This design comes from an exercise in tuning for small area on the open sky130 flow, not from production work.
In this exercise RTL edits were held to simulation tests only and were not proved equivalent to the original.
The series may have gaps, and a smaller design here may also do less where the tests do not look.
No activity file was given, so power comes from the tool's default toggle rates.

==> flow/design.v <==
module combine(led1, led2, led3, led4, led5, led6, l_red, l_blue, sw0, sw1, btn, clk, rst);
    input sw0, sw1;
    input rst;
    input [3:0] btn;
    input clk;
    output [6:0] led1, led2;
    output [6:0] led3, led4;
    output [6:0] led5, led6;
    output l_red, l_blue;
    reg [3:0] e0, e1;       
    reg [3:0] pq;           
    reg sw0_l, sw1_l;       
    reg [4:0] cnt;          
    reg [3:0] cr, cb;       
    reg [2:0] mode;
    reg sw1p;
    reg [4:0] hr;
    reg [5:0] mn, sc;
    reg [3:0] mm;
    reg [5:0] dd;
    reg [4:0] ahr;
    reg [5:0] amin;
    reg [4:0] ch;
    reg [5:0] cm, cs;
    reg cflag, tout;
    wire enb = (cnt == 5'd2);      
    wire any = |pq;
    wire b3 = (pq == 4'b1000);
    wire b2 = (pq == 4'b0100);
    wire b1 = (pq == 4'b0010);
    wire b0 = (pq == 4'b0001);
    wire al = sw0_l & (hr == ahr) & (mn == amin);
    reg [2:0] n_mode;
    reg [4:0] n_hr, n_ahr, n_ch;
    reg [5:0] n_mn, n_sc, n_dd, n_amin, n_cm, n_cs;
    reg [3:0] n_mm;
    reg n_cflag, n_tout;
    wire m31u = (mm == 4'd1) || (mm == 4'd3) || (mm == 4'd5) || (mm == 4'd7) || (mm == 4'd8) || (mm == 4'd10);
    wire m31d = (mm == 4'd3) || (mm == 4'd5) || (mm == 4'd7) || (mm == 4'd8) || (mm == 4'd10) || (mm == 4'd12);
    wire m30  = (mm == 4'd4) || (mm == 4'd6) || (mm == 4'd9) || (mm == 4'd11);
    always @* begin
        n_mode = mode;
        if (sw1_l != sw1p) n_mode = (mode >= 3'd5) ? 3'd0 : mode + 3'd1;
        n_hr = hr; n_mn = mn; n_sc = sc;
        if (any) begin
            if (mode == 3'd0) begin
                if (b3) n_hr = (hr >= 5'd23) ? 5'd0 : hr + 5'd1;
                if (b2) n_hr = (hr == 5'd0) ? 5'd23 : hr - 5'd1;
                if (b1) begin
                    if (mn >= 6'd59) begin
                        n_mn = 6'd0;
                        n_hr = (hr >= 5'd23) ? 5'd0 : hr + 5'd1;
                    end else n_mn = mn + 6'd1;
                end
                if (b0) begin
                    if (mn == 6'd0) begin
                        n_mn = 6'd59;
                        n_hr = (hr == 5'd0) ? 5'd23 : hr - 5'd1;
                    end else n_mn = mn - 6'd1;
                end
            end
        end else if (enb) begin
            if (sc >= 6'd59) begin
                n_sc = 6'd0;
                if (mn >= 6'd59) begin
                    n_mn = 6'd0;
                    n_hr = (hr >= 5'd23) ? 5'd0 : hr + 5'd1;
                end else n_mn = mn + 6'd1;
            end else n_sc = sc + 6'd1;
        end
        n_mm = mm; n_dd = dd;
        if (mode == 3'd1) begin
            if (mm == 4'd0) begin
                n_mm = 4'd1;
                n_dd = 6'd1;
            end
            if (any) begin
                if (b3) n_mm = (mm >= 4'd12) ? 4'd1 : mm + 4'd1;
                if (b2) n_mm = (mm <= 4'd1) ? 4'd12 : mm - 4'd1;
                if (b1) begin
                    n_dd = dd + 6'd1;
                    if (m31u) begin
                        if (dd >= 6'd31) begin n_dd = 6'd1; n_mm = mm + 4'd1; end
                    end else if (mm == 4'd2) begin
                        if (dd >= 6'd28) begin n_dd = 6'd1; n_mm = mm + 4'd1; end
                    end else if (m30) begin
                        if (dd >= 6'd30) begin n_dd = 6'd1; n_mm = mm + 4'd1; end
                    end else if (mm == 4'd12) begin
                        if (dd >= 6'd31) begin n_dd = 6'd1; n_mm = 4'd1; end
                    end
                end
                if (b0) begin
                    n_dd = dd - 6'd1;
                    if (m31d) begin
                        if (dd <= 6'd1) begin n_dd = 6'd31; n_mm = mm - 4'd1; end
                    end else if (mm == 4'd2) begin
                        if (dd <= 6'd1) begin n_dd = 6'd28; n_mm = mm - 4'd1; end
                    end else if (m30) begin
                        if (dd >= 6'd1) begin n_dd = 6'd30; n_mm = mm - 4'd1; end
                    end else if (mm == 4'd1) begin
                        if (dd <= 6'd1) begin n_dd = 6'd31; n_mm = 4'd12; end
                    end
                end
            end else if (hr == 5'd23 && mn == 6'd59 && sc == 6'd59) begin
                n_dd = dd + 6'd1;
                if (m31u) begin
                    if (dd >= 6'd31) begin n_dd = 6'd1; n_mm = mm + 4'd1; end
                end else if (mm == 4'd2) begin
                    if (dd >= 6'd28) begin n_dd = 6'd1; n_mm = mm + 4'd1; end
                end else if (m30) begin
                    if (dd >= 6'd30) begin n_dd = 6'd1; n_mm = mm + 4'd1; end
                end else if (mm == 4'd12) begin
                    if (dd >= 6'd31) begin n_dd = 6'd1; n_mm = 4'd1; end
                end
            end
        end
        n_ahr = ahr; n_amin = amin;
        if (mode == 3'd2) begin
            if (b3) n_ahr = (ahr >= 5'd23) ? 5'd0 : ahr + 5'd1;
            if (b2) n_ahr = (ahr == 5'd0) ? 5'd23 : ahr - 5'd1;
            if (b1) n_amin = (amin >= 6'd59) ? 6'd0 : amin + 6'd1;
            if (b0) n_amin = (amin == 6'd0) ? 6'd59 : amin - 6'd1;
        end
        n_ch = ch; n_cm = cm; n_cs = cs; n_cflag = cflag; n_tout = tout;
        if (mode == 3'd3) begin
            if (b3) n_ch = (ch >= 5'd23) ? 5'd0 : ch + 5'd1;
            if (b2) n_cm = (cm >= 6'd59) ? 6'd0 : cm + 6'd1;
            if (b1) n_cs = (cs >= 6'd59) ? 6'd0 : cs + 6'd1;
            if (b0) n_cflag = ~cflag;
        end
        if (enb) begin
            if (cflag) begin
                if (ch == 5'd0 && cm == 6'd0 && cs == 6'd0) n_tout = 1'b1;
                else if (cs == 6'd0) begin
                    if (cm == 6'd0) begin
                        n_ch = ch - 5'd1;
                        n_cm = 6'd59;
                        n_cs = 6'd59;
                    end else begin
                        n_cm = cm - 6'd1;
                        n_cs = 6'd59;
                    end
                end else n_cs = cs - 6'd1;
            end else n_tout = 1'b0;
        end
    end
    always @(posedge clk) begin
        if (rst) begin
            e0 <= 4'd0; e1 <= 4'd0; pq <= 4'd0;
            sw0_l <= 1'b0; sw1_l <= 1'b0;
            cnt <= 5'd0;
            cr <= 4'd0; cb <= 4'd0;
            mode <= 3'd0; sw1p <= 1'b0;
            hr <= 5'd0; mn <= 6'd0; sc <= 6'd0;
            mm <= 4'd0; dd <= 6'd0;
            ahr <= 5'd0; amin <= 6'd0;
            ch <= 5'd0; cm <= 6'd0; cs <= 6'd0; cflag <= 1'b0; tout <= 1'b0;
        end else begin
            e0 <= btn; e1 <= e0; pq <= e0 & ~e1;
            sw0_l <= sw0; sw1_l <= sw1;
            cnt <= (cnt >= 5'd19) ? 5'd0 : cnt + 5'd1;
            if (al) cr <= (cr >= 4'd11) ? 4'd0 : cr + 4'd1;
            if (n_tout) cb <= (cb >= 4'd11) ? 4'd0 : cb + 4'd1;
            mode <= n_mode; sw1p <= sw1_l;
            hr <= n_hr; mn <= n_mn; sc <= n_sc;
            mm <= n_mm; dd <= n_dd;
            ahr <= n_ahr; amin <= n_amin;
            ch <= n_ch; cm <= n_cm; cs <= n_cs; cflag <= n_cflag; tout <= n_tout;
        end
    end
    assign l_red  = (cr != 4'd0) && (cr <= 4'd6);
    assign l_blue = (cb != 4'd0) && (cb <= 4'd6);
    reg [5:0] v1, v2, v3;
    always @* begin
        case (mode)
            3'd0: begin v1 = {1'b0, hr}; v2 = mn; v3 = sc; end
            3'd1: begin v1 = {2'b0, mm}; v2 = dd; v3 = cs; end
            3'd2: begin v1 = {1'b0, ahr}; v2 = amin; v3 = cs; end
            default: begin v1 = {1'b0, ch}; v2 = cm; v3 = cs; end
        endcase
    end
    wire [3:0] t1 = v1 / 6'd10, u1 = v1 % 6'd10;
    wire [3:0] t2 = v2 / 6'd10, u2 = v2 % 6'd10;
    wire [3:0] t3 = v3 / 6'd10, u3 = v3 % 6'd10;
    reg [3:0] d1, d2, d3, d4, d5, d6;
    always @* begin
        d1 = t1; d2 = u1; d3 = t2; d4 = u2; d5 = t3; d6 = u3;
        case (mode)
            3'd1: begin d5 = 4'd2; d6 = 4'd4; end
            3'd2: begin d5 = 4'd2; d6 = 4'd2; end
            3'd4: begin d1 = 4'd4; d2 = 4'd4; d3 = 4'd4; d4 = 4'd4; d5 = 4'd4; d6 = 4'd4; end
            3'd5: begin d1 = 4'd8; d2 = 4'd8; d3 = 4'd8; d4 = 4'd8; d5 = 4'd8; d6 = 4'd8; end
            default: ;
        endcase
    end
    function [6:0] seg;
        input [3:0] d;
        case (d)
            4'd0: seg = 7'b0000001;
            4'd1: seg = 7'b1001111;
            4'd2: seg = 7'b0010010;
            4'd3: seg = 7'b0000110;
            4'd4: seg = 7'b1001100;
            4'd5: seg = 7'b0100100;
            4'd6: seg = 7'b0100000;
            4'd7: seg = 7'b0001111;
            4'd8: seg = 7'b0000000;
            4'd9: seg = 7'b0000100;
            default: seg = 7'b0000000;
        endcase
    endfunction
    assign led1 = seg(d1);
    assign led2 = seg(d2);
    assign led3 = seg(d3);
    assign led4 = seg(d4);
    assign led5 = seg(d5);
    assign led6 = seg(d6);
endmodule
==> flow/run.sh <==
#!/bin/bash
# synth_recipe.tcl (not shown) runs the flow's synth.tcl, then flattens the netlist and writes it again
# the make line also repeats each setting of config.mk as NAME=value (left out here)
make -C /OpenROAD-flow-scripts/flow DESIGN_CONFIG=/design/flow/config.mk WORK_HOME=/design/flow/orfs CLKGATE_MAP_FILE= SYNTH_SCRIPT=/design/flow/synth_recipe.tcl finish
==> flow/config.mk <==
export PLATFORM = sky130hd
export DESIGN_NAME = combine
export DESIGN_NICKNAME = combine
export VERILOG_FILES = /design/flow/design.v
export SDC_FILE = /design/flow/constraint.sdc
export NUM_CORES = 4
export LEC_CHECK = 0
export CAP_MARGIN = 20
export CORE_MARGIN = 2
export CORE_UTILIZATION = 40
export SLEW_MARGIN = 20
==> flow/constraint.sdc <==
create_clock -name core_clock -period 8.0 [get_ports {clk}]
set_input_delay 1.6000 -clock core_clock [delete_from_list [all_inputs] [get_ports {clk}]]
set_output_delay 1.6000 -clock core_clock [all_outputs]
set_load 0.01 [all_outputs]
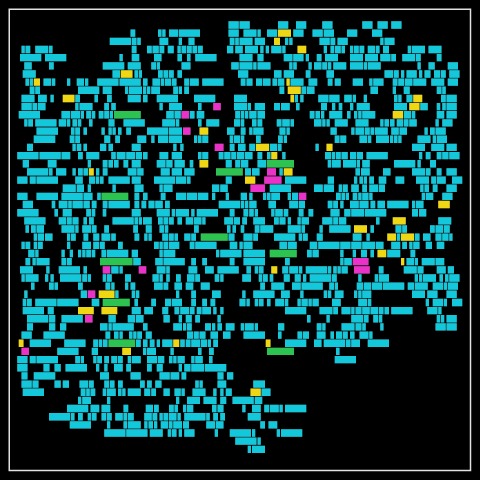
run_1/sizes.png
Scale: 3 px per um.
_2 cells -> yellow  # cells 36, share 2.9%
_6 and larger -> green  # cells 10, share 0.80%
_0 and _1 cells -> cyan  # cells 1193, share 95%
_3 and _4 cells -> magenta  # cells 15, share 1.2%
final worst slack: 0.794 ns
Area growth syn-to-layout: 9.82%
Non-clock buffers: 60

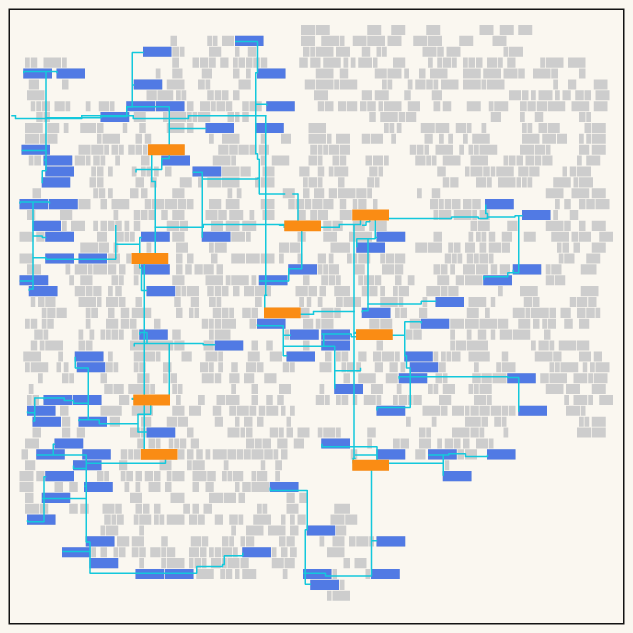
run_1/clk_routes.png
Scale: 4 px per um.
clock wires -> cyan  # length 1370 um
flip-flops -> blue  # count 88
clock drivers -> orange  # count 9
routed clock nets = 10

==> results.cfg, run 1 <==
[status]
status = finished clean

[worst_hold_path]
hold_depth = 1
min-delay-path-class = reg2reg

[global_routing]
grt_usage = 0.213

[placement]
dp_hpwl_mm = 18.6
gp_congestion = 0.939

[clocking]
tritoncts = built
hold_buffers = 0
clk_pin_slew_ns = 0.07
cts_root_buf = clkbuf_16
cts_htree_levels = 3
clk_latency_ns = 0.35
cts_buffer_depth = 2

[floorplanning]
core_region_area_sq_um = 21800
ios = 52

[logic_synthesis]
synth-edff-count = 0
syn_area_sq_um = 8910
synthesis.nets = 1344
async_reset_ff_frac = 0
ys_ff_latch = 88

[timing]
drv_slew = 0
rsz0062_at_grt = no
fmax_ghz = 0.139
fin_crit_sh = 0.901

[detailed_routing]
wl_mm = 25.1
drtPass1Iterations = 8
drt_iter0_drc = 736
viasPerCell = 5.90

[cells_and_area]
multi_input_area_sq_um = 6570

[setup_path]
crit_required_ns = 6.40
arrival_ns = 5.61
r2r_cells = 11
cp-start-kind = flop

[power]
vdd_drop_max_mv = 0.104
powerDensity_nw_per_um2 = 152
seq_power_share = 0.330
power_mw = 1.48
swShare = 0.364
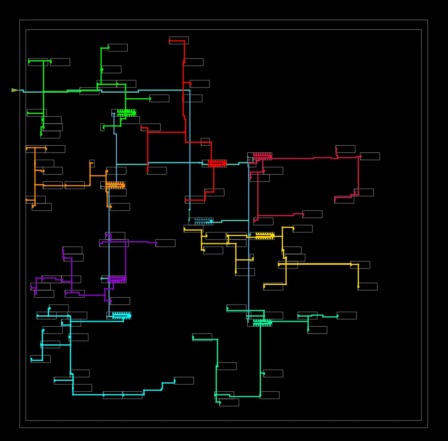
run_1/clock_tree.png
clock buffer count from CTS: 9
Seq cells: 88

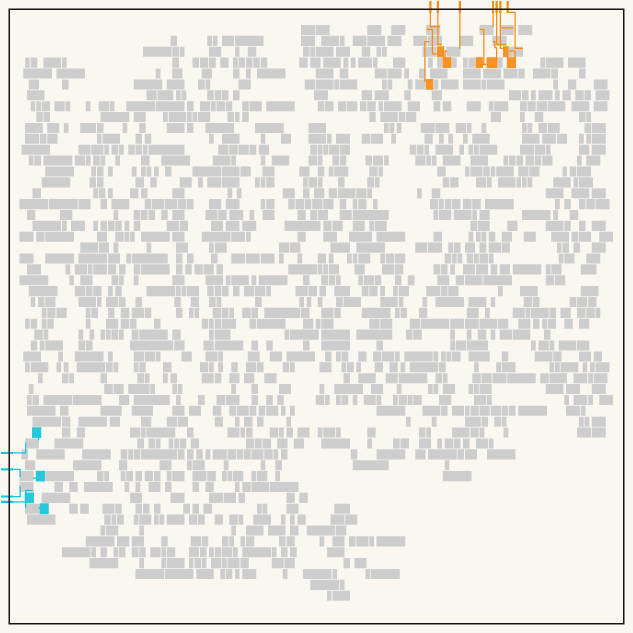
run_1/io_fan.png
Scale: 4 px per um.
led3 -> orange  # direction output, edge top, end cells 7, wire 112 um
btn -> cyan  # direction input, edge left, end cells 4, wire 27.5 um

[run 1: stage by stage]
step           utilization  cell area [sq um]  setup slack (ns)  hold WS (ns)  std cells
6_report             0.448               9780             0.794         0.384       1534
5_1_grt              0.448               9780             0.377         0.404       1534
4_1_cts              0.448               9780             0.837         0.387       1534
3_5_place_dp         0.435               9490              1.25         0.375       1518
3_3_place_gp         0.435               9490              1.27         0.372       1518
2_1_floorplan            -               8910              2.49         0.367       1259
[run 1: worst max-delay path, cell delays in order (launching register included)]
cell,delay [ns]
dfxtp_1,0.37
inv_1,0.10
ha_1,0.20
buf_4,0.21
or3_1,0.56
and3_1,0.30
nor4_1,0.55
nor2_1,0.15
ha_1,0.21
o21a_1,0.11
o21ai_1,0.13
o21ai_1,0.08
a221o_1,0.35
inv_2,0.10
a21oi_1,0.10
nor2_1,0.19
xnor2_1,0.17
nand2_1,0.13
ha_1,0.34
or2_1,0.22
a21oi_1,0.15
clkdlybuf4s50_1,0.55
[run 1: per-layer routing]
layer	GRT usage	up-vias	wire [um]
li1	-	4548	-
met3	0.0232	39	1290
met4	0.0653	0	551
met1	0.293	4207	11800
met5	0	-	0
met2	0.349	261	11500
[run 1: logic make-up after synthesis]
family	count (synthesis)	synth area share
compound gates	391	0.293
xor+xnor	41	0.0403
fa+ha+maj	77	0.108
buf+inv	145	0.0664
flops	88	0.198
mux	24	0.0284
simple gates	493	0.266
[run 1: state kept, by name, summed over array words and instances (netlist names), 5 cells and up]
register	cells
amin	6
ahr	5
cs	6
ch	5
sc	6
hr	5
mn	6
cnt	5
dd	6
cm	6
[run 1: cells in the final DEF (no fill, tap or decap), types with 12 or more instances in the layout]
| cell | instances |
|---|---|
| xnor2_1 | 27 |
| and2_1 | 15 |
| inv_1 | 61 |
| dfxtp_1 | 88 |
| xor2_1 | 14 |
| mux2i_1 | 20 |
| o22ai_1 | 13 |
| and3_1 | 14 |
| a221oi_1 | 13 |
| a21oi_1 | 110 |
| nand3_1 | 35 |
| o211ai_1 | 12 |
| nand2_1 | 120 |
| clkdlybuf4s50_1 | 50 |
| nor2_1 | 159 |
| nand2b_1 | 13 |
| o31ai_1 | 14 |
| a211oi_1 | 24 |
| ha_1 | 77 |
| o21ai_0 | 68 |
| nor3_1 | 37 |
| nor2b_1 | 26 |
| nand4_1 | 14 |
| a31oi_1 | 23 |
[run 1: power groups by stage]
stage	Combinational (mW)	Clock [mW]	Sequential (mW)
2_1_floorplan	0.407	0	0.475
3_3_place_gp	0.553	0	0.499
3_5_place_dp	0.556	0	0.499
4_1_cts	0.559	0.442	0.489
5_1_grt	0.629	0.458	0.494
6_report	0.561	0.432	0.490
[run 1: cell type report]
cell class                 count  area share
clock buffer                  11      0.0238
timing repair buffer          60      0.0586
multi-input combinational   1026       0.671
tap                          280      0.0358
sequential                    88       0.180
inverter                      64      0.0246
clock inverter                 5     0.00588
[run 1: worst paths after layout]
kind                 from      end  slack [ns]
setup / recovery  mode[0]  led4[3]        0.79
hold / removal      e1[3]    pq[3]        0.38
setup reg to reg    mm[0]    dd[2]        4.56
hold reg to reg     e1[3]    pq[3]        0.38
run_1/cell_density.png
Scale: 2 px per um. 15 x 15 tiles, from dark purple (low) to yellow (high), 0 to 100% covered.
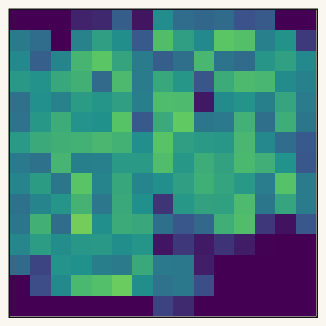

==> run 2, diff against run 1 <==
==> flow/flow/run.sh (new file) <==
#!/bin/bash
# Own layout flow: the standard layout (standard.sh), except that synthesis
# maps the logic with an area-oriented ABC script (area.abc) and without the
# platform's half/full adder cells. Synthesis is otherwise the standard flow's own script
# (synth_recipe.tcl: synth -nofsm -noshare, flatten, renames), so the registers
# keep the standard synthesis's names and cells.
set -euo pipefail
W=$PWD
F=$W/flow
export AREA_ABC_SCRIPT=$F/area.abc
make -C "$FLOW_HOME" DESIGN_CONFIG="$W/config.mk" WORK_HOME="$W/orfs" CLKGATE_MAP_FILE= \
  SYNTH_SCRIPT="$F/synth.tcl" ADDER_MAP_FILE= synth > "$W/synth.log" 2>&1
bash "$W/standard.sh" ADDER_MAP_FILE= > "$W/layout.log" 2>&1
==> flow/flow/area.abc (new file) <==
strash
&get -n
&fraig -x
&put
dc2
strash
&get -n
&dch -f
&nf -R 1000
&put
topo
==> flow/flow/synth.tcl (new file) <==
# synth_recipe.tcl with the final ABC mapping run on the script in $AREA_ABC_SCRIPT
proc synth {args} { yosys synth -nofsm -noshare {*}$args }
proc abc {args} {
  set i [lsearch -exact $args -script]
  if { $i >= 0 && [info exists ::env(AREA_ABC_SCRIPT)] } {
    set f [open $::env(AREA_ABC_SCRIPT) r]
    set s [string trim [read $f]]
    close $f
    lset args [expr { $i + 1 }] "+[join [split $s "\n"] ";"]"
  }
  yosys abc {*}$args
}
source $::env(SCRIPTS_DIR)/synth.tcl
# left out here: clear keep_hierarchy, flatten, clean up, hide names made inside functions, write 1_2_yosys.v
==> flow/standard.sh (new file) <==
#!/bin/bash
# synth_recipe.tcl (not shown) runs the flow's synth.tcl, then flattens the netlist and writes it again
# the make line also repeats each setting of config.mk as NAME=value (left out here)
make -C /OpenROAD-flow-scripts/flow DESIGN_CONFIG=/design/flow/config.mk WORK_HOME=/design/flow/orfs CLKGATE_MAP_FILE= SYNTH_SCRIPT=/design/flow/synth_recipe.tcl "${@:-finish}"
removed: flow/run.sh
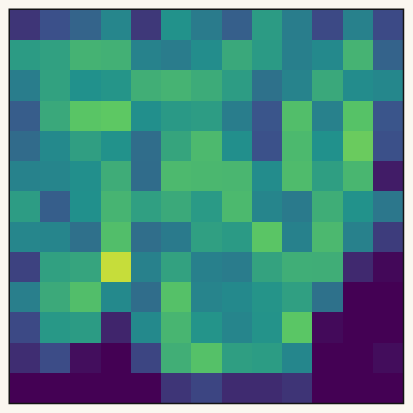
run_2/cell_density.png
Scale: 3 px per um. 13 x 13 tiles, from dark purple (low) to yellow (high), 0 to 100% covered.
densest ninth of the die = middle
mean over tiles = 43%
tiles over 75% full = 1.2%
emptiest ninth of the die = bottom right

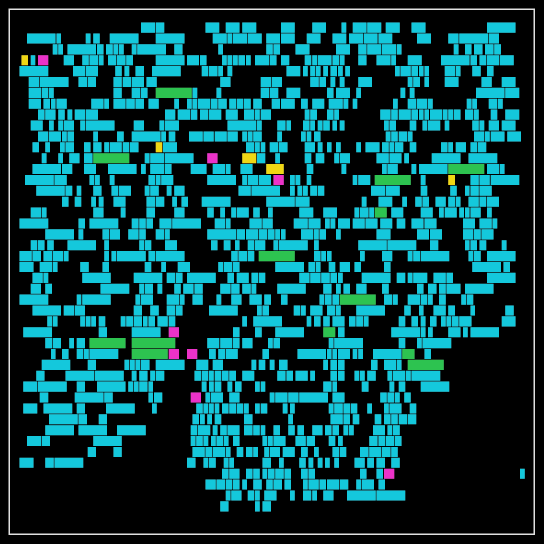
run_2/sizes.png
Scale: 4 px per um.
_0 and _1 cells -> cyan  # cells 984, share 97%
_2 cells -> yellow  # cells 5, share 0.50%
_6 and larger -> green  # cells 13, share 1.3%
_3 and _4 cells -> magenta  # cells 8, share 0.79%

==> run 2 against run 1 <==
  * Core utilization up 3.0 points
  * Power down 7.9%
  * Die area down 27%
  * Wire length down 20%
  * Critical path depth down 2
  * Combinational power down 23%
  * Sequential power up 2%
  * Final area down 23%
  * First-iteration DRC count down 27%
  * Clock power about the same
  * Register-to-register slack worse by 0.15 ns
  * Worst setup slack better by 0.77 ns
==> results.cfg, run 2 <==
[status]
status = finished clean

[timing]
fmax_ghz = 0.155
fin_crit_sh = 0.805
rsz0062_at_grt = no
fin_setup_tns_ns = 0
whs_ns = 0.382
drv_slew = 0
relSlewSlack = 0.363
hold_viol = 0

[setup_path]
r2r_start = mm[2]
cp-start-kind = flop
crit_path_cell_trace = nor2_1, and2_0, a221oi_1, nand2_1, o31ai_1, nand3_1, o21a_1, nand2_1, a31o_1, xnor2_1, o21ai_0, nand2_1, nand3_1, nand2_1, o311ai_0, nand2_1, a21oi_1, nor2b_1, clkdlybuf4s50_1
reg2reg_slack_ns = 4.41
slowest_delay_ns = 0.63
arrival_ns = 4.84
slowest_stage = and2_0
critPathMostFrequentCell = nand2_1
crit_required_ns = 6.40
r2r_cells = 11

[clocking]
clk_pin_slew_ns = 0.07
cts_buffer_depth = 2
hold_buffers = 0
tritoncts = built
numCtsBuffers = 9

[placement]
dp_hpwl_mm = 14.6
gp_congestion = 0.945

[logic_synthesis]
synthesis.nets = 945
syn_area_per_cell_sq_um = 6.87
synth_simple_gate_area_frac = 0.338
synth_compound_gate_area_share = 0.304
synth-edff-count = 0
async_reset_ff_frac = 0
synth_top_family_by_area = simple AND/OR/NAND/NOR gates
synth_xor_area_frac = 0.0612
muxShareOfSynthArea = 0.00952
ys_ff_latch = 88

[power]
powerDensity_nw_per_um2 = 181
vdd_drop_max_mv = 0.118

[cells_and_area]
area_growth_pct = 17.4
num-nets-final = 1013
layout_common_cells = 166 x nor2_1, 111 x nand2_1, 95 x a21oi_1
multi_input_area_sq_um = 4610

[detailed_routing]
drcViolationCount = 0
viasPerCell = 5.94
drtPass1Iterations = 6
wl_mm = 20.0

[worst_hold_path]
min-delay-path-class = reg2reg
hold-path-endpoint = pq[2]
hold_depth = 1
min_from = e1[2]

[global_routing]
grt_usage = 0.232

[floorplanning]
ios = 52
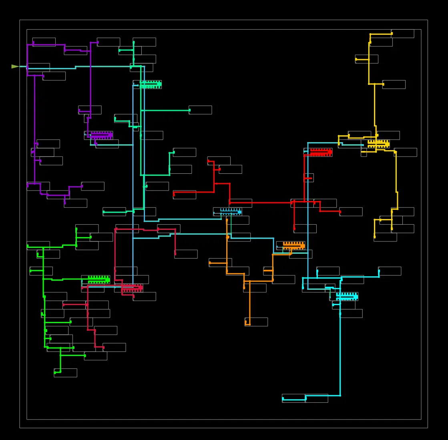
run_2/clock_tree.png
number of H-tree levels: 3
clock sinks: 88
Root Driver: clkbuf_16

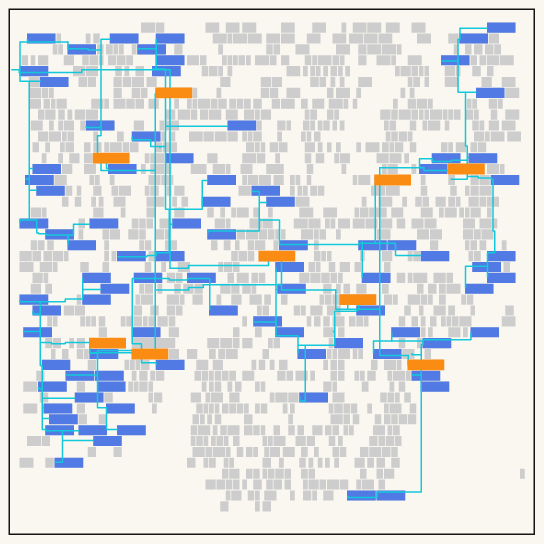
run_2/clk_routes.png
Scale: 4 px per um.
clock wires -> cyan  # length 1290 um
flip-flops -> blue  # count 88
clock drivers -> orange  # count 9
flops lie = spread over the die
routed clock nets = 10

==> run 2: cell count changes after synthesis, moves of 10 or more <==
cell,change
nand4_1,-10
and2_0,+13
inv_1,-61
and2_1,-15
nand3_1,-14
a221oi_1,-11
clkinv_1,+20
clkbuf_1,-67
a21oi_1,-15
mux2i_1,-15
ha_1,-77
nor3_1,+10
==> run 2: worst max-delay path by stage <==
stage              end  startpoint  slack (ns)  cells past startpoint
4_1_cts        led4[5]     mode[2]        1.57                     19
6_report       led4[5]     mode[2]        1.56                     19
5_1_grt        led4[5]     mode[2]        0.99                     18
3_3_place_gp   led4[5]     mode[2]        2.15                     18
3_5_place_dp   led4[5]     mode[2]        1.97                     19
2_1_floorplan  led4[3]     mode[0]        1.59                     20
==> run 2: stage by stage <==
step	area [sq um]	power (mW)	cells	worst slack, ns	utilization
global placement	7270	0.938	1210	2.15	0.459
finish	7560	1.37	1226	1.56	0.478
floorplan	6440	0.766	937	1.59	-
CTS	7560	1.37	1226	1.57	0.478
global route	7560	1.44	1226	0.990	0.478
detailed placement	7270	0.936	1210	1.97	0.459
==> run 2: critical path: cells and delay by family, from the launching register on <==
kind / cells / cell delay, ns
DFF: 1 / 0.40
and+or+nand+nor: 10 / 2.05
buffers and inverters: 1 / 0.56
AOI/OAI and AO/OA: 7 / 1.26
xor gates and xnor gates: 1 / 0.18
==> run 2: layer usage <==
metal | up-vias | global-route usage | part of all wire
li1 | 3622 | - | -
met2 | 210 | 0.373 | 0.47
met5 | - | 0 | 0
met4 | 0 | 0.0757 | 0.020
met3 | 30 | 0.0338 | 0.057
met1 | 3425 | 0.320 | 0.46
==> run 2: where the power goes <==
| part | internal, mW | total [mW] | switching, mW |
|---|---|---|---|
| clock network | 0.245 | 0.434 | 0.189 |
| registers | 0.457 | 0.501 | 0.0446 |
| logic | 0.184 | 0.431 | 0.247 |
==> run 2: final cells by class <==
| cell class | instances | area share |
|---|---|---|
| inverter | 20 | 0.00993 |
| clock buffer | 10 | 0.0303 |
| clock inverter | 6 | 0.00877 |
| tap | 216 | 0.0357 |
| multi-input combinational | 828 | 0.609 |
| timing repair buffer | 58 | 0.0734 |
| sequential | 88 | 0.233 |
==> run 2: kinds of logic after synthesis <==
logic type | count (synthesis)
compound gates | 308
xor+xnor | 45
buf+inv | 21
flops | 88
mux | 6
other cells | 1
simple gates | 468
--- run 3 (changed files replaced; the others as in run 2) ---
==> flow/design.v <==
module combine(led1, led2, led3, led4, led5, led6, l_red, l_blue, sw0, sw1, btn, clk, rst);
    input sw0, sw1;
    input rst;
    input [3:0] btn;
    input clk;
    output [6:0] led1, led2;
    output [6:0] led3, led4;
    output [6:0] led5, led6;
    output l_red, l_blue;
    reg [3:0] e0, e1;       
    reg [3:0] pq;           
    reg sw0_l, sw1_l;       
    reg [4:0] cnt;          
    reg [3:0] cr, cb;       
    reg [2:0] mode;
    reg sw1p;
    reg [4:0] hr;
    reg [5:0] mn, sc;
    reg [3:0] mm;
    reg [5:0] dd;
    reg [4:0] ahr;
    reg [5:0] amin;
    reg [4:0] ch;
    reg [5:0] cm, cs;
    reg cflag, tout;
    wire enb = (cnt == 5'd2);      
    wire any = |pq;
    wire b3 = (pq == 4'b1000);
    wire b2 = (pq == 4'b0100);
    wire b1 = (pq == 4'b0010);
    wire b0 = (pq == 4'b0001);
    wire md0 = (mode == 3'd0), md1 = (mode == 3'd1), md2 = (mode == 3'd2), md3 = (mode == 3'd3);
    wire al = sw0_l & (hr == ahr) & (mn == amin);
    function h23;  input [4:0] h; h23 = h[4] & h[2] & h[1] & h[0]; endfunction
    function m59;  input [5:0] m; m59 = m[5] & m[4] & m[3] & m[1] & m[0]; endfunction
    function [4:0] hinc; input [4:0] h; hinc = h23(h) ? 5'd0 : h + 5'd1; endfunction
    function [4:0] hdec; input [4:0] h; hdec = (h == 5'd0) ? 5'd23 : h - 5'd1; endfunction
    function [5:0] minc; input [5:0] m; minc = m59(m) ? 6'd0 : m + 6'd1; endfunction
    function [5:0] mdec; input [5:0] m; mdec = (m == 6'd0) ? 6'd59 : m - 6'd1; endfunction
    wire tick = enb & ~any;
    wire sc59 = m59(sc), mn59 = m59(mn), mn0 = (mn == 6'd0);
    wire mn_up = (md0 & b1) | (tick & sc59);
    wire mn_dn = md0 & b0;
    wire hr_up = (md0 & (b3 | (b1 & mn59))) | (tick & sc59 & mn59);
    wire hr_dn = md0 & (b2 | (b0 & mn0));
    wire [5:0] n_sc = tick ? minc(sc) : sc;
    wire [5:0] n_mn = mn_up ? minc(mn) : mn_dn ? mdec(mn) : mn;
    wire [4:0] n_hr = hr_up ? hinc(hr) : hr_dn ? hdec(hr) : hr;
    wire mm0    = (mm == 4'd0);
    wire mm2    = ~mm[3] & ~mm[2] & mm[1] & ~mm[0];
    wire mm12   = mm[3] & mm[2];
    wire mm_le1 = ~mm[3] & ~mm[2] & ~mm[1];
    wire is31   = mm[3] ^ mm[0];                           
    wire is30   = ~(mm[3] ^ mm[0]) & (mm[3] | mm[2]);      
    wire dd_le1 = (dd <= 6'd1);
    wire eom = (is31 & (dd >= 6'd31)) | (mm2 & (dd >= 6'd28)) | (is30 & (dd >= 6'd30));
    wire som = is30 | (dd_le1 & ~mm0);                     
    wire midnight = h23(hr) & mn59 & sc59;
    wire day_up = md1 & (b1 | (~any & midnight));
    wire day_dn = md1 & b0;
    wire mm_up = (md1 & b3) | (day_up & eom);
    wire mm_dn = (md1 & b2) | (day_dn & som);
    wire [3:0] mm_inc = mm12 ? 4'd1 : mm + 4'd1;
    wire [3:0] mm_dec = mm_le1 ? 4'd12 : mm - 4'd1;
    wire [3:0] n_mm = mm_up ? mm_inc : mm_dn ? mm_dec : (md1 & mm0) ? 4'd1 : mm;
    reg [5:0] n_dd;
    always @* begin
        n_dd = dd;
        if (day_up) n_dd = eom ? 6'd1 : dd + 6'd1;
        else if (day_dn) begin
            if (is30) n_dd = 6'd30;
            else if (dd_le1 & mm2) n_dd = 6'd28;
            else if (dd_le1 & ~mm0) n_dd = 6'd31;
            else n_dd = dd - 6'd1;
        end else if (md1 & mm0) n_dd = 6'd1;
    end
    wire [4:0] n_ahr = (md2 & b3) ? hinc(ahr) : (md2 & b2) ? hdec(ahr) : ahr;
    wire [5:0] n_amin = (md2 & b1) ? minc(amin) : (md2 & b0) ? mdec(amin) : amin;
    wire cz_s = (cs == 6'd0), cz_m = (cm == 6'd0), cz_h = (ch == 5'd0);
    wire dn = enb & cflag & ~(cz_s & cz_m & cz_h);
    wire [5:0] n_cs = dn ? (cz_s ? 6'd59 : cs - 6'd1) : (md3 & b1) ? minc(cs) : cs;
    wire [5:0] n_cm = (dn & cz_s) ? (cz_m ? 6'd59 : cm - 6'd1) : (md3 & b2) ? minc(cm) : cm;
    wire [4:0] n_ch = (dn & cz_s & cz_m) ? ch - 5'd1 : (md3 & b3) ? hinc(ch) : ch;
    wire n_cflag = cflag ^ (md3 & b0);
    wire n_tout = enb ? (cflag & (tout | (cz_s & cz_m & cz_h))) : tout;
    wire [2:0] n_mode = (sw1_l != sw1p) ? ((mode >= 3'd5) ? 3'd0 : mode + 3'd1) : mode;
    always @(posedge clk) begin
        if (rst) begin
            e0 <= 4'd0; e1 <= 4'd0; pq <= 4'd0;
            sw0_l <= 1'b0; sw1_l <= 1'b0;
            cnt <= 5'd0;
            cr <= 4'd0; cb <= 4'd0;
            mode <= 3'd0; sw1p <= 1'b0;
            hr <= 5'd0; mn <= 6'd0; sc <= 6'd0;
            mm <= 4'd0; dd <= 6'd0;
            ahr <= 5'd0; amin <= 6'd0;
            ch <= 5'd0; cm <= 6'd0; cs <= 6'd0; cflag <= 1'b0; tout <= 1'b0;
        end else begin
            e0 <= btn; e1 <= e0; pq <= e0 & ~e1;
            sw0_l <= sw0; sw1_l <= sw1;
            cnt <= (cnt >= 5'd19) ? 5'd0 : cnt + 5'd1;
            if (al) cr <= (cr >= 4'd11) ? 4'd0 : cr + 4'd1;
            if (n_tout) cb <= (cb >= 4'd11) ? 4'd0 : cb + 4'd1;
            mode <= n_mode; sw1p <= sw1_l;
            hr <= n_hr; mn <= n_mn; sc <= n_sc;
            mm <= n_mm; dd <= n_dd;
            ahr <= n_ahr; amin <= n_amin;
            ch <= n_ch; cm <= n_cm; cs <= n_cs; cflag <= n_cflag; tout <= n_tout;
        end
    end
    assign l_red  = (cr != 4'd0) && (cr <= 4'd6);
    assign l_blue = (cb != 4'd0) && (cb <= 4'd6);
    reg [5:0] v1, v2, v3;
    always @* begin
        case (mode)
            3'd0: begin v1 = {1'b0, hr}; v2 = mn; v3 = sc; end
            3'd1: begin v1 = {2'b0, mm}; v2 = dd; v3 = cs; end
            3'd2: begin v1 = {1'b0, ahr}; v2 = amin; v3 = cs; end
            default: begin v1 = {1'b0, ch}; v2 = cm; v3 = cs; end
        endcase
    end
    wire [3:0] t1 = v1 / 6'd10, u1 = v1 % 6'd10;
    wire [3:0] t2 = v2 / 6'd10, u2 = v2 % 6'd10;
    wire [3:0] t3 = v3 / 6'd10, u3 = v3 % 6'd10;
    reg [3:0] d1, d2, d3, d4, d5, d6;
    always @* begin
        d1 = t1; d2 = u1; d3 = t2; d4 = u2; d5 = t3; d6 = u3;
        case (mode)
            3'd1: begin d5 = 4'd2; d6 = 4'd4; end
            3'd2: begin d5 = 4'd2; d6 = 4'd2; end
            3'd4: begin d1 = 4'd4; d2 = 4'd4; d3 = 4'd4; d4 = 4'd4; d5 = 4'd4; d6 = 4'd4; end
            3'd5: begin d1 = 4'd8; d2 = 4'd8; d3 = 4'd8; d4 = 4'd8; d5 = 4'd8; d6 = 4'd8; end
            default: ;
        endcase
    end
    function [6:0] seg;
        input [3:0] d;
        case (d)
            4'd0: seg = 7'b0000001;
            4'd1: seg = 7'b1001111;
            4'd2: seg = 7'b0010010;
            4'd3: seg = 7'b0000110;
            4'd4: seg = 7'b1001100;
            4'd5: seg = 7'b0100100;
            4'd6: seg = 7'b0100000;
            4'd7: seg = 7'b0001111;
            4'd8: seg = 7'b0000000;
            4'd9: seg = 7'b0000100;
            default: seg = 7'b0000000;
        endcase
    endfunction
    assign led1 = seg(d1);
    assign led2 = seg(d2);
    assign led3 = seg(d3);
    assign led4 = seg(d4);
    assign led5 = seg(d5);
    assign led6 = seg(d6);
endmodule
==> flow/flow/run.sh <==
#!/bin/bash
# Own layout flow: the standard layout (standard.sh), except that
# * synthesis maps the logic with an area-oriented ABC script (area.abc) and
#   without the platform's half/full adder cells. Synthesis is otherwise
#   the standard flow's own script (synth_recipe.tcl: synth -nofsm -noshare, flatten,
#   renames), so the registers keep the standard synthesis's names and cells;
# * every port still gets its buffer, but a small one (buf_1);
# * clock tree synthesis builds the tree from clkbuf_8 cells, without dummy loads.
set -euo pipefail
W=$PWD
F=$W/flow
export AREA_ABC_SCRIPT=$F/area.abc
make -C "$FLOW_HOME" DESIGN_CONFIG="$W/config.mk" WORK_HOME="$W/orfs" CLKGATE_MAP_FILE= \
  SYNTH_SCRIPT="$F/synth.tcl" ADDER_MAP_FILE= synth > "$W/synth.log" 2>&1
bash "$W/standard.sh" ADDER_MAP_FILE= \
  "BUFFER_PORTS_ARGS=-buffer_cell sky130_fd_sc_hd__buf_1" \
  "CTS_ARGS=-sink_clustering_enable -repair_clock_nets -dont_use_dummy_load -buf_list sky130_fd_sc_hd__clkbuf_8" \
  > "$W/layout.log" 2>&1
==> run 3 against run 2 <==
  * Via count is 19% lower
  * Non-clock buffer count shrank 4
  * Clock-buffer cell count is 1 lower
  * Clock power fell by 43%
  * Hold slack better by 0.0048 ns
  * Critical endpoint is now led4[0]
  * Largest power group unchanged
==> results.cfg, run 3 <==
[setup_path]
cp-start-kind = flop
slowest_stage = nor2b_1
critPathMostFrequentCell = a21oi_1
arrival_ns = 5.33
cpLargestDelayFamily = simple AND/OR/NAND/NOR gates
crit_required_ns = 6.40
crit_buf_inv = 2

[logic_synthesis]
synthesis.nets = 808
ys_ff_latch = 88
synth_top_family_by_area = simple AND/OR/NAND/NOR gates
syn_area_sq_um = 5680
synth-edff-count = 0
synthTopCellsByArea = dfxtp_1 31%, nor2_1 8.0%, a21oi_1 7.8%, nand2_1 6.7%, o21ai_0 5.4%
syn_area_per_cell_sq_um = 7.10
muxShareOfSynthArea = 0.0159
synth_simple_gate_area_frac = 0.326
synthAdderAreaFrac = 0
synth_compound_gate_area_share = 0.277
async_reset_ff_frac = 0
synth_xor_area_frac = 0.0571
synth.most_common_cell = nor2_1

[global_routing]
grt_pass1_wl_mm = 24.9
grt_usage = 0.207

[timing]
hold_viol = 0
fmax_ghz = 0.144
fin_setup_tns_ns = 0
rsz0062_at_grt = no
fin_crit_sh = 0.866
relSlewSlack = 0.382
clock-skew-final_ns = 0.0413

[clocking]
cts_htree_levels = 3
cts_root_buf = clkbuf_8
cts_buffer_depth = 2
numCtsBuffers = 9
clk_latency_ns = 0.39
tritoncts = built
hold_buffers = 0
clk_pin_slew_ns = 0.10
cts_sinks = 88

[placement]
dpl_cell_area_sq_um = 6110
placed_cells = 1033
gp_congestion = 0.904
dp_hpwl_mm = 11.2

[cells_and_area]
layout_commonest_cell = nor2_1
final_cell_area_sq_um = 6240
layout_common_cells = 121 x nor2_1, 102 x nand2_1, 89 x a21oi_1
num-nets-final = 872
fin_cells = 1042

[detailed_routing]
viasPerCell = 5.70
drcViolationCount = 0
drtPass1Iterations = 5

[power]
power_mw = 1.00
powerDensity_nw_per_um2 = 161

[floorplanning]
fp-row-count = 43

[status]
status = finished clean

[worst_hold_path]
min-delay-path-class = reg2reg
==> run 3: per-stage QoR <==
step,setup slack [ns],hold slack [ns]
after global placement,1.75,0.370
after CTS,1.13,0.387
final,1.07,0.387
after detailed placement,1.54,0.371
after floorplan,2.18,0.367
after global routing,0.361,0.403
==> run 3: per-layer routing <==
metal,track usage,part of all wire
met1,0.291,0.50
met2,0.318,0.43
met3,0.0309,0.055
met4,0.0803,0.019
met5,0,0
==> run 3: cell families (layout without fill, tap and decap cells) <==
family          Yosys count  count (layout)
simple gates            391             391
mux                       9               9
buf+inv                  18              80
other cells               1               1
xor+xnor                 37              37
compound gates          256             256
flops                    88              88
==> run 3: where the power goes <==
part / internal (mW) / total (mW) / switching (mW)
sequential: 0.457 / 0.488 / 0.0313
clock: 0.101 / 0.248 / 0.147
combinational: 0.0987 / 0.267 / 0.168
==> run 3: path summary, 6_finish.rpt <==
path	cells past startpoint	from	slack, ns	end
min	1	e1[0]	0.39	pq[0]
min reg2reg	1	e1[0]	0.39	pq[0]
max	18	mode[0]	1.07	led4[0]
max reg2reg	10	pq[1]	4.81	mm[0]
==> run 3: area by class of cell <==
type / instances / area [sq um] / share of cell area
inverter: 17 / 63.8 / 0.0102
clock buffer: 9 / 124 / 0.0199
tap: 180 / 225 / 0.0361
multi-input combinational: 694 / 3840 / 0.616
sequential: 88 / 1760 / 0.282
timing repair buffer: 54 / 219 / 0.0351
==> run 3: worst register-to-register path: cells and delay by family, from the launching register on <==
family | cells | cell delay, ns
AND/OR/NAND/NOR | 6 | 1.75
AO/OA/AOI/OAI | 4 | 0.91
flip-flops | 1 | 0.37
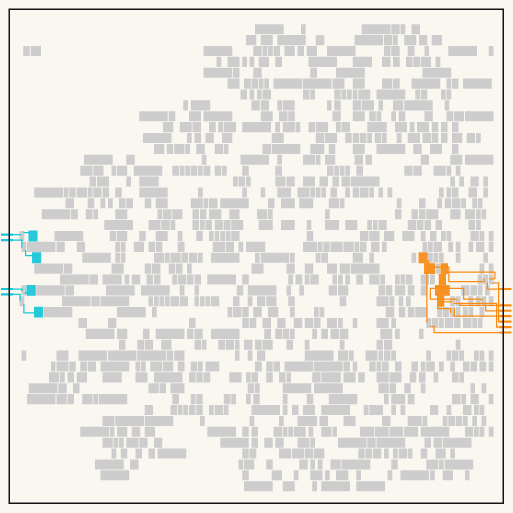
run_3/io_fan.png
Scale: 4 px per um.
btn -> cyan  # direction input, edge left, end cells 4, wire 23.8 um
led3 -> orange  # direction output, edge right, end cells 7, wire 173 um
port buffer count: 50
I/O pin total: 52

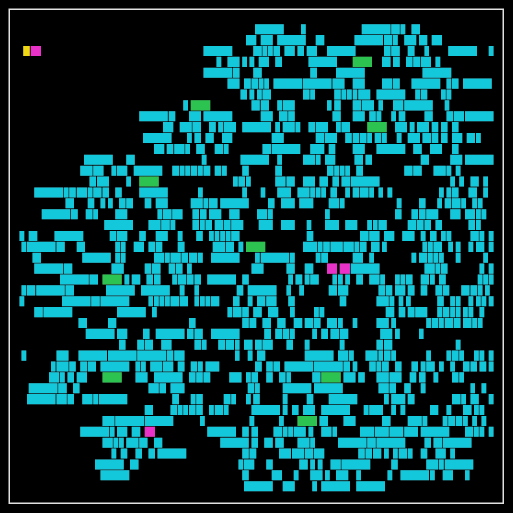
run_3/sizes.png
Scale: 4 px per um.
_0 and _1 cells -> cyan  # cells 848, share 98%
_2 cells -> yellow  # cells 1, share 0.12%
_3 and _4 cells -> magenta  # cells 4, share 0.46%
_6 and larger -> green  # cells 9, share 1.0%

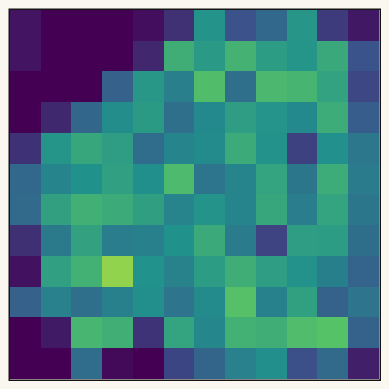
run_3/cell_density.png
Scale: 3 px per um. 12 x 12 tiles, from dark purple (low) to yellow (high), 0 to 100% covered.
fullest tile = 83%
mean over tiles = 40%
nearly empty tiles = 9.7%
emptiest ninth of the die = top left
tiles over 75% full = 0.70%
Starting Density: 0.409
final core utilization: 0.449
Core Area: 13900 sq um

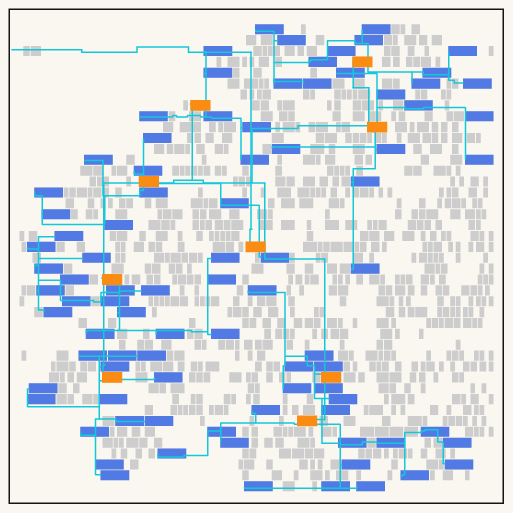
run_3/clk_routes.png
Scale: 4 px per um.
clock drivers -> orange  # count 9
clock wires -> cyan  # length 1260 um
flip-flops -> blue  # count 88
flops lie = spread over the die
routed clock nets = 10

==> run 4, diff against run 3 <==
--- a/flow/flow/run.sh
+++ b/flow/flow/run.sh
@@ -6,5 +6,5 @@
 #   renames), so the registers keep the standard synthesis's names and cells;
 # * every port still gets its buffer, but a small one (buf_1);
-# * clock tree synthesis builds the tree from clkbuf_8 cells, without dummy loads.
+# * clock tree synthesis builds the tree from clkbuf_4 cells, without dummy loads.
 set -euo pipefail
 W=$PWD
@@ -15,4 +15,4 @@
 bash "$W/standard.sh" ADDER_MAP_FILE= \
   "BUFFER_PORTS_ARGS=-buffer_cell sky130_fd_sc_hd__buf_1" \
-  "CTS_ARGS=-sink_clustering_enable -repair_clock_nets -dont_use_dummy_load -buf_list sky130_fd_sc_hd__clkbuf_8" \
+  "CTS_ARGS=-sink_clustering_enable -repair_clock_nets -dont_use_dummy_load -buf_list {sky130_fd_sc_hd__clkbuf_4 sky130_fd_sc_hd__clkbuf_8}" \
   > "$W/layout.log" 2>&1
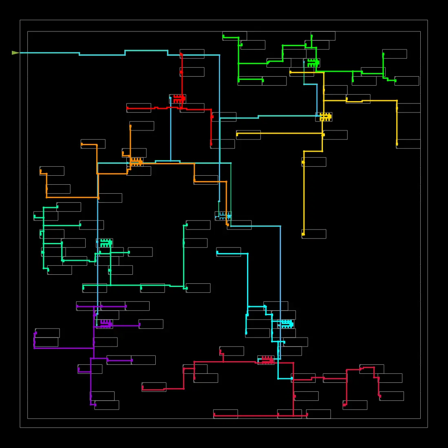
run_4/clock_tree.png
Root Driver: clkbuf_8

==> run 4 against run 3 <==
  * Global-route usage is the same
  * Largest power group unchanged
  * Register-to-register slack hardly changed
  * Die area did not move
  * Final area unchanged
  * Wire length unchanged
  * Critical path type unchanged
  * Sequential cell count did not move
  * Critical endpoint unchanged
==> results.cfg, run 4 <==
[timing]
drv_slew = 0
hold_viol = 0
rsz0062_at_grt = no
relSlewSlack = 0.382
fin_crit_sh = 0.866
clock-skew-final_ns = 0.0413
fin_setup_tns_ns = 0
whs_ns = 0.387
fmax_ghz = 0.144

[floorplanning]
fp-row-count = 43
ios = 52
core_region_area_sq_um = 13900
start_util = 0.409

[clocking]
clk_latency_ns = 0.39
tritoncts = built
clk_pin_slew_ns = 0.10
hold_buffers = 0
cts_buffer_depth = 2
cts_sinks = 88
numCtsBuffers = 9
cts_htree_levels = 3

[power]
vdd_drop_max_mv = 0.0942
powerDensity_nw_per_um2 = 161

[setup_path]
arrival_ns = 5.33
critPathMostFrequentCell = a21oi_1
slowest_stage = nor2b_1
r2r_start = pq[1]
crit_required_ns = 6.40

[status]
status = finished clean

[worst_hold_path]
min_from = e1[0]

[logic_synthesis]
synth.most_common_cell = nor2_1
syn_area_sq_um = 5680
muxShareOfSynthArea = 0.0159
synth_simple_gate_area_frac = 0.326
synthAdderAreaFrac = 0
synth_xor_area_frac = 0.0571
ys_ff_latch = 88
synth_top_family_by_area = simple AND/OR/NAND/NOR gates
synth_compound_gate_area_share = 0.277

[detailed_routing]
viasPerCell = 5.70
drt_iter0_drc = 526
drcViolationCount = 0

[global_routing]
grt_usage = 0.207
grt_pass1_wl_mm = 24.9

[placement]
gp_congestion = 0.904
portBuffers = 50
dp_hpwl_mm = 11.2

[cells_and_area]
layout_commonest_cell = nor2_1
area_growth_pct = 9.87
num-nets-final = 872
-- run 4: cell counts in the layout (fill, tap and decap cells not counted) --
Identical to the previous run, type by type.
-- run 4: through the flow --
stage	power, mW	std cells	worst slack [ns]	utilization	area (sq um)
after floorplan	0.681	800	2.18	-	5680
after global placement	0.763	1033	1.75	0.440	6110
after detailed placement	0.763	1033	1.54	0.440	6110
after CTS	1.02	1042	1.13	0.449	6240
after global routing	1.07	1042	0.361	0.449	6240
final	1.00	1042	1.07	0.449	6240
-- run 4: final timing paths --
kind / slack (ns) / endpoint / cells past startpoint
worst max-delay path: 1.07 / led4[0] / 18
worst min-delay path: 0.39 / pq[0] / 1
worst max register to register: 4.81 / mm[0] / 10
worst min register to register: 0.39 / pq[0] / 1
-- run 4: worst max-delay path, delay by kind of cell, from the launching register on --
family,cells,cell delay [ns]
buf+inv,2,0.24
compound gates,7,1.87
simple gates,8,2.26
xor+xnor,1,0.17
flops,1,0.43
-- run 4: power by group --
part	switching, mW	internal (mW)
clock network	0.147	0.101
logic	0.168	0.0987
registers	0.0313	0.457
-- run 4: cell families after synthesis --
family / Yosys count
simple gates: 391
compound gates: 256
flops: 88
xor+xnor: 37
buf+inv: 18
mux: 9
other cells: 1
-- run 4: metal layers --
layer | global-route usage | vias to the layer above | wire length, um
li1 | - | 3055 | -
met1 | 0.291 | 2697 | 7700
met2 | 0.318 | 165 | 6620
met3 | 0.0309 | 19 | 847
met4 | 0.0803 | 0 | 301
met5 | 0 | - | 0
-- run 4: layout make-up --
class,instances,area (sq um),area share
Inverter,17,63.8,0.0102
Timing Repair Buffer,54,219,0.0351
Tap cell,180,225,0.0361
Multi-Input combinational cell,694,3840,0.616
Clock buffer,9,124,0.0199
Sequential cell,88,1760,0.282
==> run 5, diff against run 4 <==
==> flow/flow/run.sh (replaced) <==
#!/bin/bash
# Own layout flow: the standard layout (standard.sh), except that synthesis
# maps the logic with an area-oriented ABC script (area.abc) and without the
# platform's half/full adder cells. Synthesis is otherwise the standard flow's own script
# (synth_recipe.tcl: synth -nofsm -noshare, flatten, renames), so the registers
# keep the standard synthesis's names and cells.
set -euo pipefail
W=$PWD
F=$W/flow
export AREA_ABC_SCRIPT=$F/area.abc
make -C "$FLOW_HOME" DESIGN_CONFIG="$W/config.mk" WORK_HOME="$W/orfs" CLKGATE_MAP_FILE= \
  SYNTH_SCRIPT="$F/synth.tcl" ADDER_MAP_FILE= synth > "$W/synth.log" 2>&1
bash "$W/standard.sh" ADDER_MAP_FILE= > "$W/layout.log" 2>&1
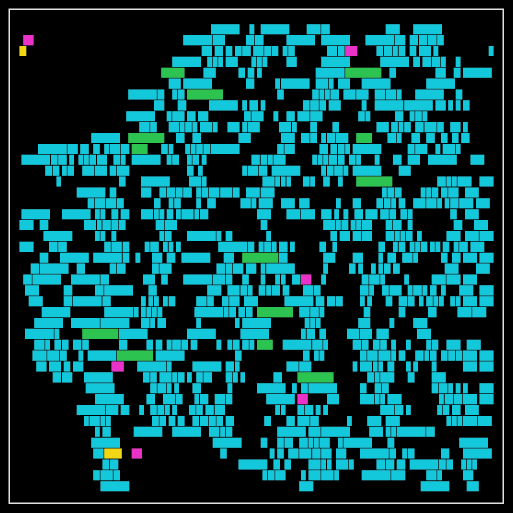
run_5/sizes.png
Scale: 4 px per um.
_2 cells -> yellow  # cells 2, share 0.23%
_3 and _4 cells -> magenta  # cells 6, share 0.69%
_0 and _1 cells -> cyan  # cells 847, share 98%
_6 and larger -> green  # cells 13, share 1.5%
final worst slack: 0.585 ns
Area growth syn-to-layout: 18.4%
Non-clock buffers: 53
final instance area: 6720 sq um

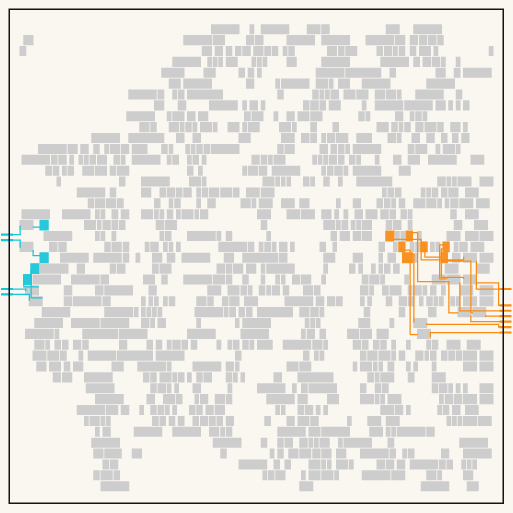
run_5/io_fan.png
Scale: 4 px per um.
led3 -> orange  # direction output, edge right, end cells 7, wire 246 um
btn -> cyan  # direction input, edge left, end cells 4, wire 38.4 um

==> run 5 against run 4 <==
  * Clock skew shrank 0.032 ns
  * Non-clock buffer count shrank 1
  * Register-to-register slack got worse by 0.02 ns
  * Core utilization grew 3.5 points
==> results.cfg, run 5 <==
[status]
status = finished clean

[cells_and_area]
layout_commonest_cell = nor2_1
layout_common_cells = 121 x nor2_1, 102 x nand2_1, 89 x a21oi_1
fin_cells = 1048

[power]
powerDensity_nw_per_um2 = 184
intPower_uw = 828
p_clk_frac = 0.343
vdd_drop_max_mv = 0.170
power.share.combinational = 0.261
power_mw = 1.24

[clocking]
clk_latency_ns = 0.35
numCtsBuffers = 9
cts_buffer_depth = 2
clk_pin_slew_ns = 0.07
tritoncts = built
cts_sinks = 88
cts_htree_levels = 3

[timing]
fin_setup_tns_ns = 0
drv_slew = 0
relSlewSlack = 0.354
hold_viol = 0
rsz0062_at_grt = no
clock-skew-final_ns = 0.00914

[floorplanning]
fp-row-count = 43
ios = 52
start_util = 0.409

[detailed_routing]
wl_mm = 16.3
viasPerCell = 5.85
drtPass1Iterations = 8
drcViolationCount = 0
drt_iter0_drc = 687

[logic_synthesis]
syn_area_sq_um = 5680
synth.most_common_cell = nor2_1
synthTopCellsByArea = dfxtp_1 31%, nor2_1 8.0%, a21oi_1 7.8%, nand2_1 6.7%, o21ai_0 5.4%
synth-edff-count = 0
syn_area_per_cell_sq_um = 7.10
synthesis.nets = 808
ys_ff_latch = 88
async_reset_ff_frac = 0

[global_routing]
grt_pass1_wl_mm = 26.5
top_usage_layer = met2
grt_usage = 0.218
grt_use_met2 = 0.350
gr-usage-met3 = 0.0475

[setup_path]
crit_path_cell_trace = nor2b_1, nor2b_1, a222oi_1, a21boi_0, o21bai_1, or2_0, nand2_1, nor2_1, clkinv_1, a31oi_1, xor2_1, and2_0, o21ai_0, a21oi_1, o21ai_0, a21oi_1, or2_0, a21oi_1, clkdlybuf4s50_1
slowest_delay_ns = 0.69
arrival_ns = 5.82
cp-start-kind = flop
slowest_stage = nor2b_1
crit_required_ns = 6.40

[placement]
dp_hpwl_mm = 12.0
portBuffers = 50
gp_congestion = 0.911
placed_cells = 1032

[worst_hold_path]
min-delay-path-class = reg2reg
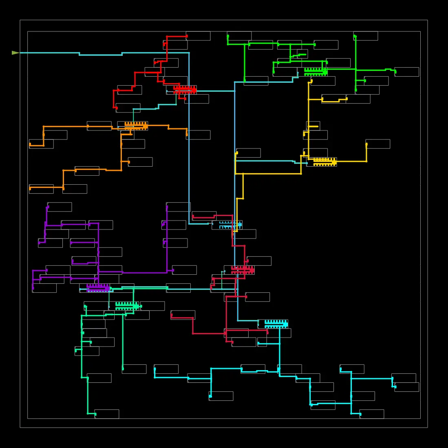
run_5/clock_tree.png
Root Driver: clkbuf_16

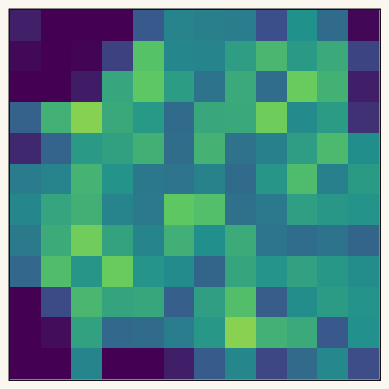
run_5/cell_density.png
Scale: 3 px per um. 12 x 12 tiles, from dark purple (low) to yellow (high), 0 to 100% covered.
emptiest ninth of the die = top left
mean over tiles = 43%
tiles over 75% full = 4.2%

[run 5: worst paths after layout]
kind	slack, ns	cells past startpoint	to	startpoint
hold / removal	0.38	1	pq[2]	e1[2]
hold reg to reg	0.38	1	pq[2]	e1[2]
setup / recovery	0.58	19	led4[0]	mode[0]
setup reg to reg	4.79	10	mm[0]	pq[1]
[run 5: per-stage QoR]
step	utilization	cell area (sq um)	hold slack (ns)
finish	0.484	6720	0.382
global route	0.484	6720	0.396
CTS	0.484	6720	0.383
detailed placement	0.462	6420	0.372
global placement	0.462	6420	0.371
floorplan	-	5680	0.367
[run 5: worst max-delay path, delay by kind of cell, from the launching register on]
| kind | cells | cell delay (ns) |
|---|---|---|
| simple gates | 7 | 2.14 |
| compound gates | 9 | 2.07 |
| buf+inv | 2 | 0.60 |
| flops | 1 | 0.44 |
| xor+xnor | 1 | 0.21 |
[run 5: final cells by class]
type | count | area (sq um)
clock buffer | 9 | 225
multi-input combinational | 694 | 3850
fill | 1368 | 7160
tap | 180 | 225
clock inverter | 7 | 75.1
sequential | 88 | 1760
inverter | 17 | 63.8
timing repair buffer | 53 | 518
[run 5: metal layers]
metal	wire [um]	part of all wire
met3	1080	0.067
met5	0	0
met4	332	0.020
met1	7730	0.48
met2	7100	0.44
[run 5: power groups by stage]
stage / logic, mW / clock network, mW / registers (mW)
6_report: 0.323 / 0.424 / 0.489
4_1_cts: 0.322 / 0.436 / 0.487
3_3_place_gp: 0.315 / 0 / 0.497
2_1_floorplan: 0.193 / 0 / 0.488
5_1_grt: 0.359 / 0.454 / 0.492
3_5_place_dp: 0.321 / 0 / 0.497
[run 5: kinds of logic after synthesis]
kind of cell / count (synthesis) / share of synthesized area
AND/OR/NAND/NOR: 391 / 0.326
AO/OA/AOI/OAI: 256 / 0.277
flip-flops: 88 / 0.310
XOR/XNOR: 37 / 0.0571
buffers and inverters: 18 / 0.0126
multiplexers: 9 / 0.0159
other: 1 / 0.000661
==> run 6, diff against run 5 <==
--- a/flow/design.v
+++ b/flow/design.v
@@ -45,6 +45,10 @@
     wire hr_dn = md0 & (b2 | (b0 & mn0));
     wire [5:0] n_sc = tick ? minc(sc) : sc;
-    wire [5:0] n_mn = mn_up ? minc(mn) : mn_dn ? mdec(mn) : mn;
-    wire [4:0] n_hr = hr_up ? hinc(hr) : hr_dn ? hdec(hr) : hr;
+    wire [4:0] hx = (any & md2) ? ahr : (any & md3) ? ch : hr;
+    wire [5:0] mx = (any & md2) ? amin : (any & md3 & b2) ? cm : (any & md3) ? cs : mn;
+    wire [4:0] h_inc = hinc(hx), h_dec = hdec(hx);
+    wire [5:0] m_inc = minc(mx), m_dec = mdec(mx);
+    wire [5:0] n_mn = mn_up ? m_inc : mn_dn ? m_dec : mn;
+    wire [4:0] n_hr = hr_up ? h_inc : hr_dn ? h_dec : hr;
     wire mm0    = (mm == 4'd0);
     wire mm2    = ~mm[3] & ~mm[2] & mm[1] & ~mm[0];
@@ -75,11 +79,11 @@
         end else if (md1 & mm0) n_dd = 6'd1;
     end
-    wire [4:0] n_ahr = (md2 & b3) ? hinc(ahr) : (md2 & b2) ? hdec(ahr) : ahr;
-    wire [5:0] n_amin = (md2 & b1) ? minc(amin) : (md2 & b0) ? mdec(amin) : amin;
+    wire [4:0] n_ahr = (md2 & b3) ? h_inc : (md2 & b2) ? h_dec : ahr;
+    wire [5:0] n_amin = (md2 & b1) ? m_inc : (md2 & b0) ? m_dec : amin;
     wire cz_s = (cs == 6'd0), cz_m = (cm == 6'd0), cz_h = (ch == 5'd0);
     wire dn = enb & cflag & ~(cz_s & cz_m & cz_h);
-    wire [5:0] n_cs = dn ? (cz_s ? 6'd59 : cs - 6'd1) : (md3 & b1) ? minc(cs) : cs;
-    wire [5:0] n_cm = (dn & cz_s) ? (cz_m ? 6'd59 : cm - 6'd1) : (md3 & b2) ? minc(cm) : cm;
-    wire [4:0] n_ch = (dn & cz_s & cz_m) ? ch - 5'd1 : (md3 & b3) ? hinc(ch) : ch;
+    wire [5:0] n_cs = dn ? (cz_s ? 6'd59 : cs - 6'd1) : (md3 & b1) ? m_inc : cs;
+    wire [5:0] n_cm = (dn & cz_s) ? (cz_m ? 6'd59 : cm - 6'd1) : (md3 & b2) ? m_inc : cm;
+    wire [4:0] n_ch = (dn & cz_s & cz_m) ? ch - 5'd1 : (md3 & b3) ? h_inc : ch;
     wire n_cflag = cflag ^ (md3 & b0);
     wire n_tout = enb ? (cflag & (tout | (cz_s & cz_m & cz_h))) : tout;
==> flow/flow/run.sh (replaced) <==
#!/bin/bash
# Own layout flow: the standard layout (standard.sh), except that
# * synthesis maps the logic with an area-oriented ABC script (area.abc) and
#   without the platform's half/full adder cells. Synthesis is otherwise
#   the standard flow's own script (synth_recipe.tcl: synth -nofsm -noshare, flatten,
#   renames), so the registers keep the standard synthesis's names and cells;
# * every port still gets its buffer, but a small one (buf_1);
# * clock tree synthesis builds the tree from clkbuf_8 cells, without dummy loads.
set -euo pipefail
W=$PWD
F=$W/flow
export AREA_ABC_SCRIPT=$F/area.abc
make -C "$FLOW_HOME" DESIGN_CONFIG="$W/config.mk" WORK_HOME="$W/orfs" CLKGATE_MAP_FILE= \
  SYNTH_SCRIPT="$F/synth.tcl" ADDER_MAP_FILE= synth > "$W/synth.log" 2>&1
bash "$W/standard.sh" ADDER_MAP_FILE= \
  "BUFFER_PORTS_ARGS=-buffer_cell sky130_fd_sc_hd__buf_1" \
  "CTS_ARGS=-sink_clustering_enable -repair_clock_nets -dont_use_dummy_load -buf_list sky130_fd_sc_hd__clkbuf_8" \
  > "$W/layout.log" 2>&1
==> run 6 against run 5 <==
  * Critical path type unchanged
  * Worst setup slack improved by 1.2 ns
  * Maximum frequency up 19%
  * First-iteration DRC count down 17%
  * Still clean
  * Non-clock buffer count is 3 higher
  * Critical endpoint unchanged
  * Via count down 2.0%
==> results.cfg, run 6 <==
[clocking]
numCtsBuffers = 9
hold_buffers = 0
clk_pin_slew_ns = 0.09

[detailed_routing]
drcViolationCount = 0
drt_iter0_drc = 571
wl_met3_mm = 1.22
routed.top_layer = met4
viasPerCell = 5.80

[floorplanning]
fp-row-count = 43
core_region_area_sq_um = 13800
start_util = 0.406

[setup_path]
crit_required_ns = 6.40
slowest_delay_ns = 0.60
crit_path_cell_trace = nor3b_2, buf_4, nor2_1, nand2_1, nand2_1, clkinv_1, nand3_1, o21ai_0, o211ai_1, nand2_1, xor2_1, nor2_1, or2_0, a21oi_1, xor2_1, a21boi_0, a21o_1, nand2_1, a21oi_1, buf_1
critPathMostFrequentCell = nand2_1
slowest_stage = dfxtp_1

[cells_and_area]
layout_commonest_cell = nor2_1
final_cell_area_sq_um = 6180
layout_common_cells = 133 x nor2_1, 118 x nand2_1, 88 x dfxtp_1
area_growth_pct = 10.4

[logic_synthesis]
ys_ff_latch = 88
synthesis.nets = 801
synthTopCellsByArea = dfxtp_1 31%, nor2_1 8.9%, nand2_1 7.9%, a21oi_1 6.7%, o21ai_0 4.7%
syn_area_per_cell_sq_um = 7.06
synth_top_family_by_area = simple AND/OR/NAND/NOR gates

[placement]
portBuffers = 50
dp_hpwl_mm = 12.1

[timing]
clock-skew-final_ns = 0.0281
rsz0062_at_grt = no
fin_crit_sh = 0.779

[worst_hold_path]
min-delay-path-class = reg2reg
min_from = e1[1]

[global_routing]
grt_pass1_wl_mm = 26.3
grt_usage = 0.222

[status]
status = finished clean
-- run 6: cell count changes after synthesis, sizes merged, moves of 5 or more --
cell and change:
nor2b -5, a31oi -10, nand3 +5, nand2 +16
o31ai -5, o22ai +6, and3 -6, nor2 +12
o21ai -8, a21oi -14
-- run 6: layer usage --
| layer | up-vias | track usage |
|---|---|---|
| met5 | - | 0 |
| met4 | 0 | 0.0848 |
| met3 | 26 | 0.0362 |
| met2 | 235 | 0.339 |
| met1 | 2718 | 0.314 |
| li1 | 3034 | - |
-- run 6: final cells by class --
class                           count  area, sq um  area share
Sequential cell                    88         1760       0.285
Inverter                           20         75.1      0.0122
Multi-Input combinational cell    684         3760       0.608
Timing Repair Buffer               56          234      0.0379
Clock buffer                        9          124      0.0201
Tap cell                          180          225      0.0365
-- run 6: power by group --
part / switching, mW / internal (mW) / leakage, nW
logic: 0.193 / 0.105 / 1.45
clock network: 0.145 / 0.101 / 0.0647
registers: 0.0277 / 0.456 / 0.715
total: 0.366 / 0.661 / 2.23
-- run 6: cells by family (layout without fill, tap and decap cells) --
group                  Yosys count  after routing
AO/OA/AOI/OAI                  241            241
XOR/XNOR                        32             32
buffers and inverters           21             85
flip-flops                      88             88
multiplexers                     9              9
other                            1              1
AND/OR/NAND/NOR                401            401
-- run 6: per-stage QoR --
stage           util  power, mW  instances  setup slack [ns]  hold WS (ns)
4_1_cts        0.448       1.03       1037              1.86         0.386
6_report       0.448       1.03       1037              1.76         0.384
3_3_place_gp   0.439      0.787       1028              2.41         0.370
2_1_floorplan      -      0.694        793              2.22         0.367
3_5_place_dp   0.439      0.786       1028              2.30         0.375
5_1_grt        0.448       1.09       1037              1.30         0.396
-- run 6: path summary, 6_finish.rpt --
| path | end | slack [ns] | cells after the start |
|---|---|---|---|
| worst max register to register | mn[4] | 3.62 | 13 |
| worst min register to register | pq[1] | 0.38 | 1 |
| worst max-delay path | led4[0] | 1.76 | 20 |
| worst min-delay path | pq[1] | 0.38 | 1 |
-- run 6: critical path: cells and delay by family, from the launching register on --
family | cells | cell delay (ns)
xor gates and xnor gates | 2 | 0.32
and+or+nand+nor | 9 | 1.53
buffers and inverters | 3 | 0.45
DFF | 1 | 0.60
AOI/OAI and AO/OA | 6 | 1.35
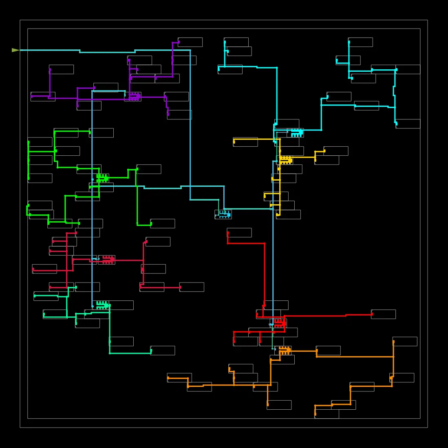
run_6/clock_tree.png
Root Driver: clkbuf_8

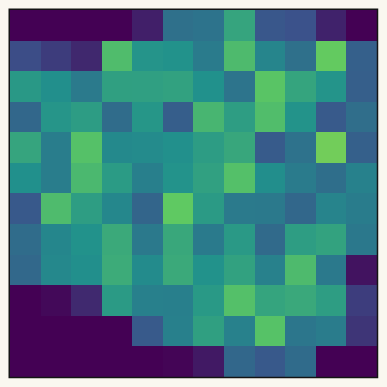
run_6/cell_density.png
Scale: 3 px per um. 12 x 12 tiles, from dark purple (low) to yellow (high), 0 to 100% covered.
emptiest ninth of the die = bottom left
nearly empty tiles = 13%
mean over tiles = 40%
tiles over 75% full = 2.1%
fullest tile = 78%

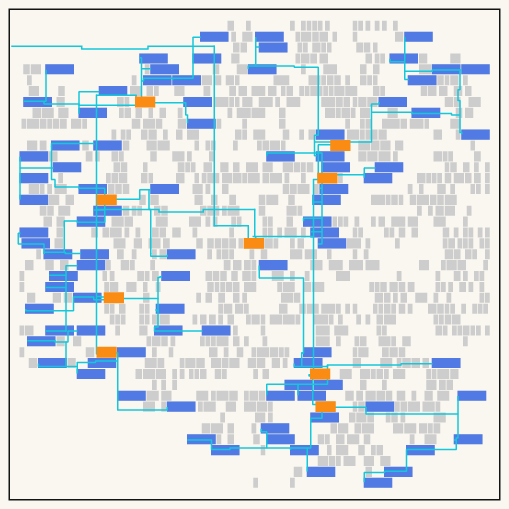
run_6/clk_routes.png
Scale: 4 px per um.
flip-flops -> blue  # count 88
clock drivers -> orange  # count 9
clock wires -> cyan  # length 1200 um
flops lie = spread over the die
routed clock nets = 10

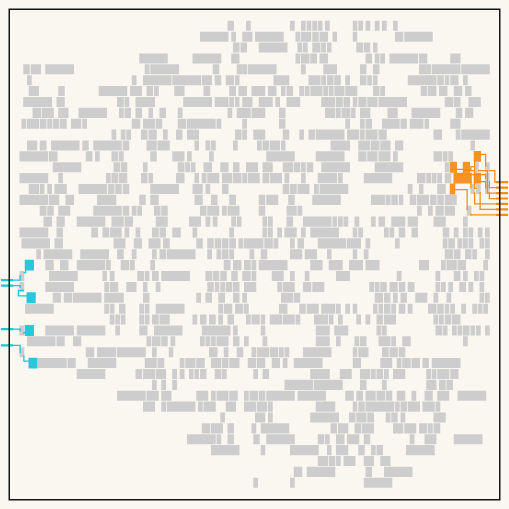
run_6/io_fan.png
Scale: 4 px per um.
led3 -> orange  # direction output, edge right, end cells 7, wire 92.2 um
btn -> cyan  # direction input, edge left, end cells 4, wire 22.8 um

==> run 7, diff against run 6 <==
--- a/flow/flow/run.sh
+++ b/flow/flow/run.sh
@@ -1,5 +1,6 @@
 #!/bin/bash
 # Own layout flow: the standard layout (standard.sh), except that
-# * synthesis maps the logic with an area-oriented ABC script (area.abc) and
+# * synthesis maps the logic with an area-oriented ABC script (area.abc: a
+#   5-minute &deepsyn AIG optimisation, then &nf area mapping) and
 #   without the platform's half/full adder cells. Synthesis is otherwise
 #   the standard flow's own script (synth_recipe.tcl: synth -nofsm -noshare, flatten,
==> flow/flow/area.abc (replaced) <==
strash
&get -n
&fraig -x
&deepsyn -T 300
&put
strash
&get -n
&dch -f
&nf -R 1000
&put
topo
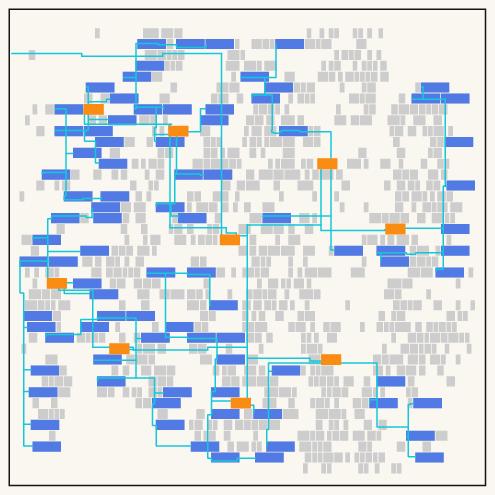
run_7/clk_routes.png
Scale: 4 px per um.
clock wires -> cyan  # length 1180 um
flip-flops -> blue  # count 88
clock drivers -> orange  # count 9
routed clock nets = 10

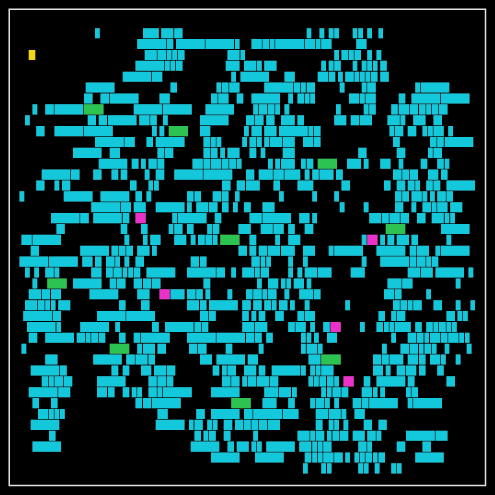
run_7/sizes.png
Scale: 4 px per um.
_3 and _4 cells -> magenta  # cells 5, share 0.65%
_6 and larger -> green  # cells 9, share 1.2%
_0 and _1 cells -> cyan  # cells 755, share 98%
_2 cells -> yellow  # cells 1, share 0.13%
final instance area: 5820 sq um
Area growth syn-to-layout: 10.6%
Non-clock buffers: 55
final worst slack: 1.50 ns

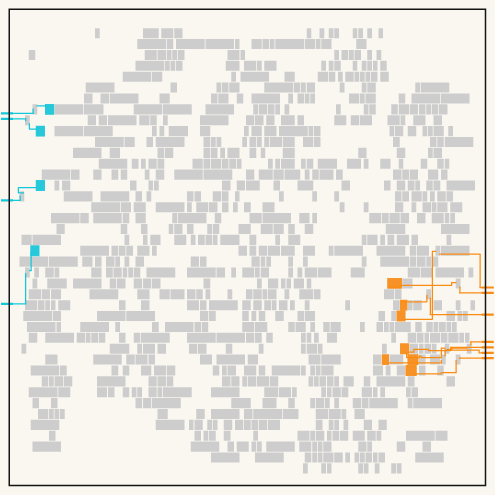
run_7/io_fan.png
Scale: 4 px per um.
led3 -> orange  # direction output, edge right, end cells 7, wire 185 um
btn -> cyan  # direction input, edge left, end cells 4, wire 42.9 um

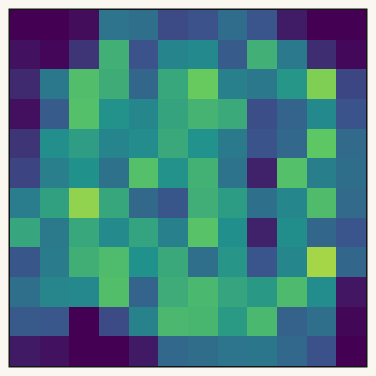
run_7/cell_density.png
Scale: 3 px per um. 12 x 12 tiles, from dark purple (low) to yellow (high), 0 to 100% covered.
fullest tile = 86%
tiles over 75% full = 2.8%
mean over tiles = 40%
nearly empty tiles = 6.9%

==> run 7 against run 6 <==
  * Still clean
  * Final cell count decreased by 9.2%
  * Critical path depth decreased by 4
  * Non-clock buffer count decreased by 1
  * Sequential power decreased by 1%
  * Die area decreased by 5.8%
  * Largest power group unchanged
==> results.cfg, run 7 <==
[status]
status = finished clean

[logic_synthesis]
syn_area_per_cell_sq_um = 7.44
async_reset_ff_frac = 0
synthesis.nets = 715
synth.most_common_cell = nor2_1

[timing]
fin_setup_tns_ns = 0
relSlewSlack = 0.347

[clocking]
hold_buffers = 0
cts_root_buf = clkbuf_8
tritoncts = built
clk_pin_slew_ns = 0.09
cts_buffer_depth = 2
numCtsBuffers = 9
clk_latency_ns = 0.38
cts_sinks = 88

[setup_path]
slowest_stage = dfxtp_1
crit_path_cell_trace = clkinv_1, nor2_1, a22oi_1, nand2_1, a21oi_1, nor2_1, and2_0, nor3_1, a21oi_1, o21ai_0, nand2b_1, nand3_1, o21ai_0, and2_0, o31ai_1, buf_1
cp-start-kind = flop
crit_required_ns = 6.40
arrival_ns = 4.90

[placement]
portBuffers = 50
dp_hpwl_mm = 12.2
dpl_cell_area_sq_um = 5690

[global_routing]
grt_pass1_wl_mm = 26.0

[detailed_routing]
drt_iter0_drc = 378
drcViolationCount = 0

[cells_and_area]
layout_common_cells = 91 x nor2_1, 88 x dfxtp_1, 77 x nand2_1
num-nets-final = 780

[worst_hold_path]
min-delay-path-class = reg2reg

[floorplanning]
core_region_area_sq_um = 12700
## run 7: cell count changes in the layout (fill, tap and decap cells not counted), moves of 6 or more
cell,before,now
a221oi_1,10,2
a21oi_1,75,60
o21a_1,6,14
nor2_1,133,91
o21ai_0,53,46
xnor2_1,17,24
a211oi_1,17,9
o31ai_1,0,9
a222oi_1,11,1
nand2_1,118,77
nand3_1,22,16
o22ai_1,10,20
## run 7: logic make-up after synthesis
family | after synthesis | synth area share
flip-flops | 88 | 0.335
buffers and inverters | 24 | 0.0178
multiplexers | 12 | 0.0238
other | 1 | 0.000713
AND/OR/NAND/NOR | 331 | 0.305
AO/OA/AOI/OAI | 216 | 0.260
XOR/XNOR | 35 | 0.0583
## run 7: per-layer routing
metal	GRT usage	vias up	routed length, um
met2	0.378	192	7480
met5	0	-	0
li1	-	2707	-
met4	0.0871	0	399
met1	0.298	2539	7070
met3	0.0483	32	1070
## run 7: layout make-up
cell class	count	area [sq um]
inverter	23	86.3
timing repair buffer	55	226
fill	1358	6900
clock buffer	9	124
sequential	88	1760
tap	172	215
multi-input combinational	595	3400
## run 7: final timing paths
path,end,cells past startpoint,slack [ns],startpoint
worst max register to register,ch[1],13,4.11,cnt[2]
worst max-delay path,led4[1],16,1.50,mode[1]
worst min-delay path,pq[1],1,0.38,e1[1]
worst min register to register,pq[1],1,0.38,e1[1]
## run 7: where the power goes
group	leakage (nW)	internal [mW]	switching [mW]
sequential	0.715	0.453	0.0260
clock	0.0647	0.101	0.146
combinational	1.35	0.0844	0.146
total	2.13	0.638	0.318
## run 7: worst max-delay path, delay by kind of cell (launching register included)
family / cells / cell delay [ns]
buf+inv: 2 / 0.64
flops: 1 / 0.83
compound gates: 6 / 0.91
simple gates: 8 / 2.13
## run 7: per-stage QoR
step | hold slack [ns] | power, mW | utilization | worst slack, ns
finish | 0.384 | 0.955 | 0.457 | 1.50
global route | 0.399 | 1.01 | 0.457 | 1.05
floorplan | 0.367 | 0.640 | - | 2.44
CTS | 0.385 | 0.964 | 0.457 | 1.54
global placement | 0.372 | 0.711 | 0.448 | 2.29
detailed placement | 0.372 | 0.717 | 0.448 | 1.96
==> run 8, diff against run 7 <==
--- a/flow/design.v
+++ b/flow/design.v
@@ -8,9 +8,14 @@
     output [6:0] led5, led6;
     output l_red, l_blue;
-    reg [3:0] e0, e1;       
-    reg [3:0] pq;           
+    reg [3:0] e0;
+    reg [2:0] pc, pq;
+    wire [3:0] pn = btn & ~e0;
+    wire pn_one = (pn == 4'b0001) | (pn == 4'b0010) | (pn == 4'b0100) | (pn == 4'b1000);
+    wire [1:0] pn_idx = {pn[3] | pn[2], pn[3] | pn[1]};
+    wire [2:0] pn_code = pn_one ? {1'b1, pn_idx} : {2'b00, |pn};
     reg sw0_l, sw1_l;       
     reg [4:0] cnt;          
-    reg [3:0] cr, cb;       
+    reg rph, bph;
+    reg [2:0] rj, bj;
     reg [2:0] mode;
     reg sw1p;
@@ -25,9 +30,9 @@
     reg cflag, tout;
     wire enb = (cnt == 5'd2);      
-    wire any = |pq;
-    wire b3 = (pq == 4'b1000);
-    wire b2 = (pq == 4'b0100);
-    wire b1 = (pq == 4'b0010);
-    wire b0 = (pq == 4'b0001);
+    wire any = pq[2] | pq[0];
+    wire b3 = pq[2] & pq[1] & pq[0];
+    wire b2 = pq[2] & pq[1] & ~pq[0];
+    wire b1 = pq[2] & ~pq[1] & pq[0];
+    wire b0 = pq[2] & ~pq[1] & ~pq[0];
     wire md0 = (mode == 3'd0), md1 = (mode == 3'd1), md2 = (mode == 3'd2), md3 = (mode == 3'd3);
     wire al = sw0_l & (hr == ahr) & (mn == amin);
@@ -91,8 +96,8 @@
     always @(posedge clk) begin
         if (rst) begin
-            e0 <= 4'd0; e1 <= 4'd0; pq <= 4'd0;
+            e0 <= 4'd0; pc <= 3'd0; pq <= 3'd0;
             sw0_l <= 1'b0; sw1_l <= 1'b0;
             cnt <= 5'd0;
-            cr <= 4'd0; cb <= 4'd0;
+            rph <= 1'b0; rj <= 3'd0; bph <= 1'b0; bj <= 3'd0;
             mode <= 3'd0; sw1p <= 1'b0;
             hr <= 5'd0; mn <= 6'd0; sc <= 6'd0;
@@ -101,9 +106,15 @@
             ch <= 5'd0; cm <= 6'd0; cs <= 6'd0; cflag <= 1'b0; tout <= 1'b0;
         end else begin
-            e0 <= btn; e1 <= e0; pq <= e0 & ~e1;
+            e0 <= btn; pc <= pn_code; pq <= pc;
             sw0_l <= sw0; sw1_l <= sw1;
             cnt <= (cnt >= 5'd19) ? 5'd0 : cnt + 5'd1;
-            if (al) cr <= (cr >= 4'd11) ? 4'd0 : cr + 4'd1;
-            if (n_tout) cb <= (cb >= 4'd11) ? 4'd0 : cb + 4'd1;
+            if (al) begin
+                rj <= (rj == 3'd5) ? 3'd0 : rj + 3'd1;
+                rph <= rph ^ (rj == 3'd0);
+            end
+            if (n_tout) begin
+                bj <= (bj == 3'd5) ? 3'd0 : bj + 3'd1;
+                bph <= bph ^ (bj == 3'd0);
+            end
             mode <= n_mode; sw1p <= sw1_l;
             hr <= n_hr; mn <= n_mn; sc <= n_sc;
@@ -113,6 +124,6 @@
         end
     end
-    assign l_red  = (cr != 4'd0) && (cr <= 4'd6);
-    assign l_blue = (cb != 4'd0) && (cb <= 4'd6);
+    assign l_red  = rph;
+    assign l_blue = bph;
     reg [5:0] v1, v2, v3;
     always @* begin
--- a/flow/flow/run.sh
+++ b/flow/flow/run.sh
@@ -1,6 +1,7 @@
 #!/bin/bash
 # Own layout flow: the standard layout (standard.sh), except that
-# * synthesis maps the logic with an area-oriented ABC script (area.abc: a
-#   5-minute &deepsyn AIG optimisation, then &nf area mapping) and
+# * synthesis maps the logic with an area-oriented ABC script (area.abc:
+#   three rounds of a 200-second &deepsyn AIG optimisation, each followed
+#   by &nf area mapping) and
 #   without the platform's half/full adder cells. Synthesis is otherwise
 #   the standard flow's own script (synth_recipe.tcl: synth -nofsm -noshare, flatten,
@@ -16,4 +17,4 @@
 bash "$W/standard.sh" ADDER_MAP_FILE= \
   "BUFFER_PORTS_ARGS=-buffer_cell sky130_fd_sc_hd__buf_1" \
-  "CTS_ARGS=-sink_clustering_enable -repair_clock_nets -dont_use_dummy_load -buf_list sky130_fd_sc_hd__clkbuf_8" \
+  "CTS_ARGS=-sink_clustering_enable -repair_clock_nets -dont_use_dummy_load -sink_clustering_size 25 -buf_list sky130_fd_sc_hd__clkbuf_8" \
   > "$W/layout.log" 2>&1
==> flow/flow/area.abc (replaced) <==
strash
&get -n
&fraig -x
&put
dc2
strash
&get -n
&dch -f
&nf -R 1000
&put
topo
==> run 8 against run 7 <==
  * Maximum frequency decreased by 7.1%
  * Synthesized cell count up 15%
  * Power up 0.91%
  * Via count rose by 12%
  * Critical endpoint is now led4[0]
==> results.cfg, run 8 <==
[setup_path]
cp-start-kind = flop
arrival_ns = 5.39
critPathMostFrequentCell = o21ai_0
slowest_delay_ns = 0.59
crit_required_ns = 6.40
crit_buf_inv = 1

[timing]
fin_crit_sh = 0.874
rsz0062_at_grt = no
fmax_ghz = 0.143
fin_setup_tns_ns = 0
hold_viol = 0

[logic_synthesis]
synth-edff-count = 0
ys_ff_latch = 86
syn_area_sq_um = 5680

[clocking]
cts_htree_levels = 3
numCtsBuffers = 9
hold_buffers = 0

[detailed_routing]
drtPass1Iterations = 7
wl_mm = 17.2
viasPerCell = 5.78

[power]
intPower_uw = 631
vdd_drop_max_mv = 0.0621
power.share.combinational = 0.254
seq_power_share = 0.485

[cells_and_area]
area_growth_pct = 10.1
num-nets-final = 887
layout_commonest_cell = nor2_1

[placement]
dpl_cell_area_sq_um = 6130
placed_cells = 1048

[floorplanning]
ios = 52
fp-row-count = 43

[global_routing]
grt_pass1_wl_mm = 27.0

[status]
status = finished clean
## run 8: cell count changes after synthesis, sizes merged, moves of 5 or more
cell,previous run,this run
and3,7,13
a2111oi,0,5
a222oi,1,8
o21a,14,6
o22ai,20,11
nand2,77,91
or2,10,5
a21oi,60,97
a22o,6,1
nor2,91,144
o31ai,9,4
o21ai,46,58
xor2,11,19
## run 8: path summary, 6_finish.rpt
kind	startpoint	to	slack, ns	cells after the start
setup reg to reg	mode[0]	amin[4]	3.95	14
hold / removal	pc[0]	pq[0]	0.45	1
hold reg to reg	pc[0]	pq[0]	0.45	1
setup / recovery	mode[0]	led4[0]	1.01	18
## run 8: routing by layer
layer / vias to the layer above / wire [um] / track usage
met5: - / 12 / 0
met4: 2 / 353 / 0.0895
met3: 26 / 1290 / 0.0521
met2: 238 / 7440 / 0.341
met1: 2737 / 8110 / 0.319
li1: 3107 / - / -
## run 8: final cells by class
| class | count | area, sq um |
|---|---|---|
| clock buffer | 9 | 124 |
| fill | 1462 | 7630 |
| inverter | 23 | 86.3 |
| multi-input combinational | 704 | 3870 |
| sequential | 86 | 1720 |
| tap | 180 | 225 |
| timing repair buffer | 55 | 226 |
## run 8: power by group through the flow
stage / Sequential, mW / Combinational (mW) / Clock [mW]
2_1_floorplan: 0.470 / 0.174 / 0
3_3_place_gp: 0.477 / 0.241 / 0
5_1_grt: 0.470 / 0.275 / 0.274
4_1_cts: 0.467 / 0.243 / 0.257
3_5_place_dp: 0.477 / 0.243 / 0
6_report: 0.468 / 0.245 / 0.252
## run 8: logic make-up (layout without fill, tap and decap cells)
family          count (synthesis)  after routing  share of synthesized area
flops                          86             86                      0.303
simple gates                  398            398                      0.325
xor+xnor                       40             40                     0.0617
other cells                     1              1                   0.000660
mux                             8              8                     0.0141
compound gates                257            257                      0.279
buf+inv                        24             87                     0.0165
## run 8: stage by stage
step	util	total power, mW
floorplan	-	0.644
global placement	0.441	0.719
detailed placement	0.441	0.720
CTS	0.450	0.968
global route	0.450	1.02
finish	0.450	0.964
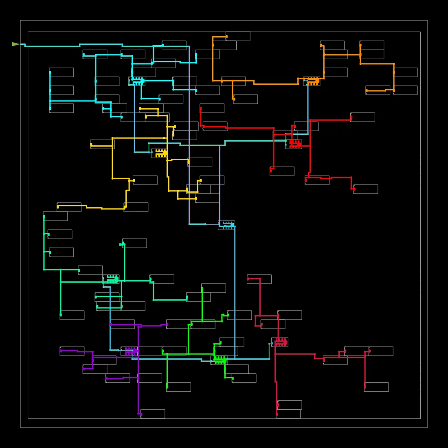
run_8/clock_tree.png
clock sinks: 86
Seq cells: 86

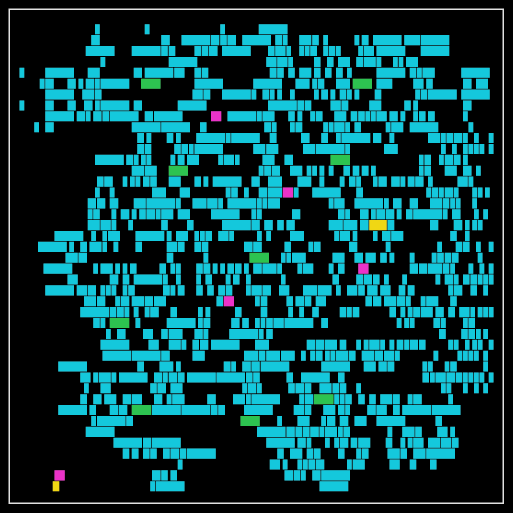
run_8/sizes.png
Scale: 4 px per um.
_2 cells -> yellow  # cells 2, share 0.23%
_6 and larger -> green  # cells 9, share 1.0%
_3 and _4 cells -> magenta  # cells 5, share 0.57%
_0 and _1 cells -> cyan  # cells 861, share 98%

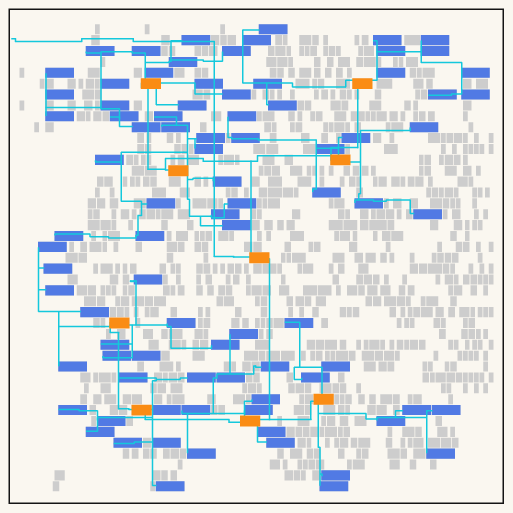
run_8/clk_routes.png
Scale: 4 px per um.
flip-flops -> blue  # count 86
clock wires -> cyan  # length 1280 um
clock drivers -> orange  # count 9
flops lie = spread over the die
clock latency (worst-skew pair): 0.38 ns
Clk network pwr share: 0.261
clock skew: 0.0258 ns

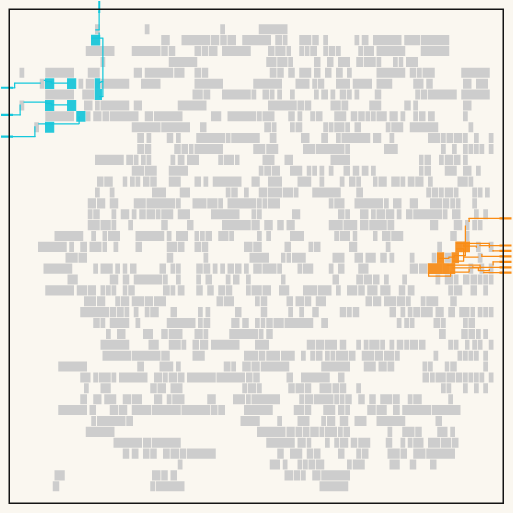
run_8/io_fan.png
Scale: 4 px per um.
led3 -> orange  # direction output, edge right, end cells 7, wire 108 um
btn -> cyan  # direction input, edge 3 left, 1 top, end cells 9, wire 78.2 um

run_8/cell_density.png
Scale: 3 px per um. 12 x 12 tiles, from dark purple (low) to yellow (high), 0 to 100% covered.
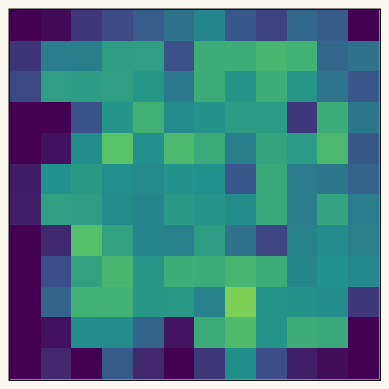

==> run 9, diff against run 8 <==
--- a/flow/flow/run.sh
+++ b/flow/flow/run.sh
@@ -17,4 +17,4 @@
 bash "$W/standard.sh" ADDER_MAP_FILE= \
   "BUFFER_PORTS_ARGS=-buffer_cell sky130_fd_sc_hd__buf_1" \
-  "CTS_ARGS=-sink_clustering_enable -repair_clock_nets -dont_use_dummy_load -sink_clustering_size 25 -buf_list sky130_fd_sc_hd__clkbuf_8" \
+  "CTS_ARGS=-sink_clustering_enable -repair_clock_nets -dont_use_dummy_load -buf_list sky130_fd_sc_hd__clkbuf_8" \
   > "$W/layout.log" 2>&1
==> flow/flow/area.abc (replaced) <==
strash
&get -n
&fraig -x
&deepsyn -T 200
&put
strash
&get -n
&dch -f
&nf -R 1000
&put
strash
&get -n
&deepsyn -T 200
&put
strash
&get -n
&dch -f
&nf -R 1000
&put
strash
&get -n
&deepsyn -T 200
&put
strash
&get -n
&dch -f
&nf -R 1000
&put
topo
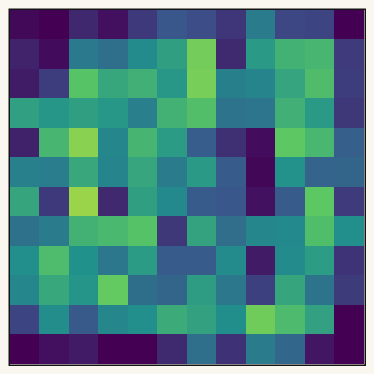
run_9/cell_density.png
Scale: 3 px per um. 12 x 12 tiles, from dark purple (low) to yellow (high), 0 to 100% covered.
nearly empty tiles = 5.6%
tiles over 75% full = 4.2%
mean over tiles = 40%
fullest tile = 84%

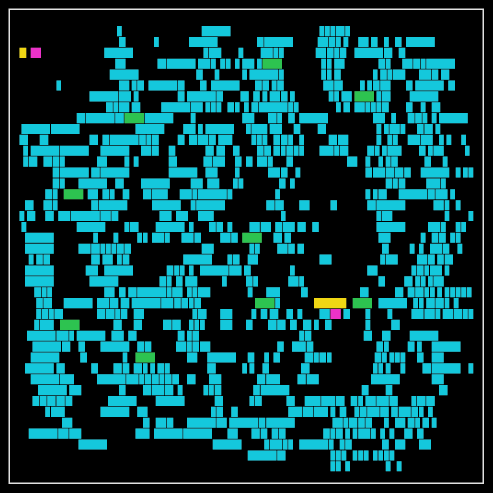
run_9/sizes.png
Scale: 4 px per um.
_2 cells -> yellow  # cells 2, share 0.26%
_6 and larger -> green  # cells 9, share 1.2%
_0 and _1 cells -> cyan  # cells 764, share 98%
_3 and _4 cells -> magenta  # cells 2, share 0.26%

==> run 9 against run 8 <==
  * Still clean on timing, DRC and antenna
  * Via count is 8.5% lower
  * Hold slack worse by 0.0092 ns
  * Clock skew is 0.0036 ns higher
  * First-iteration DRC count is 30% lower
  * Sequential power is 3% higher
  * Maximum frequency is 15% higher
  * Critical endpoint is now led2[4]
  * Highest routed layer is now met4
==> results.cfg, run 9 <==
[worst_hold_path]
min-delay-path-class = reg2reg

[setup_path]
reg2reg_slack_ns = 3.97
arrival_ns = 4.46
r2r_start = mode[0]
crit_required_ns = 6.40
rr_endpoint = amin[5]
crit_start = mode[0]

[timing]
clock-skew-final_ns = 0.0294
fin_crit_sh = 0.758
hold_viol = 0

[logic_synthesis]
async_reset_ff_frac = 0
syn_area_per_cell_sq_um = 7.27
synthesis.nets = 725

[clocking]
cts_buffer_depth = 2
cts_sinks = 86

[floorplanning]
start_util = 0.411
ios = 52
fp-row-count = 41

[power]
p_switching_uw = 416
power.share.combinational = 0.333
intPower_uw = 676

[detailed_routing]
viasPerCell = 5.89
drt_iter0_drc = 481

[placement]
gp_congestion = 0.940
dp_hpwl_mm = 12.6

[status]
status = finished clean

[cells_and_area]
layout_common_cells = 102 x nor2_1, 98 x nand2_1, 86 x dfxtp_1
nFillCells = 1318
final_cell_area_sq_um = 5750
area_growth_pct = 10.3
seq_area_sq_um = 1720

[global_routing]
grt_usage = 0.239
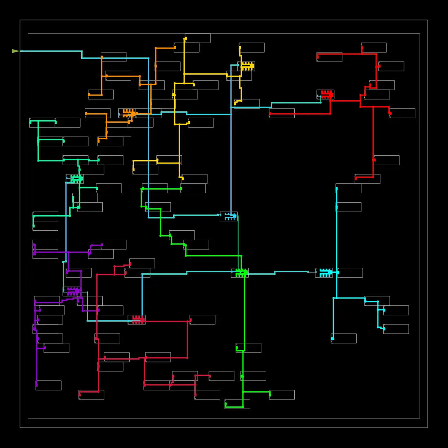
run_9/clock_tree.png

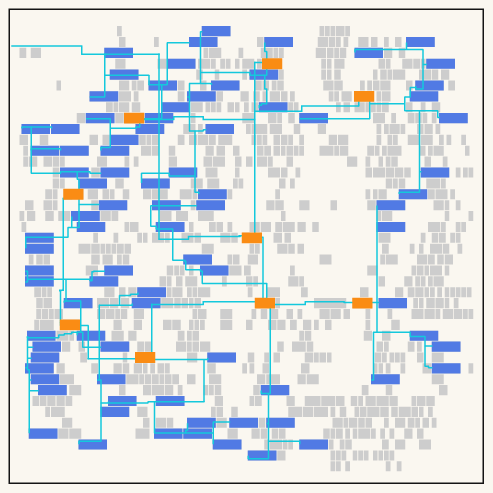
run_9/clk_routes.png
Scale: 4 px per um.
clock drivers -> orange  # count 9
clock wires -> cyan  # length 1200 um
flip-flops -> blue  # count 86
flops lie = spread over the die
routed clock nets = 10
Clk network pwr share: 0.225
Clk. pwr: 246 uW

[run 9: cell types whose count changed after synthesis, sizes merged, moves of 5 or more]
cell    delta
nand2      +7
o21a      +12
a21oi     -33
a222oi     -7
nor2b      -7
nor2      -42
a22o       +7
xnor2      -5
and2       -5
a31oi      -9
a21boi     +6
nor3       -6
[run 9: layout make-up]
type | count | share of cell area
Timing Repair Buffer | 52 | 0.0355
Multi-Input combinational cell | 611 | 0.594
Inverter | 19 | 0.0124
Tap cell | 172 | 0.0374
Sequential cell | 86 | 0.300
Clock buffer | 9 | 0.0215
[run 9: logic make-up (layout without fill, tap and decap cells)]
group,after synthesis,after routing,share of synthesized area
compound gates,217,217,0.259
buf+inv,20,80,0.0151
other cells,1,1,0.000719
simple gates,347,347,0.311
xor+xnor,33,33,0.0554
flops,86,86,0.330
mux,13,13,0.0283
[run 9: how the worst min path moves through the flow]
stage	start	end	slack, ns	cells past startpoint
final	pc[1]	pq[1]	0.44	1
after detailed placement	pc[1]	pq[1]	0.42	1
after global placement	pc[0]	pq[0]	0.42	1
after global routing	pc[1]	pq[1]	0.46	1
after floorplan	pc[0]	pq[0]	0.41	1
after CTS	pc[1]	pq[1]	0.44	1
[run 9: worst max-delay path: stages (launching register included)]
cell      delay [ns]
dfxtp_1         0.42
nor2_1          0.64
nor2b_1         0.40
a22o_1          0.32
a21oi_1         0.55
a21boi_0        0.47
nor2_1          0.14
nand3b_1        0.20
a21boi_0        0.29
a21oi_1         0.13
nor4_1          0.33
buf_1           0.20
[run 9: layer usage]
layer / vias to the layer above / track usage / part of all wire
met5: - / 0 / 0
met4: 0 / 0.0949 / 0.025
met3: 28 / 0.0487 / 0.058
met2: 213 / 0.390 / 0.47
met1: 2634 / 0.310 / 0.45
li1: 2718 / - / -
[run 9: per-stage QoR]
stage | hold WS, ns | utilization | setup slack, ns | total power [mW] | std cells
detailed placement | 0.421 | 0.444 | 2.42 | 0.851 | 940
global placement | 0.421 | 0.444 | 2.63 | 0.840 | 940
finish | 0.436 | 0.454 | 1.94 | 1.09 | 949
floorplan | 0.414 | - | 3.01 | 0.734 | 717
global route | 0.464 | 0.454 | 1.52 | 1.16 | 949
CTS | 0.439 | 0.454 | 2.01 | 1.10 | 949
[run 9: power groups by stage]
| stage | clock network (mW) | logic [mW] | registers [mW] |
|---|---|---|---|
| 6_report | 0.246 | 0.364 | 0.483 |
| 5_1_grt | 0.271 | 0.406 | 0.486 |
| 4_1_cts | 0.254 | 0.361 | 0.481 |
| 3_3_place_gp | 0 | 0.349 | 0.491 |
| 3_5_place_dp | 0 | 0.360 | 0.491 |
| 2_1_floorplan | 0 | 0.254 | 0.480 |
==> run 10, diff against run 9 <==
--- a/flow/design.v
+++ b/flow/design.v
@@ -15,5 +15,6 @@
     wire [2:0] pn_code = pn_one ? {1'b1, pn_idx} : {2'b00, |pn};
     reg sw0_l, sw1_l;       
-    reg [4:0] cnt;          
+    reg [1:0] cq;
+    reg [2:0] c5;
     reg rph, bph;
     reg [2:0] rj, bj;
@@ -29,5 +30,5 @@
     reg [5:0] cm, cs;
     reg cflag, tout;
-    wire enb = (cnt == 5'd2);      
+    wire enb = cq[1] & cq[0] & c5[1] & ~c5[0];      
     wire any = pq[2] | pq[0];
     wire b3 = pq[2] & pq[1] & pq[0];
@@ -98,5 +99,5 @@
             e0 <= 4'd0; pc <= 3'd0; pq <= 3'd0;
             sw0_l <= 1'b0; sw1_l <= 1'b0;
-            cnt <= 5'd0;
+            cq <= 2'd0; c5 <= 3'd0;
             rph <= 1'b0; rj <= 3'd0; bph <= 1'b0; bj <= 3'd0;
             mode <= 3'd0; sw1p <= 1'b0;
@@ -108,12 +109,13 @@
             e0 <= btn; pc <= pn_code; pq <= pc;
             sw0_l <= sw0; sw1_l <= sw1;
-            cnt <= (cnt >= 5'd19) ? 5'd0 : cnt + 5'd1;
+            cq <= {cq[0], ~cq[1]};
+            c5 <= c5[2] ? 3'd0 : c5 + 3'd1;
             if (al) begin
-                rj <= (rj == 3'd5) ? 3'd0 : rj + 3'd1;
-                rph <= rph ^ (rj == 3'd0);
+                rj <= {rj[1], rj[0], ~rj[2]};
+                rph <= rph ^ (~rj[2] & ~rj[0]);
             end
             if (n_tout) begin
-                bj <= (bj == 3'd5) ? 3'd0 : bj + 3'd1;
-                bph <= bph ^ (bj == 3'd0);
+                bj <= {bj[1], bj[0], ~bj[2]};
+                bph <= bph ^ (~bj[2] & ~bj[0]);
             end
             mode <= n_mode; sw1p <= sw1_l;
--- a/flow/flow/run.sh
+++ b/flow/flow/run.sh
@@ -17,4 +17,4 @@
 bash "$W/standard.sh" ADDER_MAP_FILE= \
   "BUFFER_PORTS_ARGS=-buffer_cell sky130_fd_sc_hd__buf_1" \
-  "CTS_ARGS=-sink_clustering_enable -repair_clock_nets -dont_use_dummy_load -buf_list sky130_fd_sc_hd__clkbuf_8" \
+  "CTS_ARGS=-repair_clock_nets -dont_use_dummy_load -buf_list sky130_fd_sc_hd__clkbuf_16" \
   > "$W/layout.log" 2>&1
==> flow/flow/area.abc (replaced) <==
strash
&get -n
&fraig -x
&put
dc2
strash
&get -n
&dch -f
&nf -R 1000
&put
topo
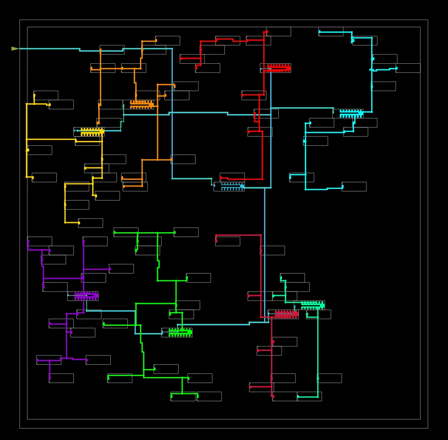
run_10/clock_tree.png
Root Driver: clkbuf_16

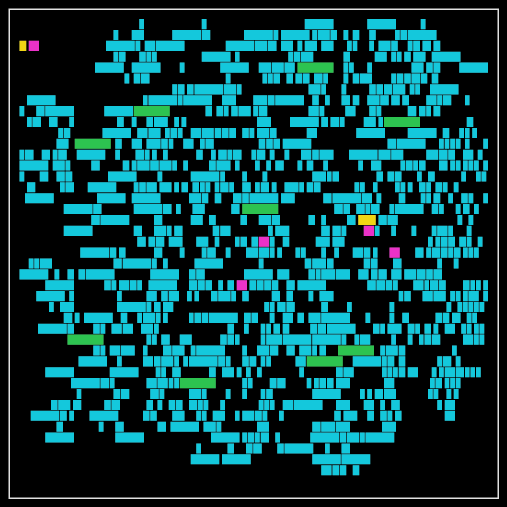
run_10/sizes.png
Scale: 4 px per um.
_0 and _1 cells -> cyan  # cells 843, share 98%
_3 and _4 cells -> magenta  # cells 5, share 0.58%
_6 and larger -> green  # cells 9, share 1.0%
_2 cells -> yellow  # cells 2, share 0.23%
final instance area: 6230 sq um
final worst slack: 1.33 ns
Area growth syn-to-layout: 12.1%

==> run 10 against run 9 <==
  * Clock skew fell by 0.0034 ns
  * Via count is 6.5% higher
  * Synthesized area increased by 6.6%
  * Power decreased by 0.97%
  * Die area rose by 6.4%
  * Sequential cell count unchanged
  * Wire length down 0.31%
  * Critical path depth rose by 8
  * Final area is 8.4% higher
  * Global-route usage fell by 1.2 points
  * Sequential share of layout area shrank 2.3 points
  * Clock-buffer cell count did not move
  * Critical path type unchanged
  * Critical endpoint is now led4[0]
  * Highest routed layer unchanged
==> results.cfg, run 10 <==
[worst_hold_path]
hold_depth = 1
hold-path-endpoint = pq[1]

[detailed_routing]
wl_met3_mm = 1.12
routed.top_layer = met4
wl_met1_mm = 7.99
wl_mm = 16.5

[timing]
fmax_ghz = 0.150
fin_crit_sh = 0.833
drv_slew = 0
relSlewSlack = 0.382

[cells_and_area]
layout_commonest_cell = nor2_1
num-nets-final = 869
layout_common_cells = 140 x nor2_1, 110 x nand2_1, 89 x a21oi_1

[clocking]
clk_latency_ns = 0.36
hold_buffers = 0
tritoncts = built
cts_buffer_depth = 2

[status]
status = finished clean

[setup_path]
r2r_cells = 11
slowest_stage = nor2b_1
rr_endpoint = cs[5]
crit_path_cell_trace = nor2b_1, nor2b_1, a221oi_1, nand2_1, o21ai_0, nand3_1, o21ai_0, nand2b_1, a31oi_1, xnor2_1, nor2b_1, o21ai_0, nor2b_1, xnor2_1, a21oi_1, a21o_1, nand2b_1, a21oi_1, buf_1
critPathMostFrequentCell = nor2b_1
cp-start-kind = flop

[logic_synthesis]
synthesis.nets = 804
syn_area_sq_um = 5560
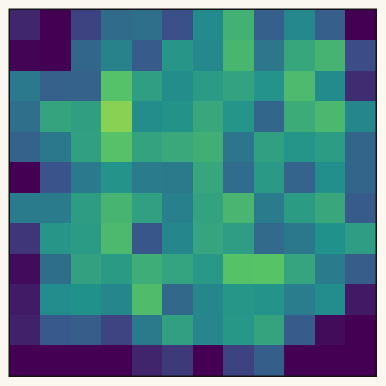
run_10/cell_density.png
Scale: 3 px per um. 12 x 12 tiles, from dark purple (low) to yellow (high), 0 to 100% covered.
nearly empty tiles = 9.7%
fullest tile = 82%
mean over tiles = 40%
emptiest ninth of the die = bottom left
tiles over 75% full = 0.70%
Starting Density: 0.405
final core utilization: 0.454

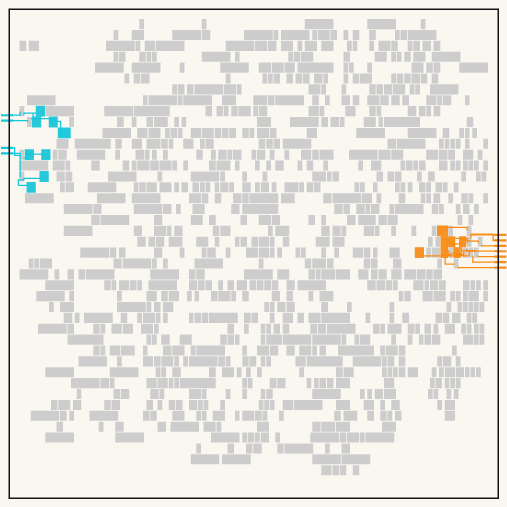
run_10/io_fan.png
Scale: 4 px per um.
led3 -> orange  # direction output, edge right, end cells 7, wire 109 um
btn -> cyan  # direction input, edge left, end cells 9, wire 53.1 um

run 10: kinds of logic after synthesis:
family	count (synthesis)	share of synthesized area
AOI/OAI and AO/OA	235	0.264
xor gates and xnor gates	38	0.0599
buffers and inverters	27	0.0189
DFF	86	0.310
muxes	11	0.0198
other	1	0.000675
and+or+nand+nor	398	0.326
run 10: stage by stage:
stage	instance area, sq um	power (mW)	setup WS (ns)	utilization
CTS	6230	1.09	1.44	0.454
finish	6230	1.08	1.33	0.454
global route	6230	1.14	0.817	0.454
detailed placement	6000	0.730	1.80	0.438
global placement	6000	0.729	2.07	0.438
floorplan	5560	0.653	2.43	-
run 10: routing by layer:
metal,vias up,track usage
met5,-,0
met4,0,0.0596
met3,22,0.0501
met2,215,0.348
met1,2715,0.324
li1,3005,-
run 10: worst max path at each step:
| stage | from | to | slack (ns) | cells past startpoint |
|---|---|---|---|---|
| CTS | mode[0] | led4[0] | 1.44 | 19 |
| floorplan | mode[1] | led4[0] | 2.43 | 17 |
| finish | mode[0] | led4[0] | 1.33 | 19 |
| global placement | mode[0] | led4[0] | 2.07 | 19 |
| detailed placement | mode[0] | led4[0] | 1.80 | 19 |
| global route | mode[0] | led4[3] | 0.82 | 19 |
run 10: worst max-delay path: cells and delay by family (launching register included):
kind                      cells  cell delay (ns)
xor gates and xnor gates      2             0.25
AOI/OAI and AO/OA             8             1.70
and+or+nand+nor               8             2.06
DFF                           1             0.54
buffers and inverters         1             0.16
run 10: where the power goes:
part           internal, mW  switching (mW)
registers             0.445          0.0246
clock network         0.198           0.160
logic                0.0892           0.165
run 10: cell type report:
cell class                 instances  area (sq um)  share of cell area
timing repair buffer              55           226              0.0364
clock buffer                       9           225              0.0362
sequential                        86          1720               0.276
inverter                          26          97.6              0.0157
multi-input combinational        683          3730               0.599
tap                              180           225              0.0362
==> run 11, diff against run 10 <==
--- a/flow/flow/run.sh
+++ b/flow/flow/run.sh
@@ -17,4 +17,4 @@
 bash "$W/standard.sh" ADDER_MAP_FILE= \
   "BUFFER_PORTS_ARGS=-buffer_cell sky130_fd_sc_hd__buf_1" \
-  "CTS_ARGS=-repair_clock_nets -dont_use_dummy_load -buf_list sky130_fd_sc_hd__clkbuf_16" \
+  "CTS_ARGS=-sink_clustering_enable -sink_clustering_size 40 -sink_clustering_max_diameter 300 -repair_clock_nets -dont_use_dummy_load -buf_list sky130_fd_sc_hd__clkbuf_16" \
   > "$W/layout.log" 2>&1
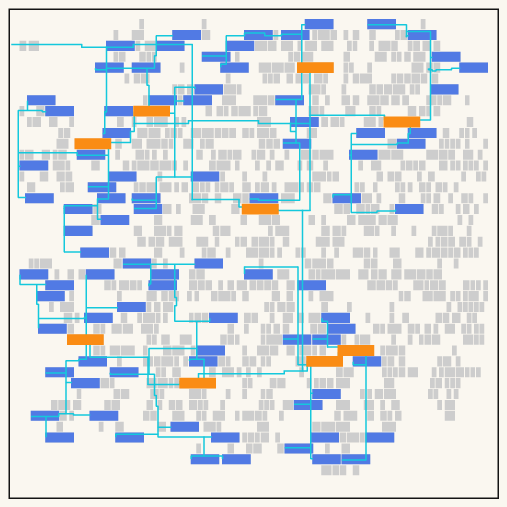
run_11/clk_routes.png
Scale: 4 px per um.
clock drivers -> orange  # count 9
clock wires -> cyan  # length 1230 um
flip-flops -> blue  # count 86
routed clock nets = 10
flops lie = spread over the die

==> run 11 against run 10 <==
  * Still clean on timing, DRC and antenna
  * Clock power about the same
  * Die area stayed put
  * Register-to-register slack hardly changed
  * First-iteration DRC count did not move
  * Non-clock buffer count is the same
  * Clock-buffer cell count unchanged
  * Synthesized cell count stayed put
  * Wire length stayed put
  * Sequential cell count is the same
  * Via count unchanged
==> results.cfg, run 11 <==
[power]
swShare = 0.323
seq_power_share = 0.434
p_clk_frac = 0.330
vdd_drop_max_mv = 0.103
powerDensity_nw_per_um2 = 174
power.share.combinational = 0.235

[setup_path]
crit_start = mode[0]
crit_required_ns = 6.40
arrival_ns = 5.07
reg2reg_slack_ns = 4.09

[floorplanning]
start_util = 0.405

[timing]
relSlewSlack = 0.382
fmax_ghz = 0.150
fin_setup_tns_ns = 0
clock-skew-final_ns = 0.0260
hold_viol = 0
fin_crit_sh = 0.833
whs_ns = 0.434

[placement]
gp_congestion = 0.938
placed_cells = 1030

[detailed_routing]
drcViolationCount = 0
drt_iter0_drc = 550
viasPerCell = 5.73

[logic_synthesis]
syn_area_per_cell_sq_um = 6.98
async_reset_ff_frac = 0
syn_area_sq_um = 5560
ys_ff_latch = 86
synthTopCellsByArea = dfxtp_1 31%, nor2_1 9.5%, a21oi_1 8.0%, nand2_1 7.4%, o21ai_0 4.2%
synth-edff-count = 0

[global_routing]
grt_pass1_wl_mm = 26.9
grt_usage = 0.228

[clocking]
clk_pin_slew_ns = 0.06
numCtsBuffers = 9
hold_buffers = 0
clk_latency_ns = 0.36
cts_buffer_depth = 2
tritoncts = built
cts_sinks = 86

[worst_hold_path]
hold-path-endpoint = pq[1]

[status]
status = finished clean

[cells_and_area]
final_cell_area_sq_um = 6230
final_util = 0.454
==> run 11: cell counts after synthesis <==
No cell type changed its count.
==> run 11: critical path, cell delays in order (launching register included) <==
cell	delay (ns)
dfxtp_1	0.54
nor2b_1	0.39
nor2b_1	0.73
a221oi_1	0.17
nand2_1	0.14
o21ai_0	0.11
nand3_1	0.12
o21ai_0	0.10
nand2b_1	0.19
a31oi_1	0.43
xnor2_1	0.17
nor2b_1	0.18
o21ai_0	0.25
nor2b_1	0.23
xnor2_1	0.08
a21oi_1	0.38
a21o_1	0.15
nand2b_1	0.08
a21oi_1	0.11
buf_1	0.16
==> run 11: worst max-delay path by stage <==
stage / depth (start not counted) / slack, ns / endpoint
2_1_floorplan: 17 / 2.43 / led4[0]
5_1_grt: 19 / 0.82 / led4[3]
3_3_place_gp: 19 / 2.07 / led4[0]
6_report: 19 / 1.33 / led4[0]
3_5_place_dp: 19 / 1.80 / led4[0]
4_1_cts: 19 / 1.44 / led4[0]
==> run 11: final cells by class <==
type,instances,area [sq um]
inverter,26,97.6
clock buffer,9,225
tap,180,225
timing repair buffer,55,226
sequential,86,1720
fill,1421,7490
multi-input combinational,683,3730
==> run 11: through the flow <==
step	worst slack (ns)	total power [mW]
3_3_place_gp	2.07	0.729
5_1_grt	0.817	1.14
2_1_floorplan	2.43	0.653
6_report	1.33	1.08
3_5_place_dp	1.80	0.730
4_1_cts	1.44	1.09
==> run 11: per-layer routing <==
metal	routed length, um	GRT usage	up-vias
met1	7990	0.324	2715
met4	289	0.0596	0
met3	1120	0.0501	22
met5	0	0	-
met2	7130	0.348	215
li1	-	-	3005
==> run 11: cell families (layout without fill, tap and decap cells) <==
kind of cell    after synthesis  after routing  share of synthesized area
compound gates              235            235                      0.264
flops                        86             86                      0.310
buf+inv                      27             90                     0.0189
simple gates                398            398                      0.326
xor+xnor                     38             38                     0.0599
mux                          11             11                     0.0198
other cells                   1              1                   0.000675
==> run 11: power by group through the flow <==
| stage | clock (mW) | combinational (mW) | sequential (mW) |
|---|---|---|---|
| 2_1_floorplan | 0 | 0.183 | 0.470 |
| 3_3_place_gp | 0 | 0.251 | 0.478 |
| 3_5_place_dp | 0 | 0.252 | 0.478 |
| 4_1_cts | 0.367 | 0.253 | 0.469 |
| 5_1_grt | 0.382 | 0.289 | 0.472 |
| 6_report | 0.357 | 0.254 | 0.470 |
==> run 12, diff against run 11 <==
--- a/flow/flow/run.sh
+++ b/flow/flow/run.sh
@@ -17,4 +17,4 @@
 bash "$W/standard.sh" ADDER_MAP_FILE= \
   "BUFFER_PORTS_ARGS=-buffer_cell sky130_fd_sc_hd__buf_1" \
-  "CTS_ARGS=-sink_clustering_enable -sink_clustering_size 40 -sink_clustering_max_diameter 300 -repair_clock_nets -dont_use_dummy_load -buf_list sky130_fd_sc_hd__clkbuf_16" \
+  "CTS_ARGS=-sink_clustering_enable -repair_clock_nets -dont_use_dummy_load -buf_list sky130_fd_sc_hd__clkbuf_8" \
   > "$W/layout.log" 2>&1
==> flow/flow/area.abc (replaced) <==
strash
&get -n
&fraig -x
&deepsyn -T 200
&put
strash
&get -n
&dch -f
&nf -R 1000
&put
strash
&get -n
&deepsyn -T 200
&put
strash
&get -n
&dch -f
&nf -R 1000
&put
strash
&get -n
&deepsyn -T 200
&put
strash
&get -n
&dch -f
&nf -R 1000
&put
topo
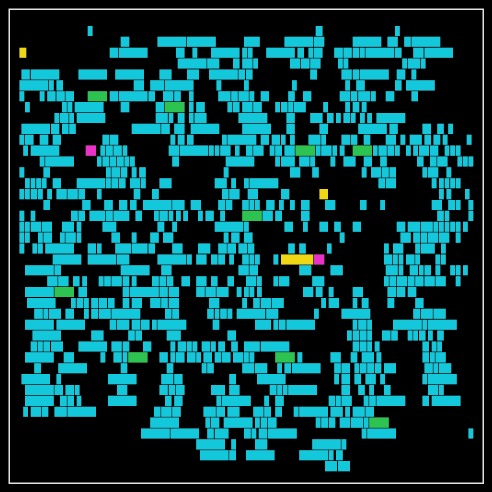
run_12/sizes.png
Scale: 4 px per um.
_3 and _4 cells -> magenta  # cells 2, share 0.26%
_6 and larger -> green  # cells 9, share 1.2%
_0 and _1 cells -> cyan  # cells 754, share 98%
_2 cells -> yellow  # cells 3, share 0.39%
Non-clock buffers: 52
final worst slack: 1.70 ns
Area growth syn-to-layout: 10.3%
final instance area: 5750 sq um

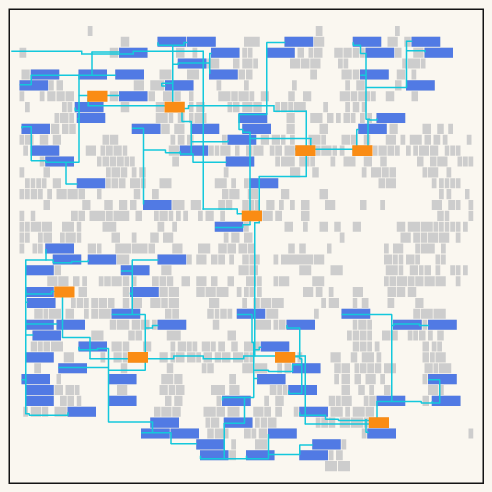
run_12/clk_routes.png
Scale: 4 px per um.
clock wires -> cyan  # length 1200 um
clock drivers -> orange  # count 9
flip-flops -> blue  # count 86
flops lie = spread over the die
routed clock nets = 10

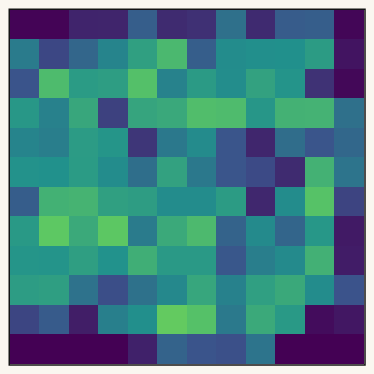
run_12/cell_density.png
Scale: 3 px per um. 12 x 12 tiles, from dark purple (low) to yellow (high), 0 to 100% covered.
nearly empty tiles = 6.9%
mean over tiles = 40%
densest ninth of the die = left middle
tiles over 75% full = 0.70%
fullest tile = 76%
Core Area: 12700 sq um
Starting Density: 0.411
final core utilization: 0.454

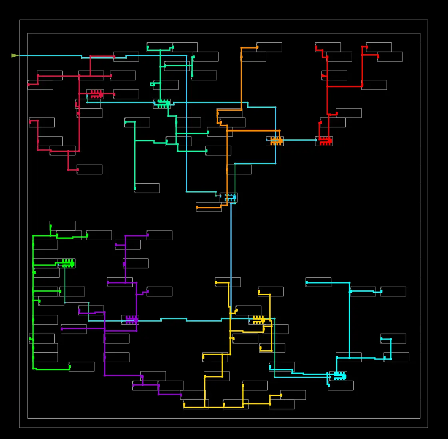
run_12/clock_tree.png
Root Driver: clkbuf_8

==> run 12 against run 11 <==
  * Still clean
  * Sequential share of layout area grew 2.3 points
  * Clock power shrank 31%
  * Global-route usage grew 0.086 points
  * Clock skew is essentially flat
  * Power grew 6.3%
  * Maximum frequency grew 5.7%
  * Synthesized cell count shrank 11%
  * Sequential cell count is the same
  * Worst setup slack gained 0.36 ns
  * Clock-buffer cell count is the same
  * Hold slack lost 0.018 ns
  * Critical path type unchanged
==> results.cfg, run 12 <==
[power]
vdd_drop_max_mv = 0.115

[cells_and_area]
layout_common_cells = 104 x nor2_1, 86 x dfxtp_1, 70 x nand2_1
nFillCells = 1351
num-nets-final = 778
layout_commonest_cell = nor2_1

[setup_path]
rr_endpoint = mn[4]
cp-start-kind = flop
critPathMostFrequentCell = nor2_1
slowest_delay_ns = 0.91
r2r_cells = 12
arrival_ns = 4.70
slowest_stage = dfxtp_1

[detailed_routing]
viasPerCell = 5.84
drt_iter0_drc = 387
drtPass1Iterations = 5
drcViolationCount = 0
wl_mm = 16.1

[clocking]
cts_sinks = 86
cts_buffer_depth = 2
hold_buffers = 0
clk_pin_slew_ns = 0.08
tritoncts = built
clk_latency_ns = 0.39

[worst_hold_path]
min-delay-path-class = reg2reg
hold-path-endpoint = cq[0]

[timing]
hold_viol = 0
drv_slew = 0
clock-skew-final_ns = 0.0255
whs_ns = 0.415
rsz0062_at_grt = no
fmax_ghz = 0.159
fin_setup_tns_ns = 0

[global_routing]
grt_usage = 0.229
grt_pass1_wl_mm = 25.6

[placement]
gp_congestion = 0.919
dpl_cell_area_sq_um = 5620
pre_cts_ws_ns = 2.17
dp_hpwl_mm = 12.2
portBuffers = 50

[floorplanning]
fp-row-count = 41

[status]
status = finished clean

[logic_synthesis]
async_reset_ff_frac = 0
syn_area_per_cell_sq_um = 7.36
syn_area_sq_um = 5210
run 12: cell count changes after synthesis, sizes merged, moves of 7 or more:
cell and delta:
nand2 -40, nor2 -35, a21oi -33, xnor2 -14, a222oi -11, and3 -11
nor4 +9, nand2b +8, nor2b -8, a21o +7, and2 +7, mux2 +7
run 12: worst max path at each step:
stage	endpoint	startpoint
after global routing	led4[0]	mode[1]
after floorplan	led4[0]	mode[1]
after detailed placement	led4[0]	mode[1]
final	led4[0]	mode[1]
after CTS	led4[0]	mode[1]
after global placement	led4[0]	mode[1]
run 12: metrics by stage:
| stage | power, mW | instances | utilization |
|---|---|---|---|
| 2_1_floorplan | 0.776 | 708 | - |
| 3_3_place_gp | 0.900 | 931 | 0.444 |
| 3_5_place_dp | 0.906 | 931 | 0.444 |
| 4_1_cts | 1.15 | 940 | 0.453 |
| 5_1_grt | 1.22 | 940 | 0.454 |
| 6_report | 1.15 | 940 | 0.454 |
run 12: critical path, delay by kind of cell (launching register included):
| family | cells | cell delay [ns] |
|---|---|---|
| AOI/OAI and AO/OA | 3 | 1.22 |
| buffers and inverters | 1 | 0.17 |
| DFF | 1 | 0.91 |
| and+or+nand+nor | 8 | 2.03 |
run 12: cell type report:
cell class	count	area (sq um)	area share
clock buffer	9	124	0.0216
inverter	25	93.8	0.0163
multi-input combinational	596	3390	0.590
sequential	86	1720	0.300
tap	172	215	0.0374
timing repair buffer	52	204	0.0355
run 12: cell families (layout without fill, tap and decap cells):
kind of cell,after synthesis,in the layout,share of synthesized area
AND/OR/NAND/NOR,329,329,0.301
AO/OA/AOI/OAI,228,228,0.277
flip-flops,86,86,0.331
buffers and inverters,26,86,0.0195
XOR/XNOR,25,25,0.0420
multiplexers,13,13,0.0291
other,1,1,0.000720
run 12: where the power goes:
| part | internal (mW) | switching, mW |
|---|---|---|
| registers | 0.459 | 0.0553 |
| clock network | 0.101 | 0.146 |
| logic | 0.143 | 0.246 |
| total | 0.703 | 0.447 |
run 12: layer usage:
layer	global-route usage	up-vias	share of wire	wire (um)
li1	-	2726	-	-
met1	0.295	2544	0.46	7440
met2	0.383	206	0.46	7430
met3	0.0484	15	0.063	1010
met4	0.0648	0	0.015	249
met5	0	-	0	0

==> notes/layouts.md <==
Pictures saved along the way, in no particular order.

Wires at chosen ports, followed through buffers.
Scale: 4 px per um.
image #1
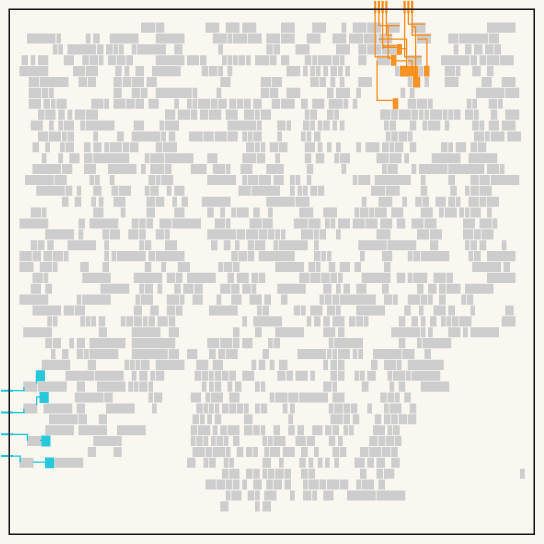
image #2
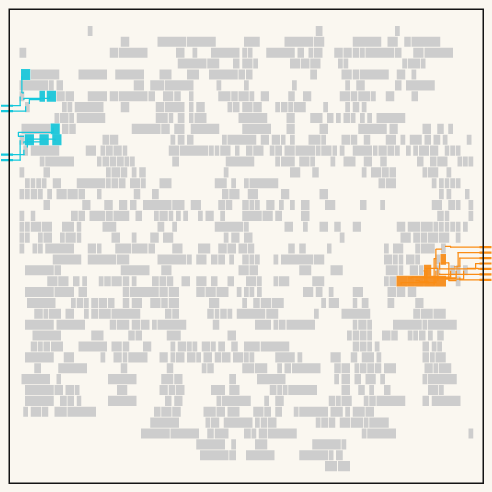
image #3
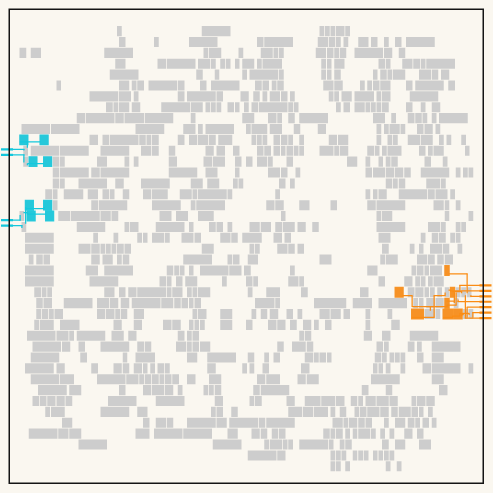
run 12: image #2
run 2: image #1
run 9: image #3

Key to image #3:
led3 -> orange  # direction output, edge right, end cells 7, wire 102 um
btn -> cyan  # direction input, edge left, end cells 8, wire 40.4 um

afterwards: timing with drivers on the ports:
In the flow no input, the clock included, has a driving cell. The finished layouts below were timed again as built, in two steps.
Step 1: set_driving_cell puts a clkbuf_16 on clk and a buf_2 on each other input, an assumption about the parent block.
Step 2, shift: input delay + t, output delay - t, t = (earliest + latest rising clock arrival at the registers) / 2. This alone moves slack from input paths to output paths.
a / b / c = ideal / step 1 / step 2; a / b = the first two.
run | t (ns) | setup slack, ns | worst hold slack (ns) | slew at the worst register clock pin (ns)
run 1 | 0.393 | 0.794 / 0.750 / 1.143 | 0.384 / 0.384 / 0.384 | 0.07 / 0.07
run 2 | 0.398 | 1.564 / 1.520 / 1.918 | 0.382 / 0.382 / 0.382 | 0.07 / 0.07
run 3 | 0.403 | 1.068 / 1.032 / 1.435 | 0.387 / 0.387 / 0.387 | 0.10 / 0.10
run 4 | 0.403 | 1.068 / 1.032 / 1.435 | 0.387 / 0.387 / 0.387 | 0.10 / 0.10
run 5 | 0.388 | 0.585 / 0.546 / 0.934 | 0.382 / 0.382 / 0.382 | 0.07 / 0.07
run 6 | 0.394 | 1.764 / 1.729 / 2.123 | 0.384 / 0.384 / 0.384 | 0.09 / 0.09
run 7 | 0.407 | 1.503 / 1.469 / 1.876 | 0.384 / 0.384 / 0.384 | 0.09 / 0.09
run 8 | 0.407 | 1.007 / 0.971 / 1.378 | 0.445 / 0.445 / 0.445 | 0.10 / 0.10
run 9 | 0.404 | 1.939 / 1.903 / 2.307 | 0.436 / 0.436 / 0.436 | 0.09 / 0.09
run 10 | 0.384 | 1.334 / 1.294 / 1.678 | 0.434 / 0.434 / 0.434 | 0.07 / 0.07
run 11 | 0.384 | 1.334 / 1.294 / 1.678 | 0.434 / 0.434 / 0.434 | 0.07 / 0.07
run 12 | 0.407 | 1.697 / 1.663 / 2.070 | 0.415 / 0.415 / 0.415 | 0.09 / 0.09
After both steps every run listed still meets setup and hold.
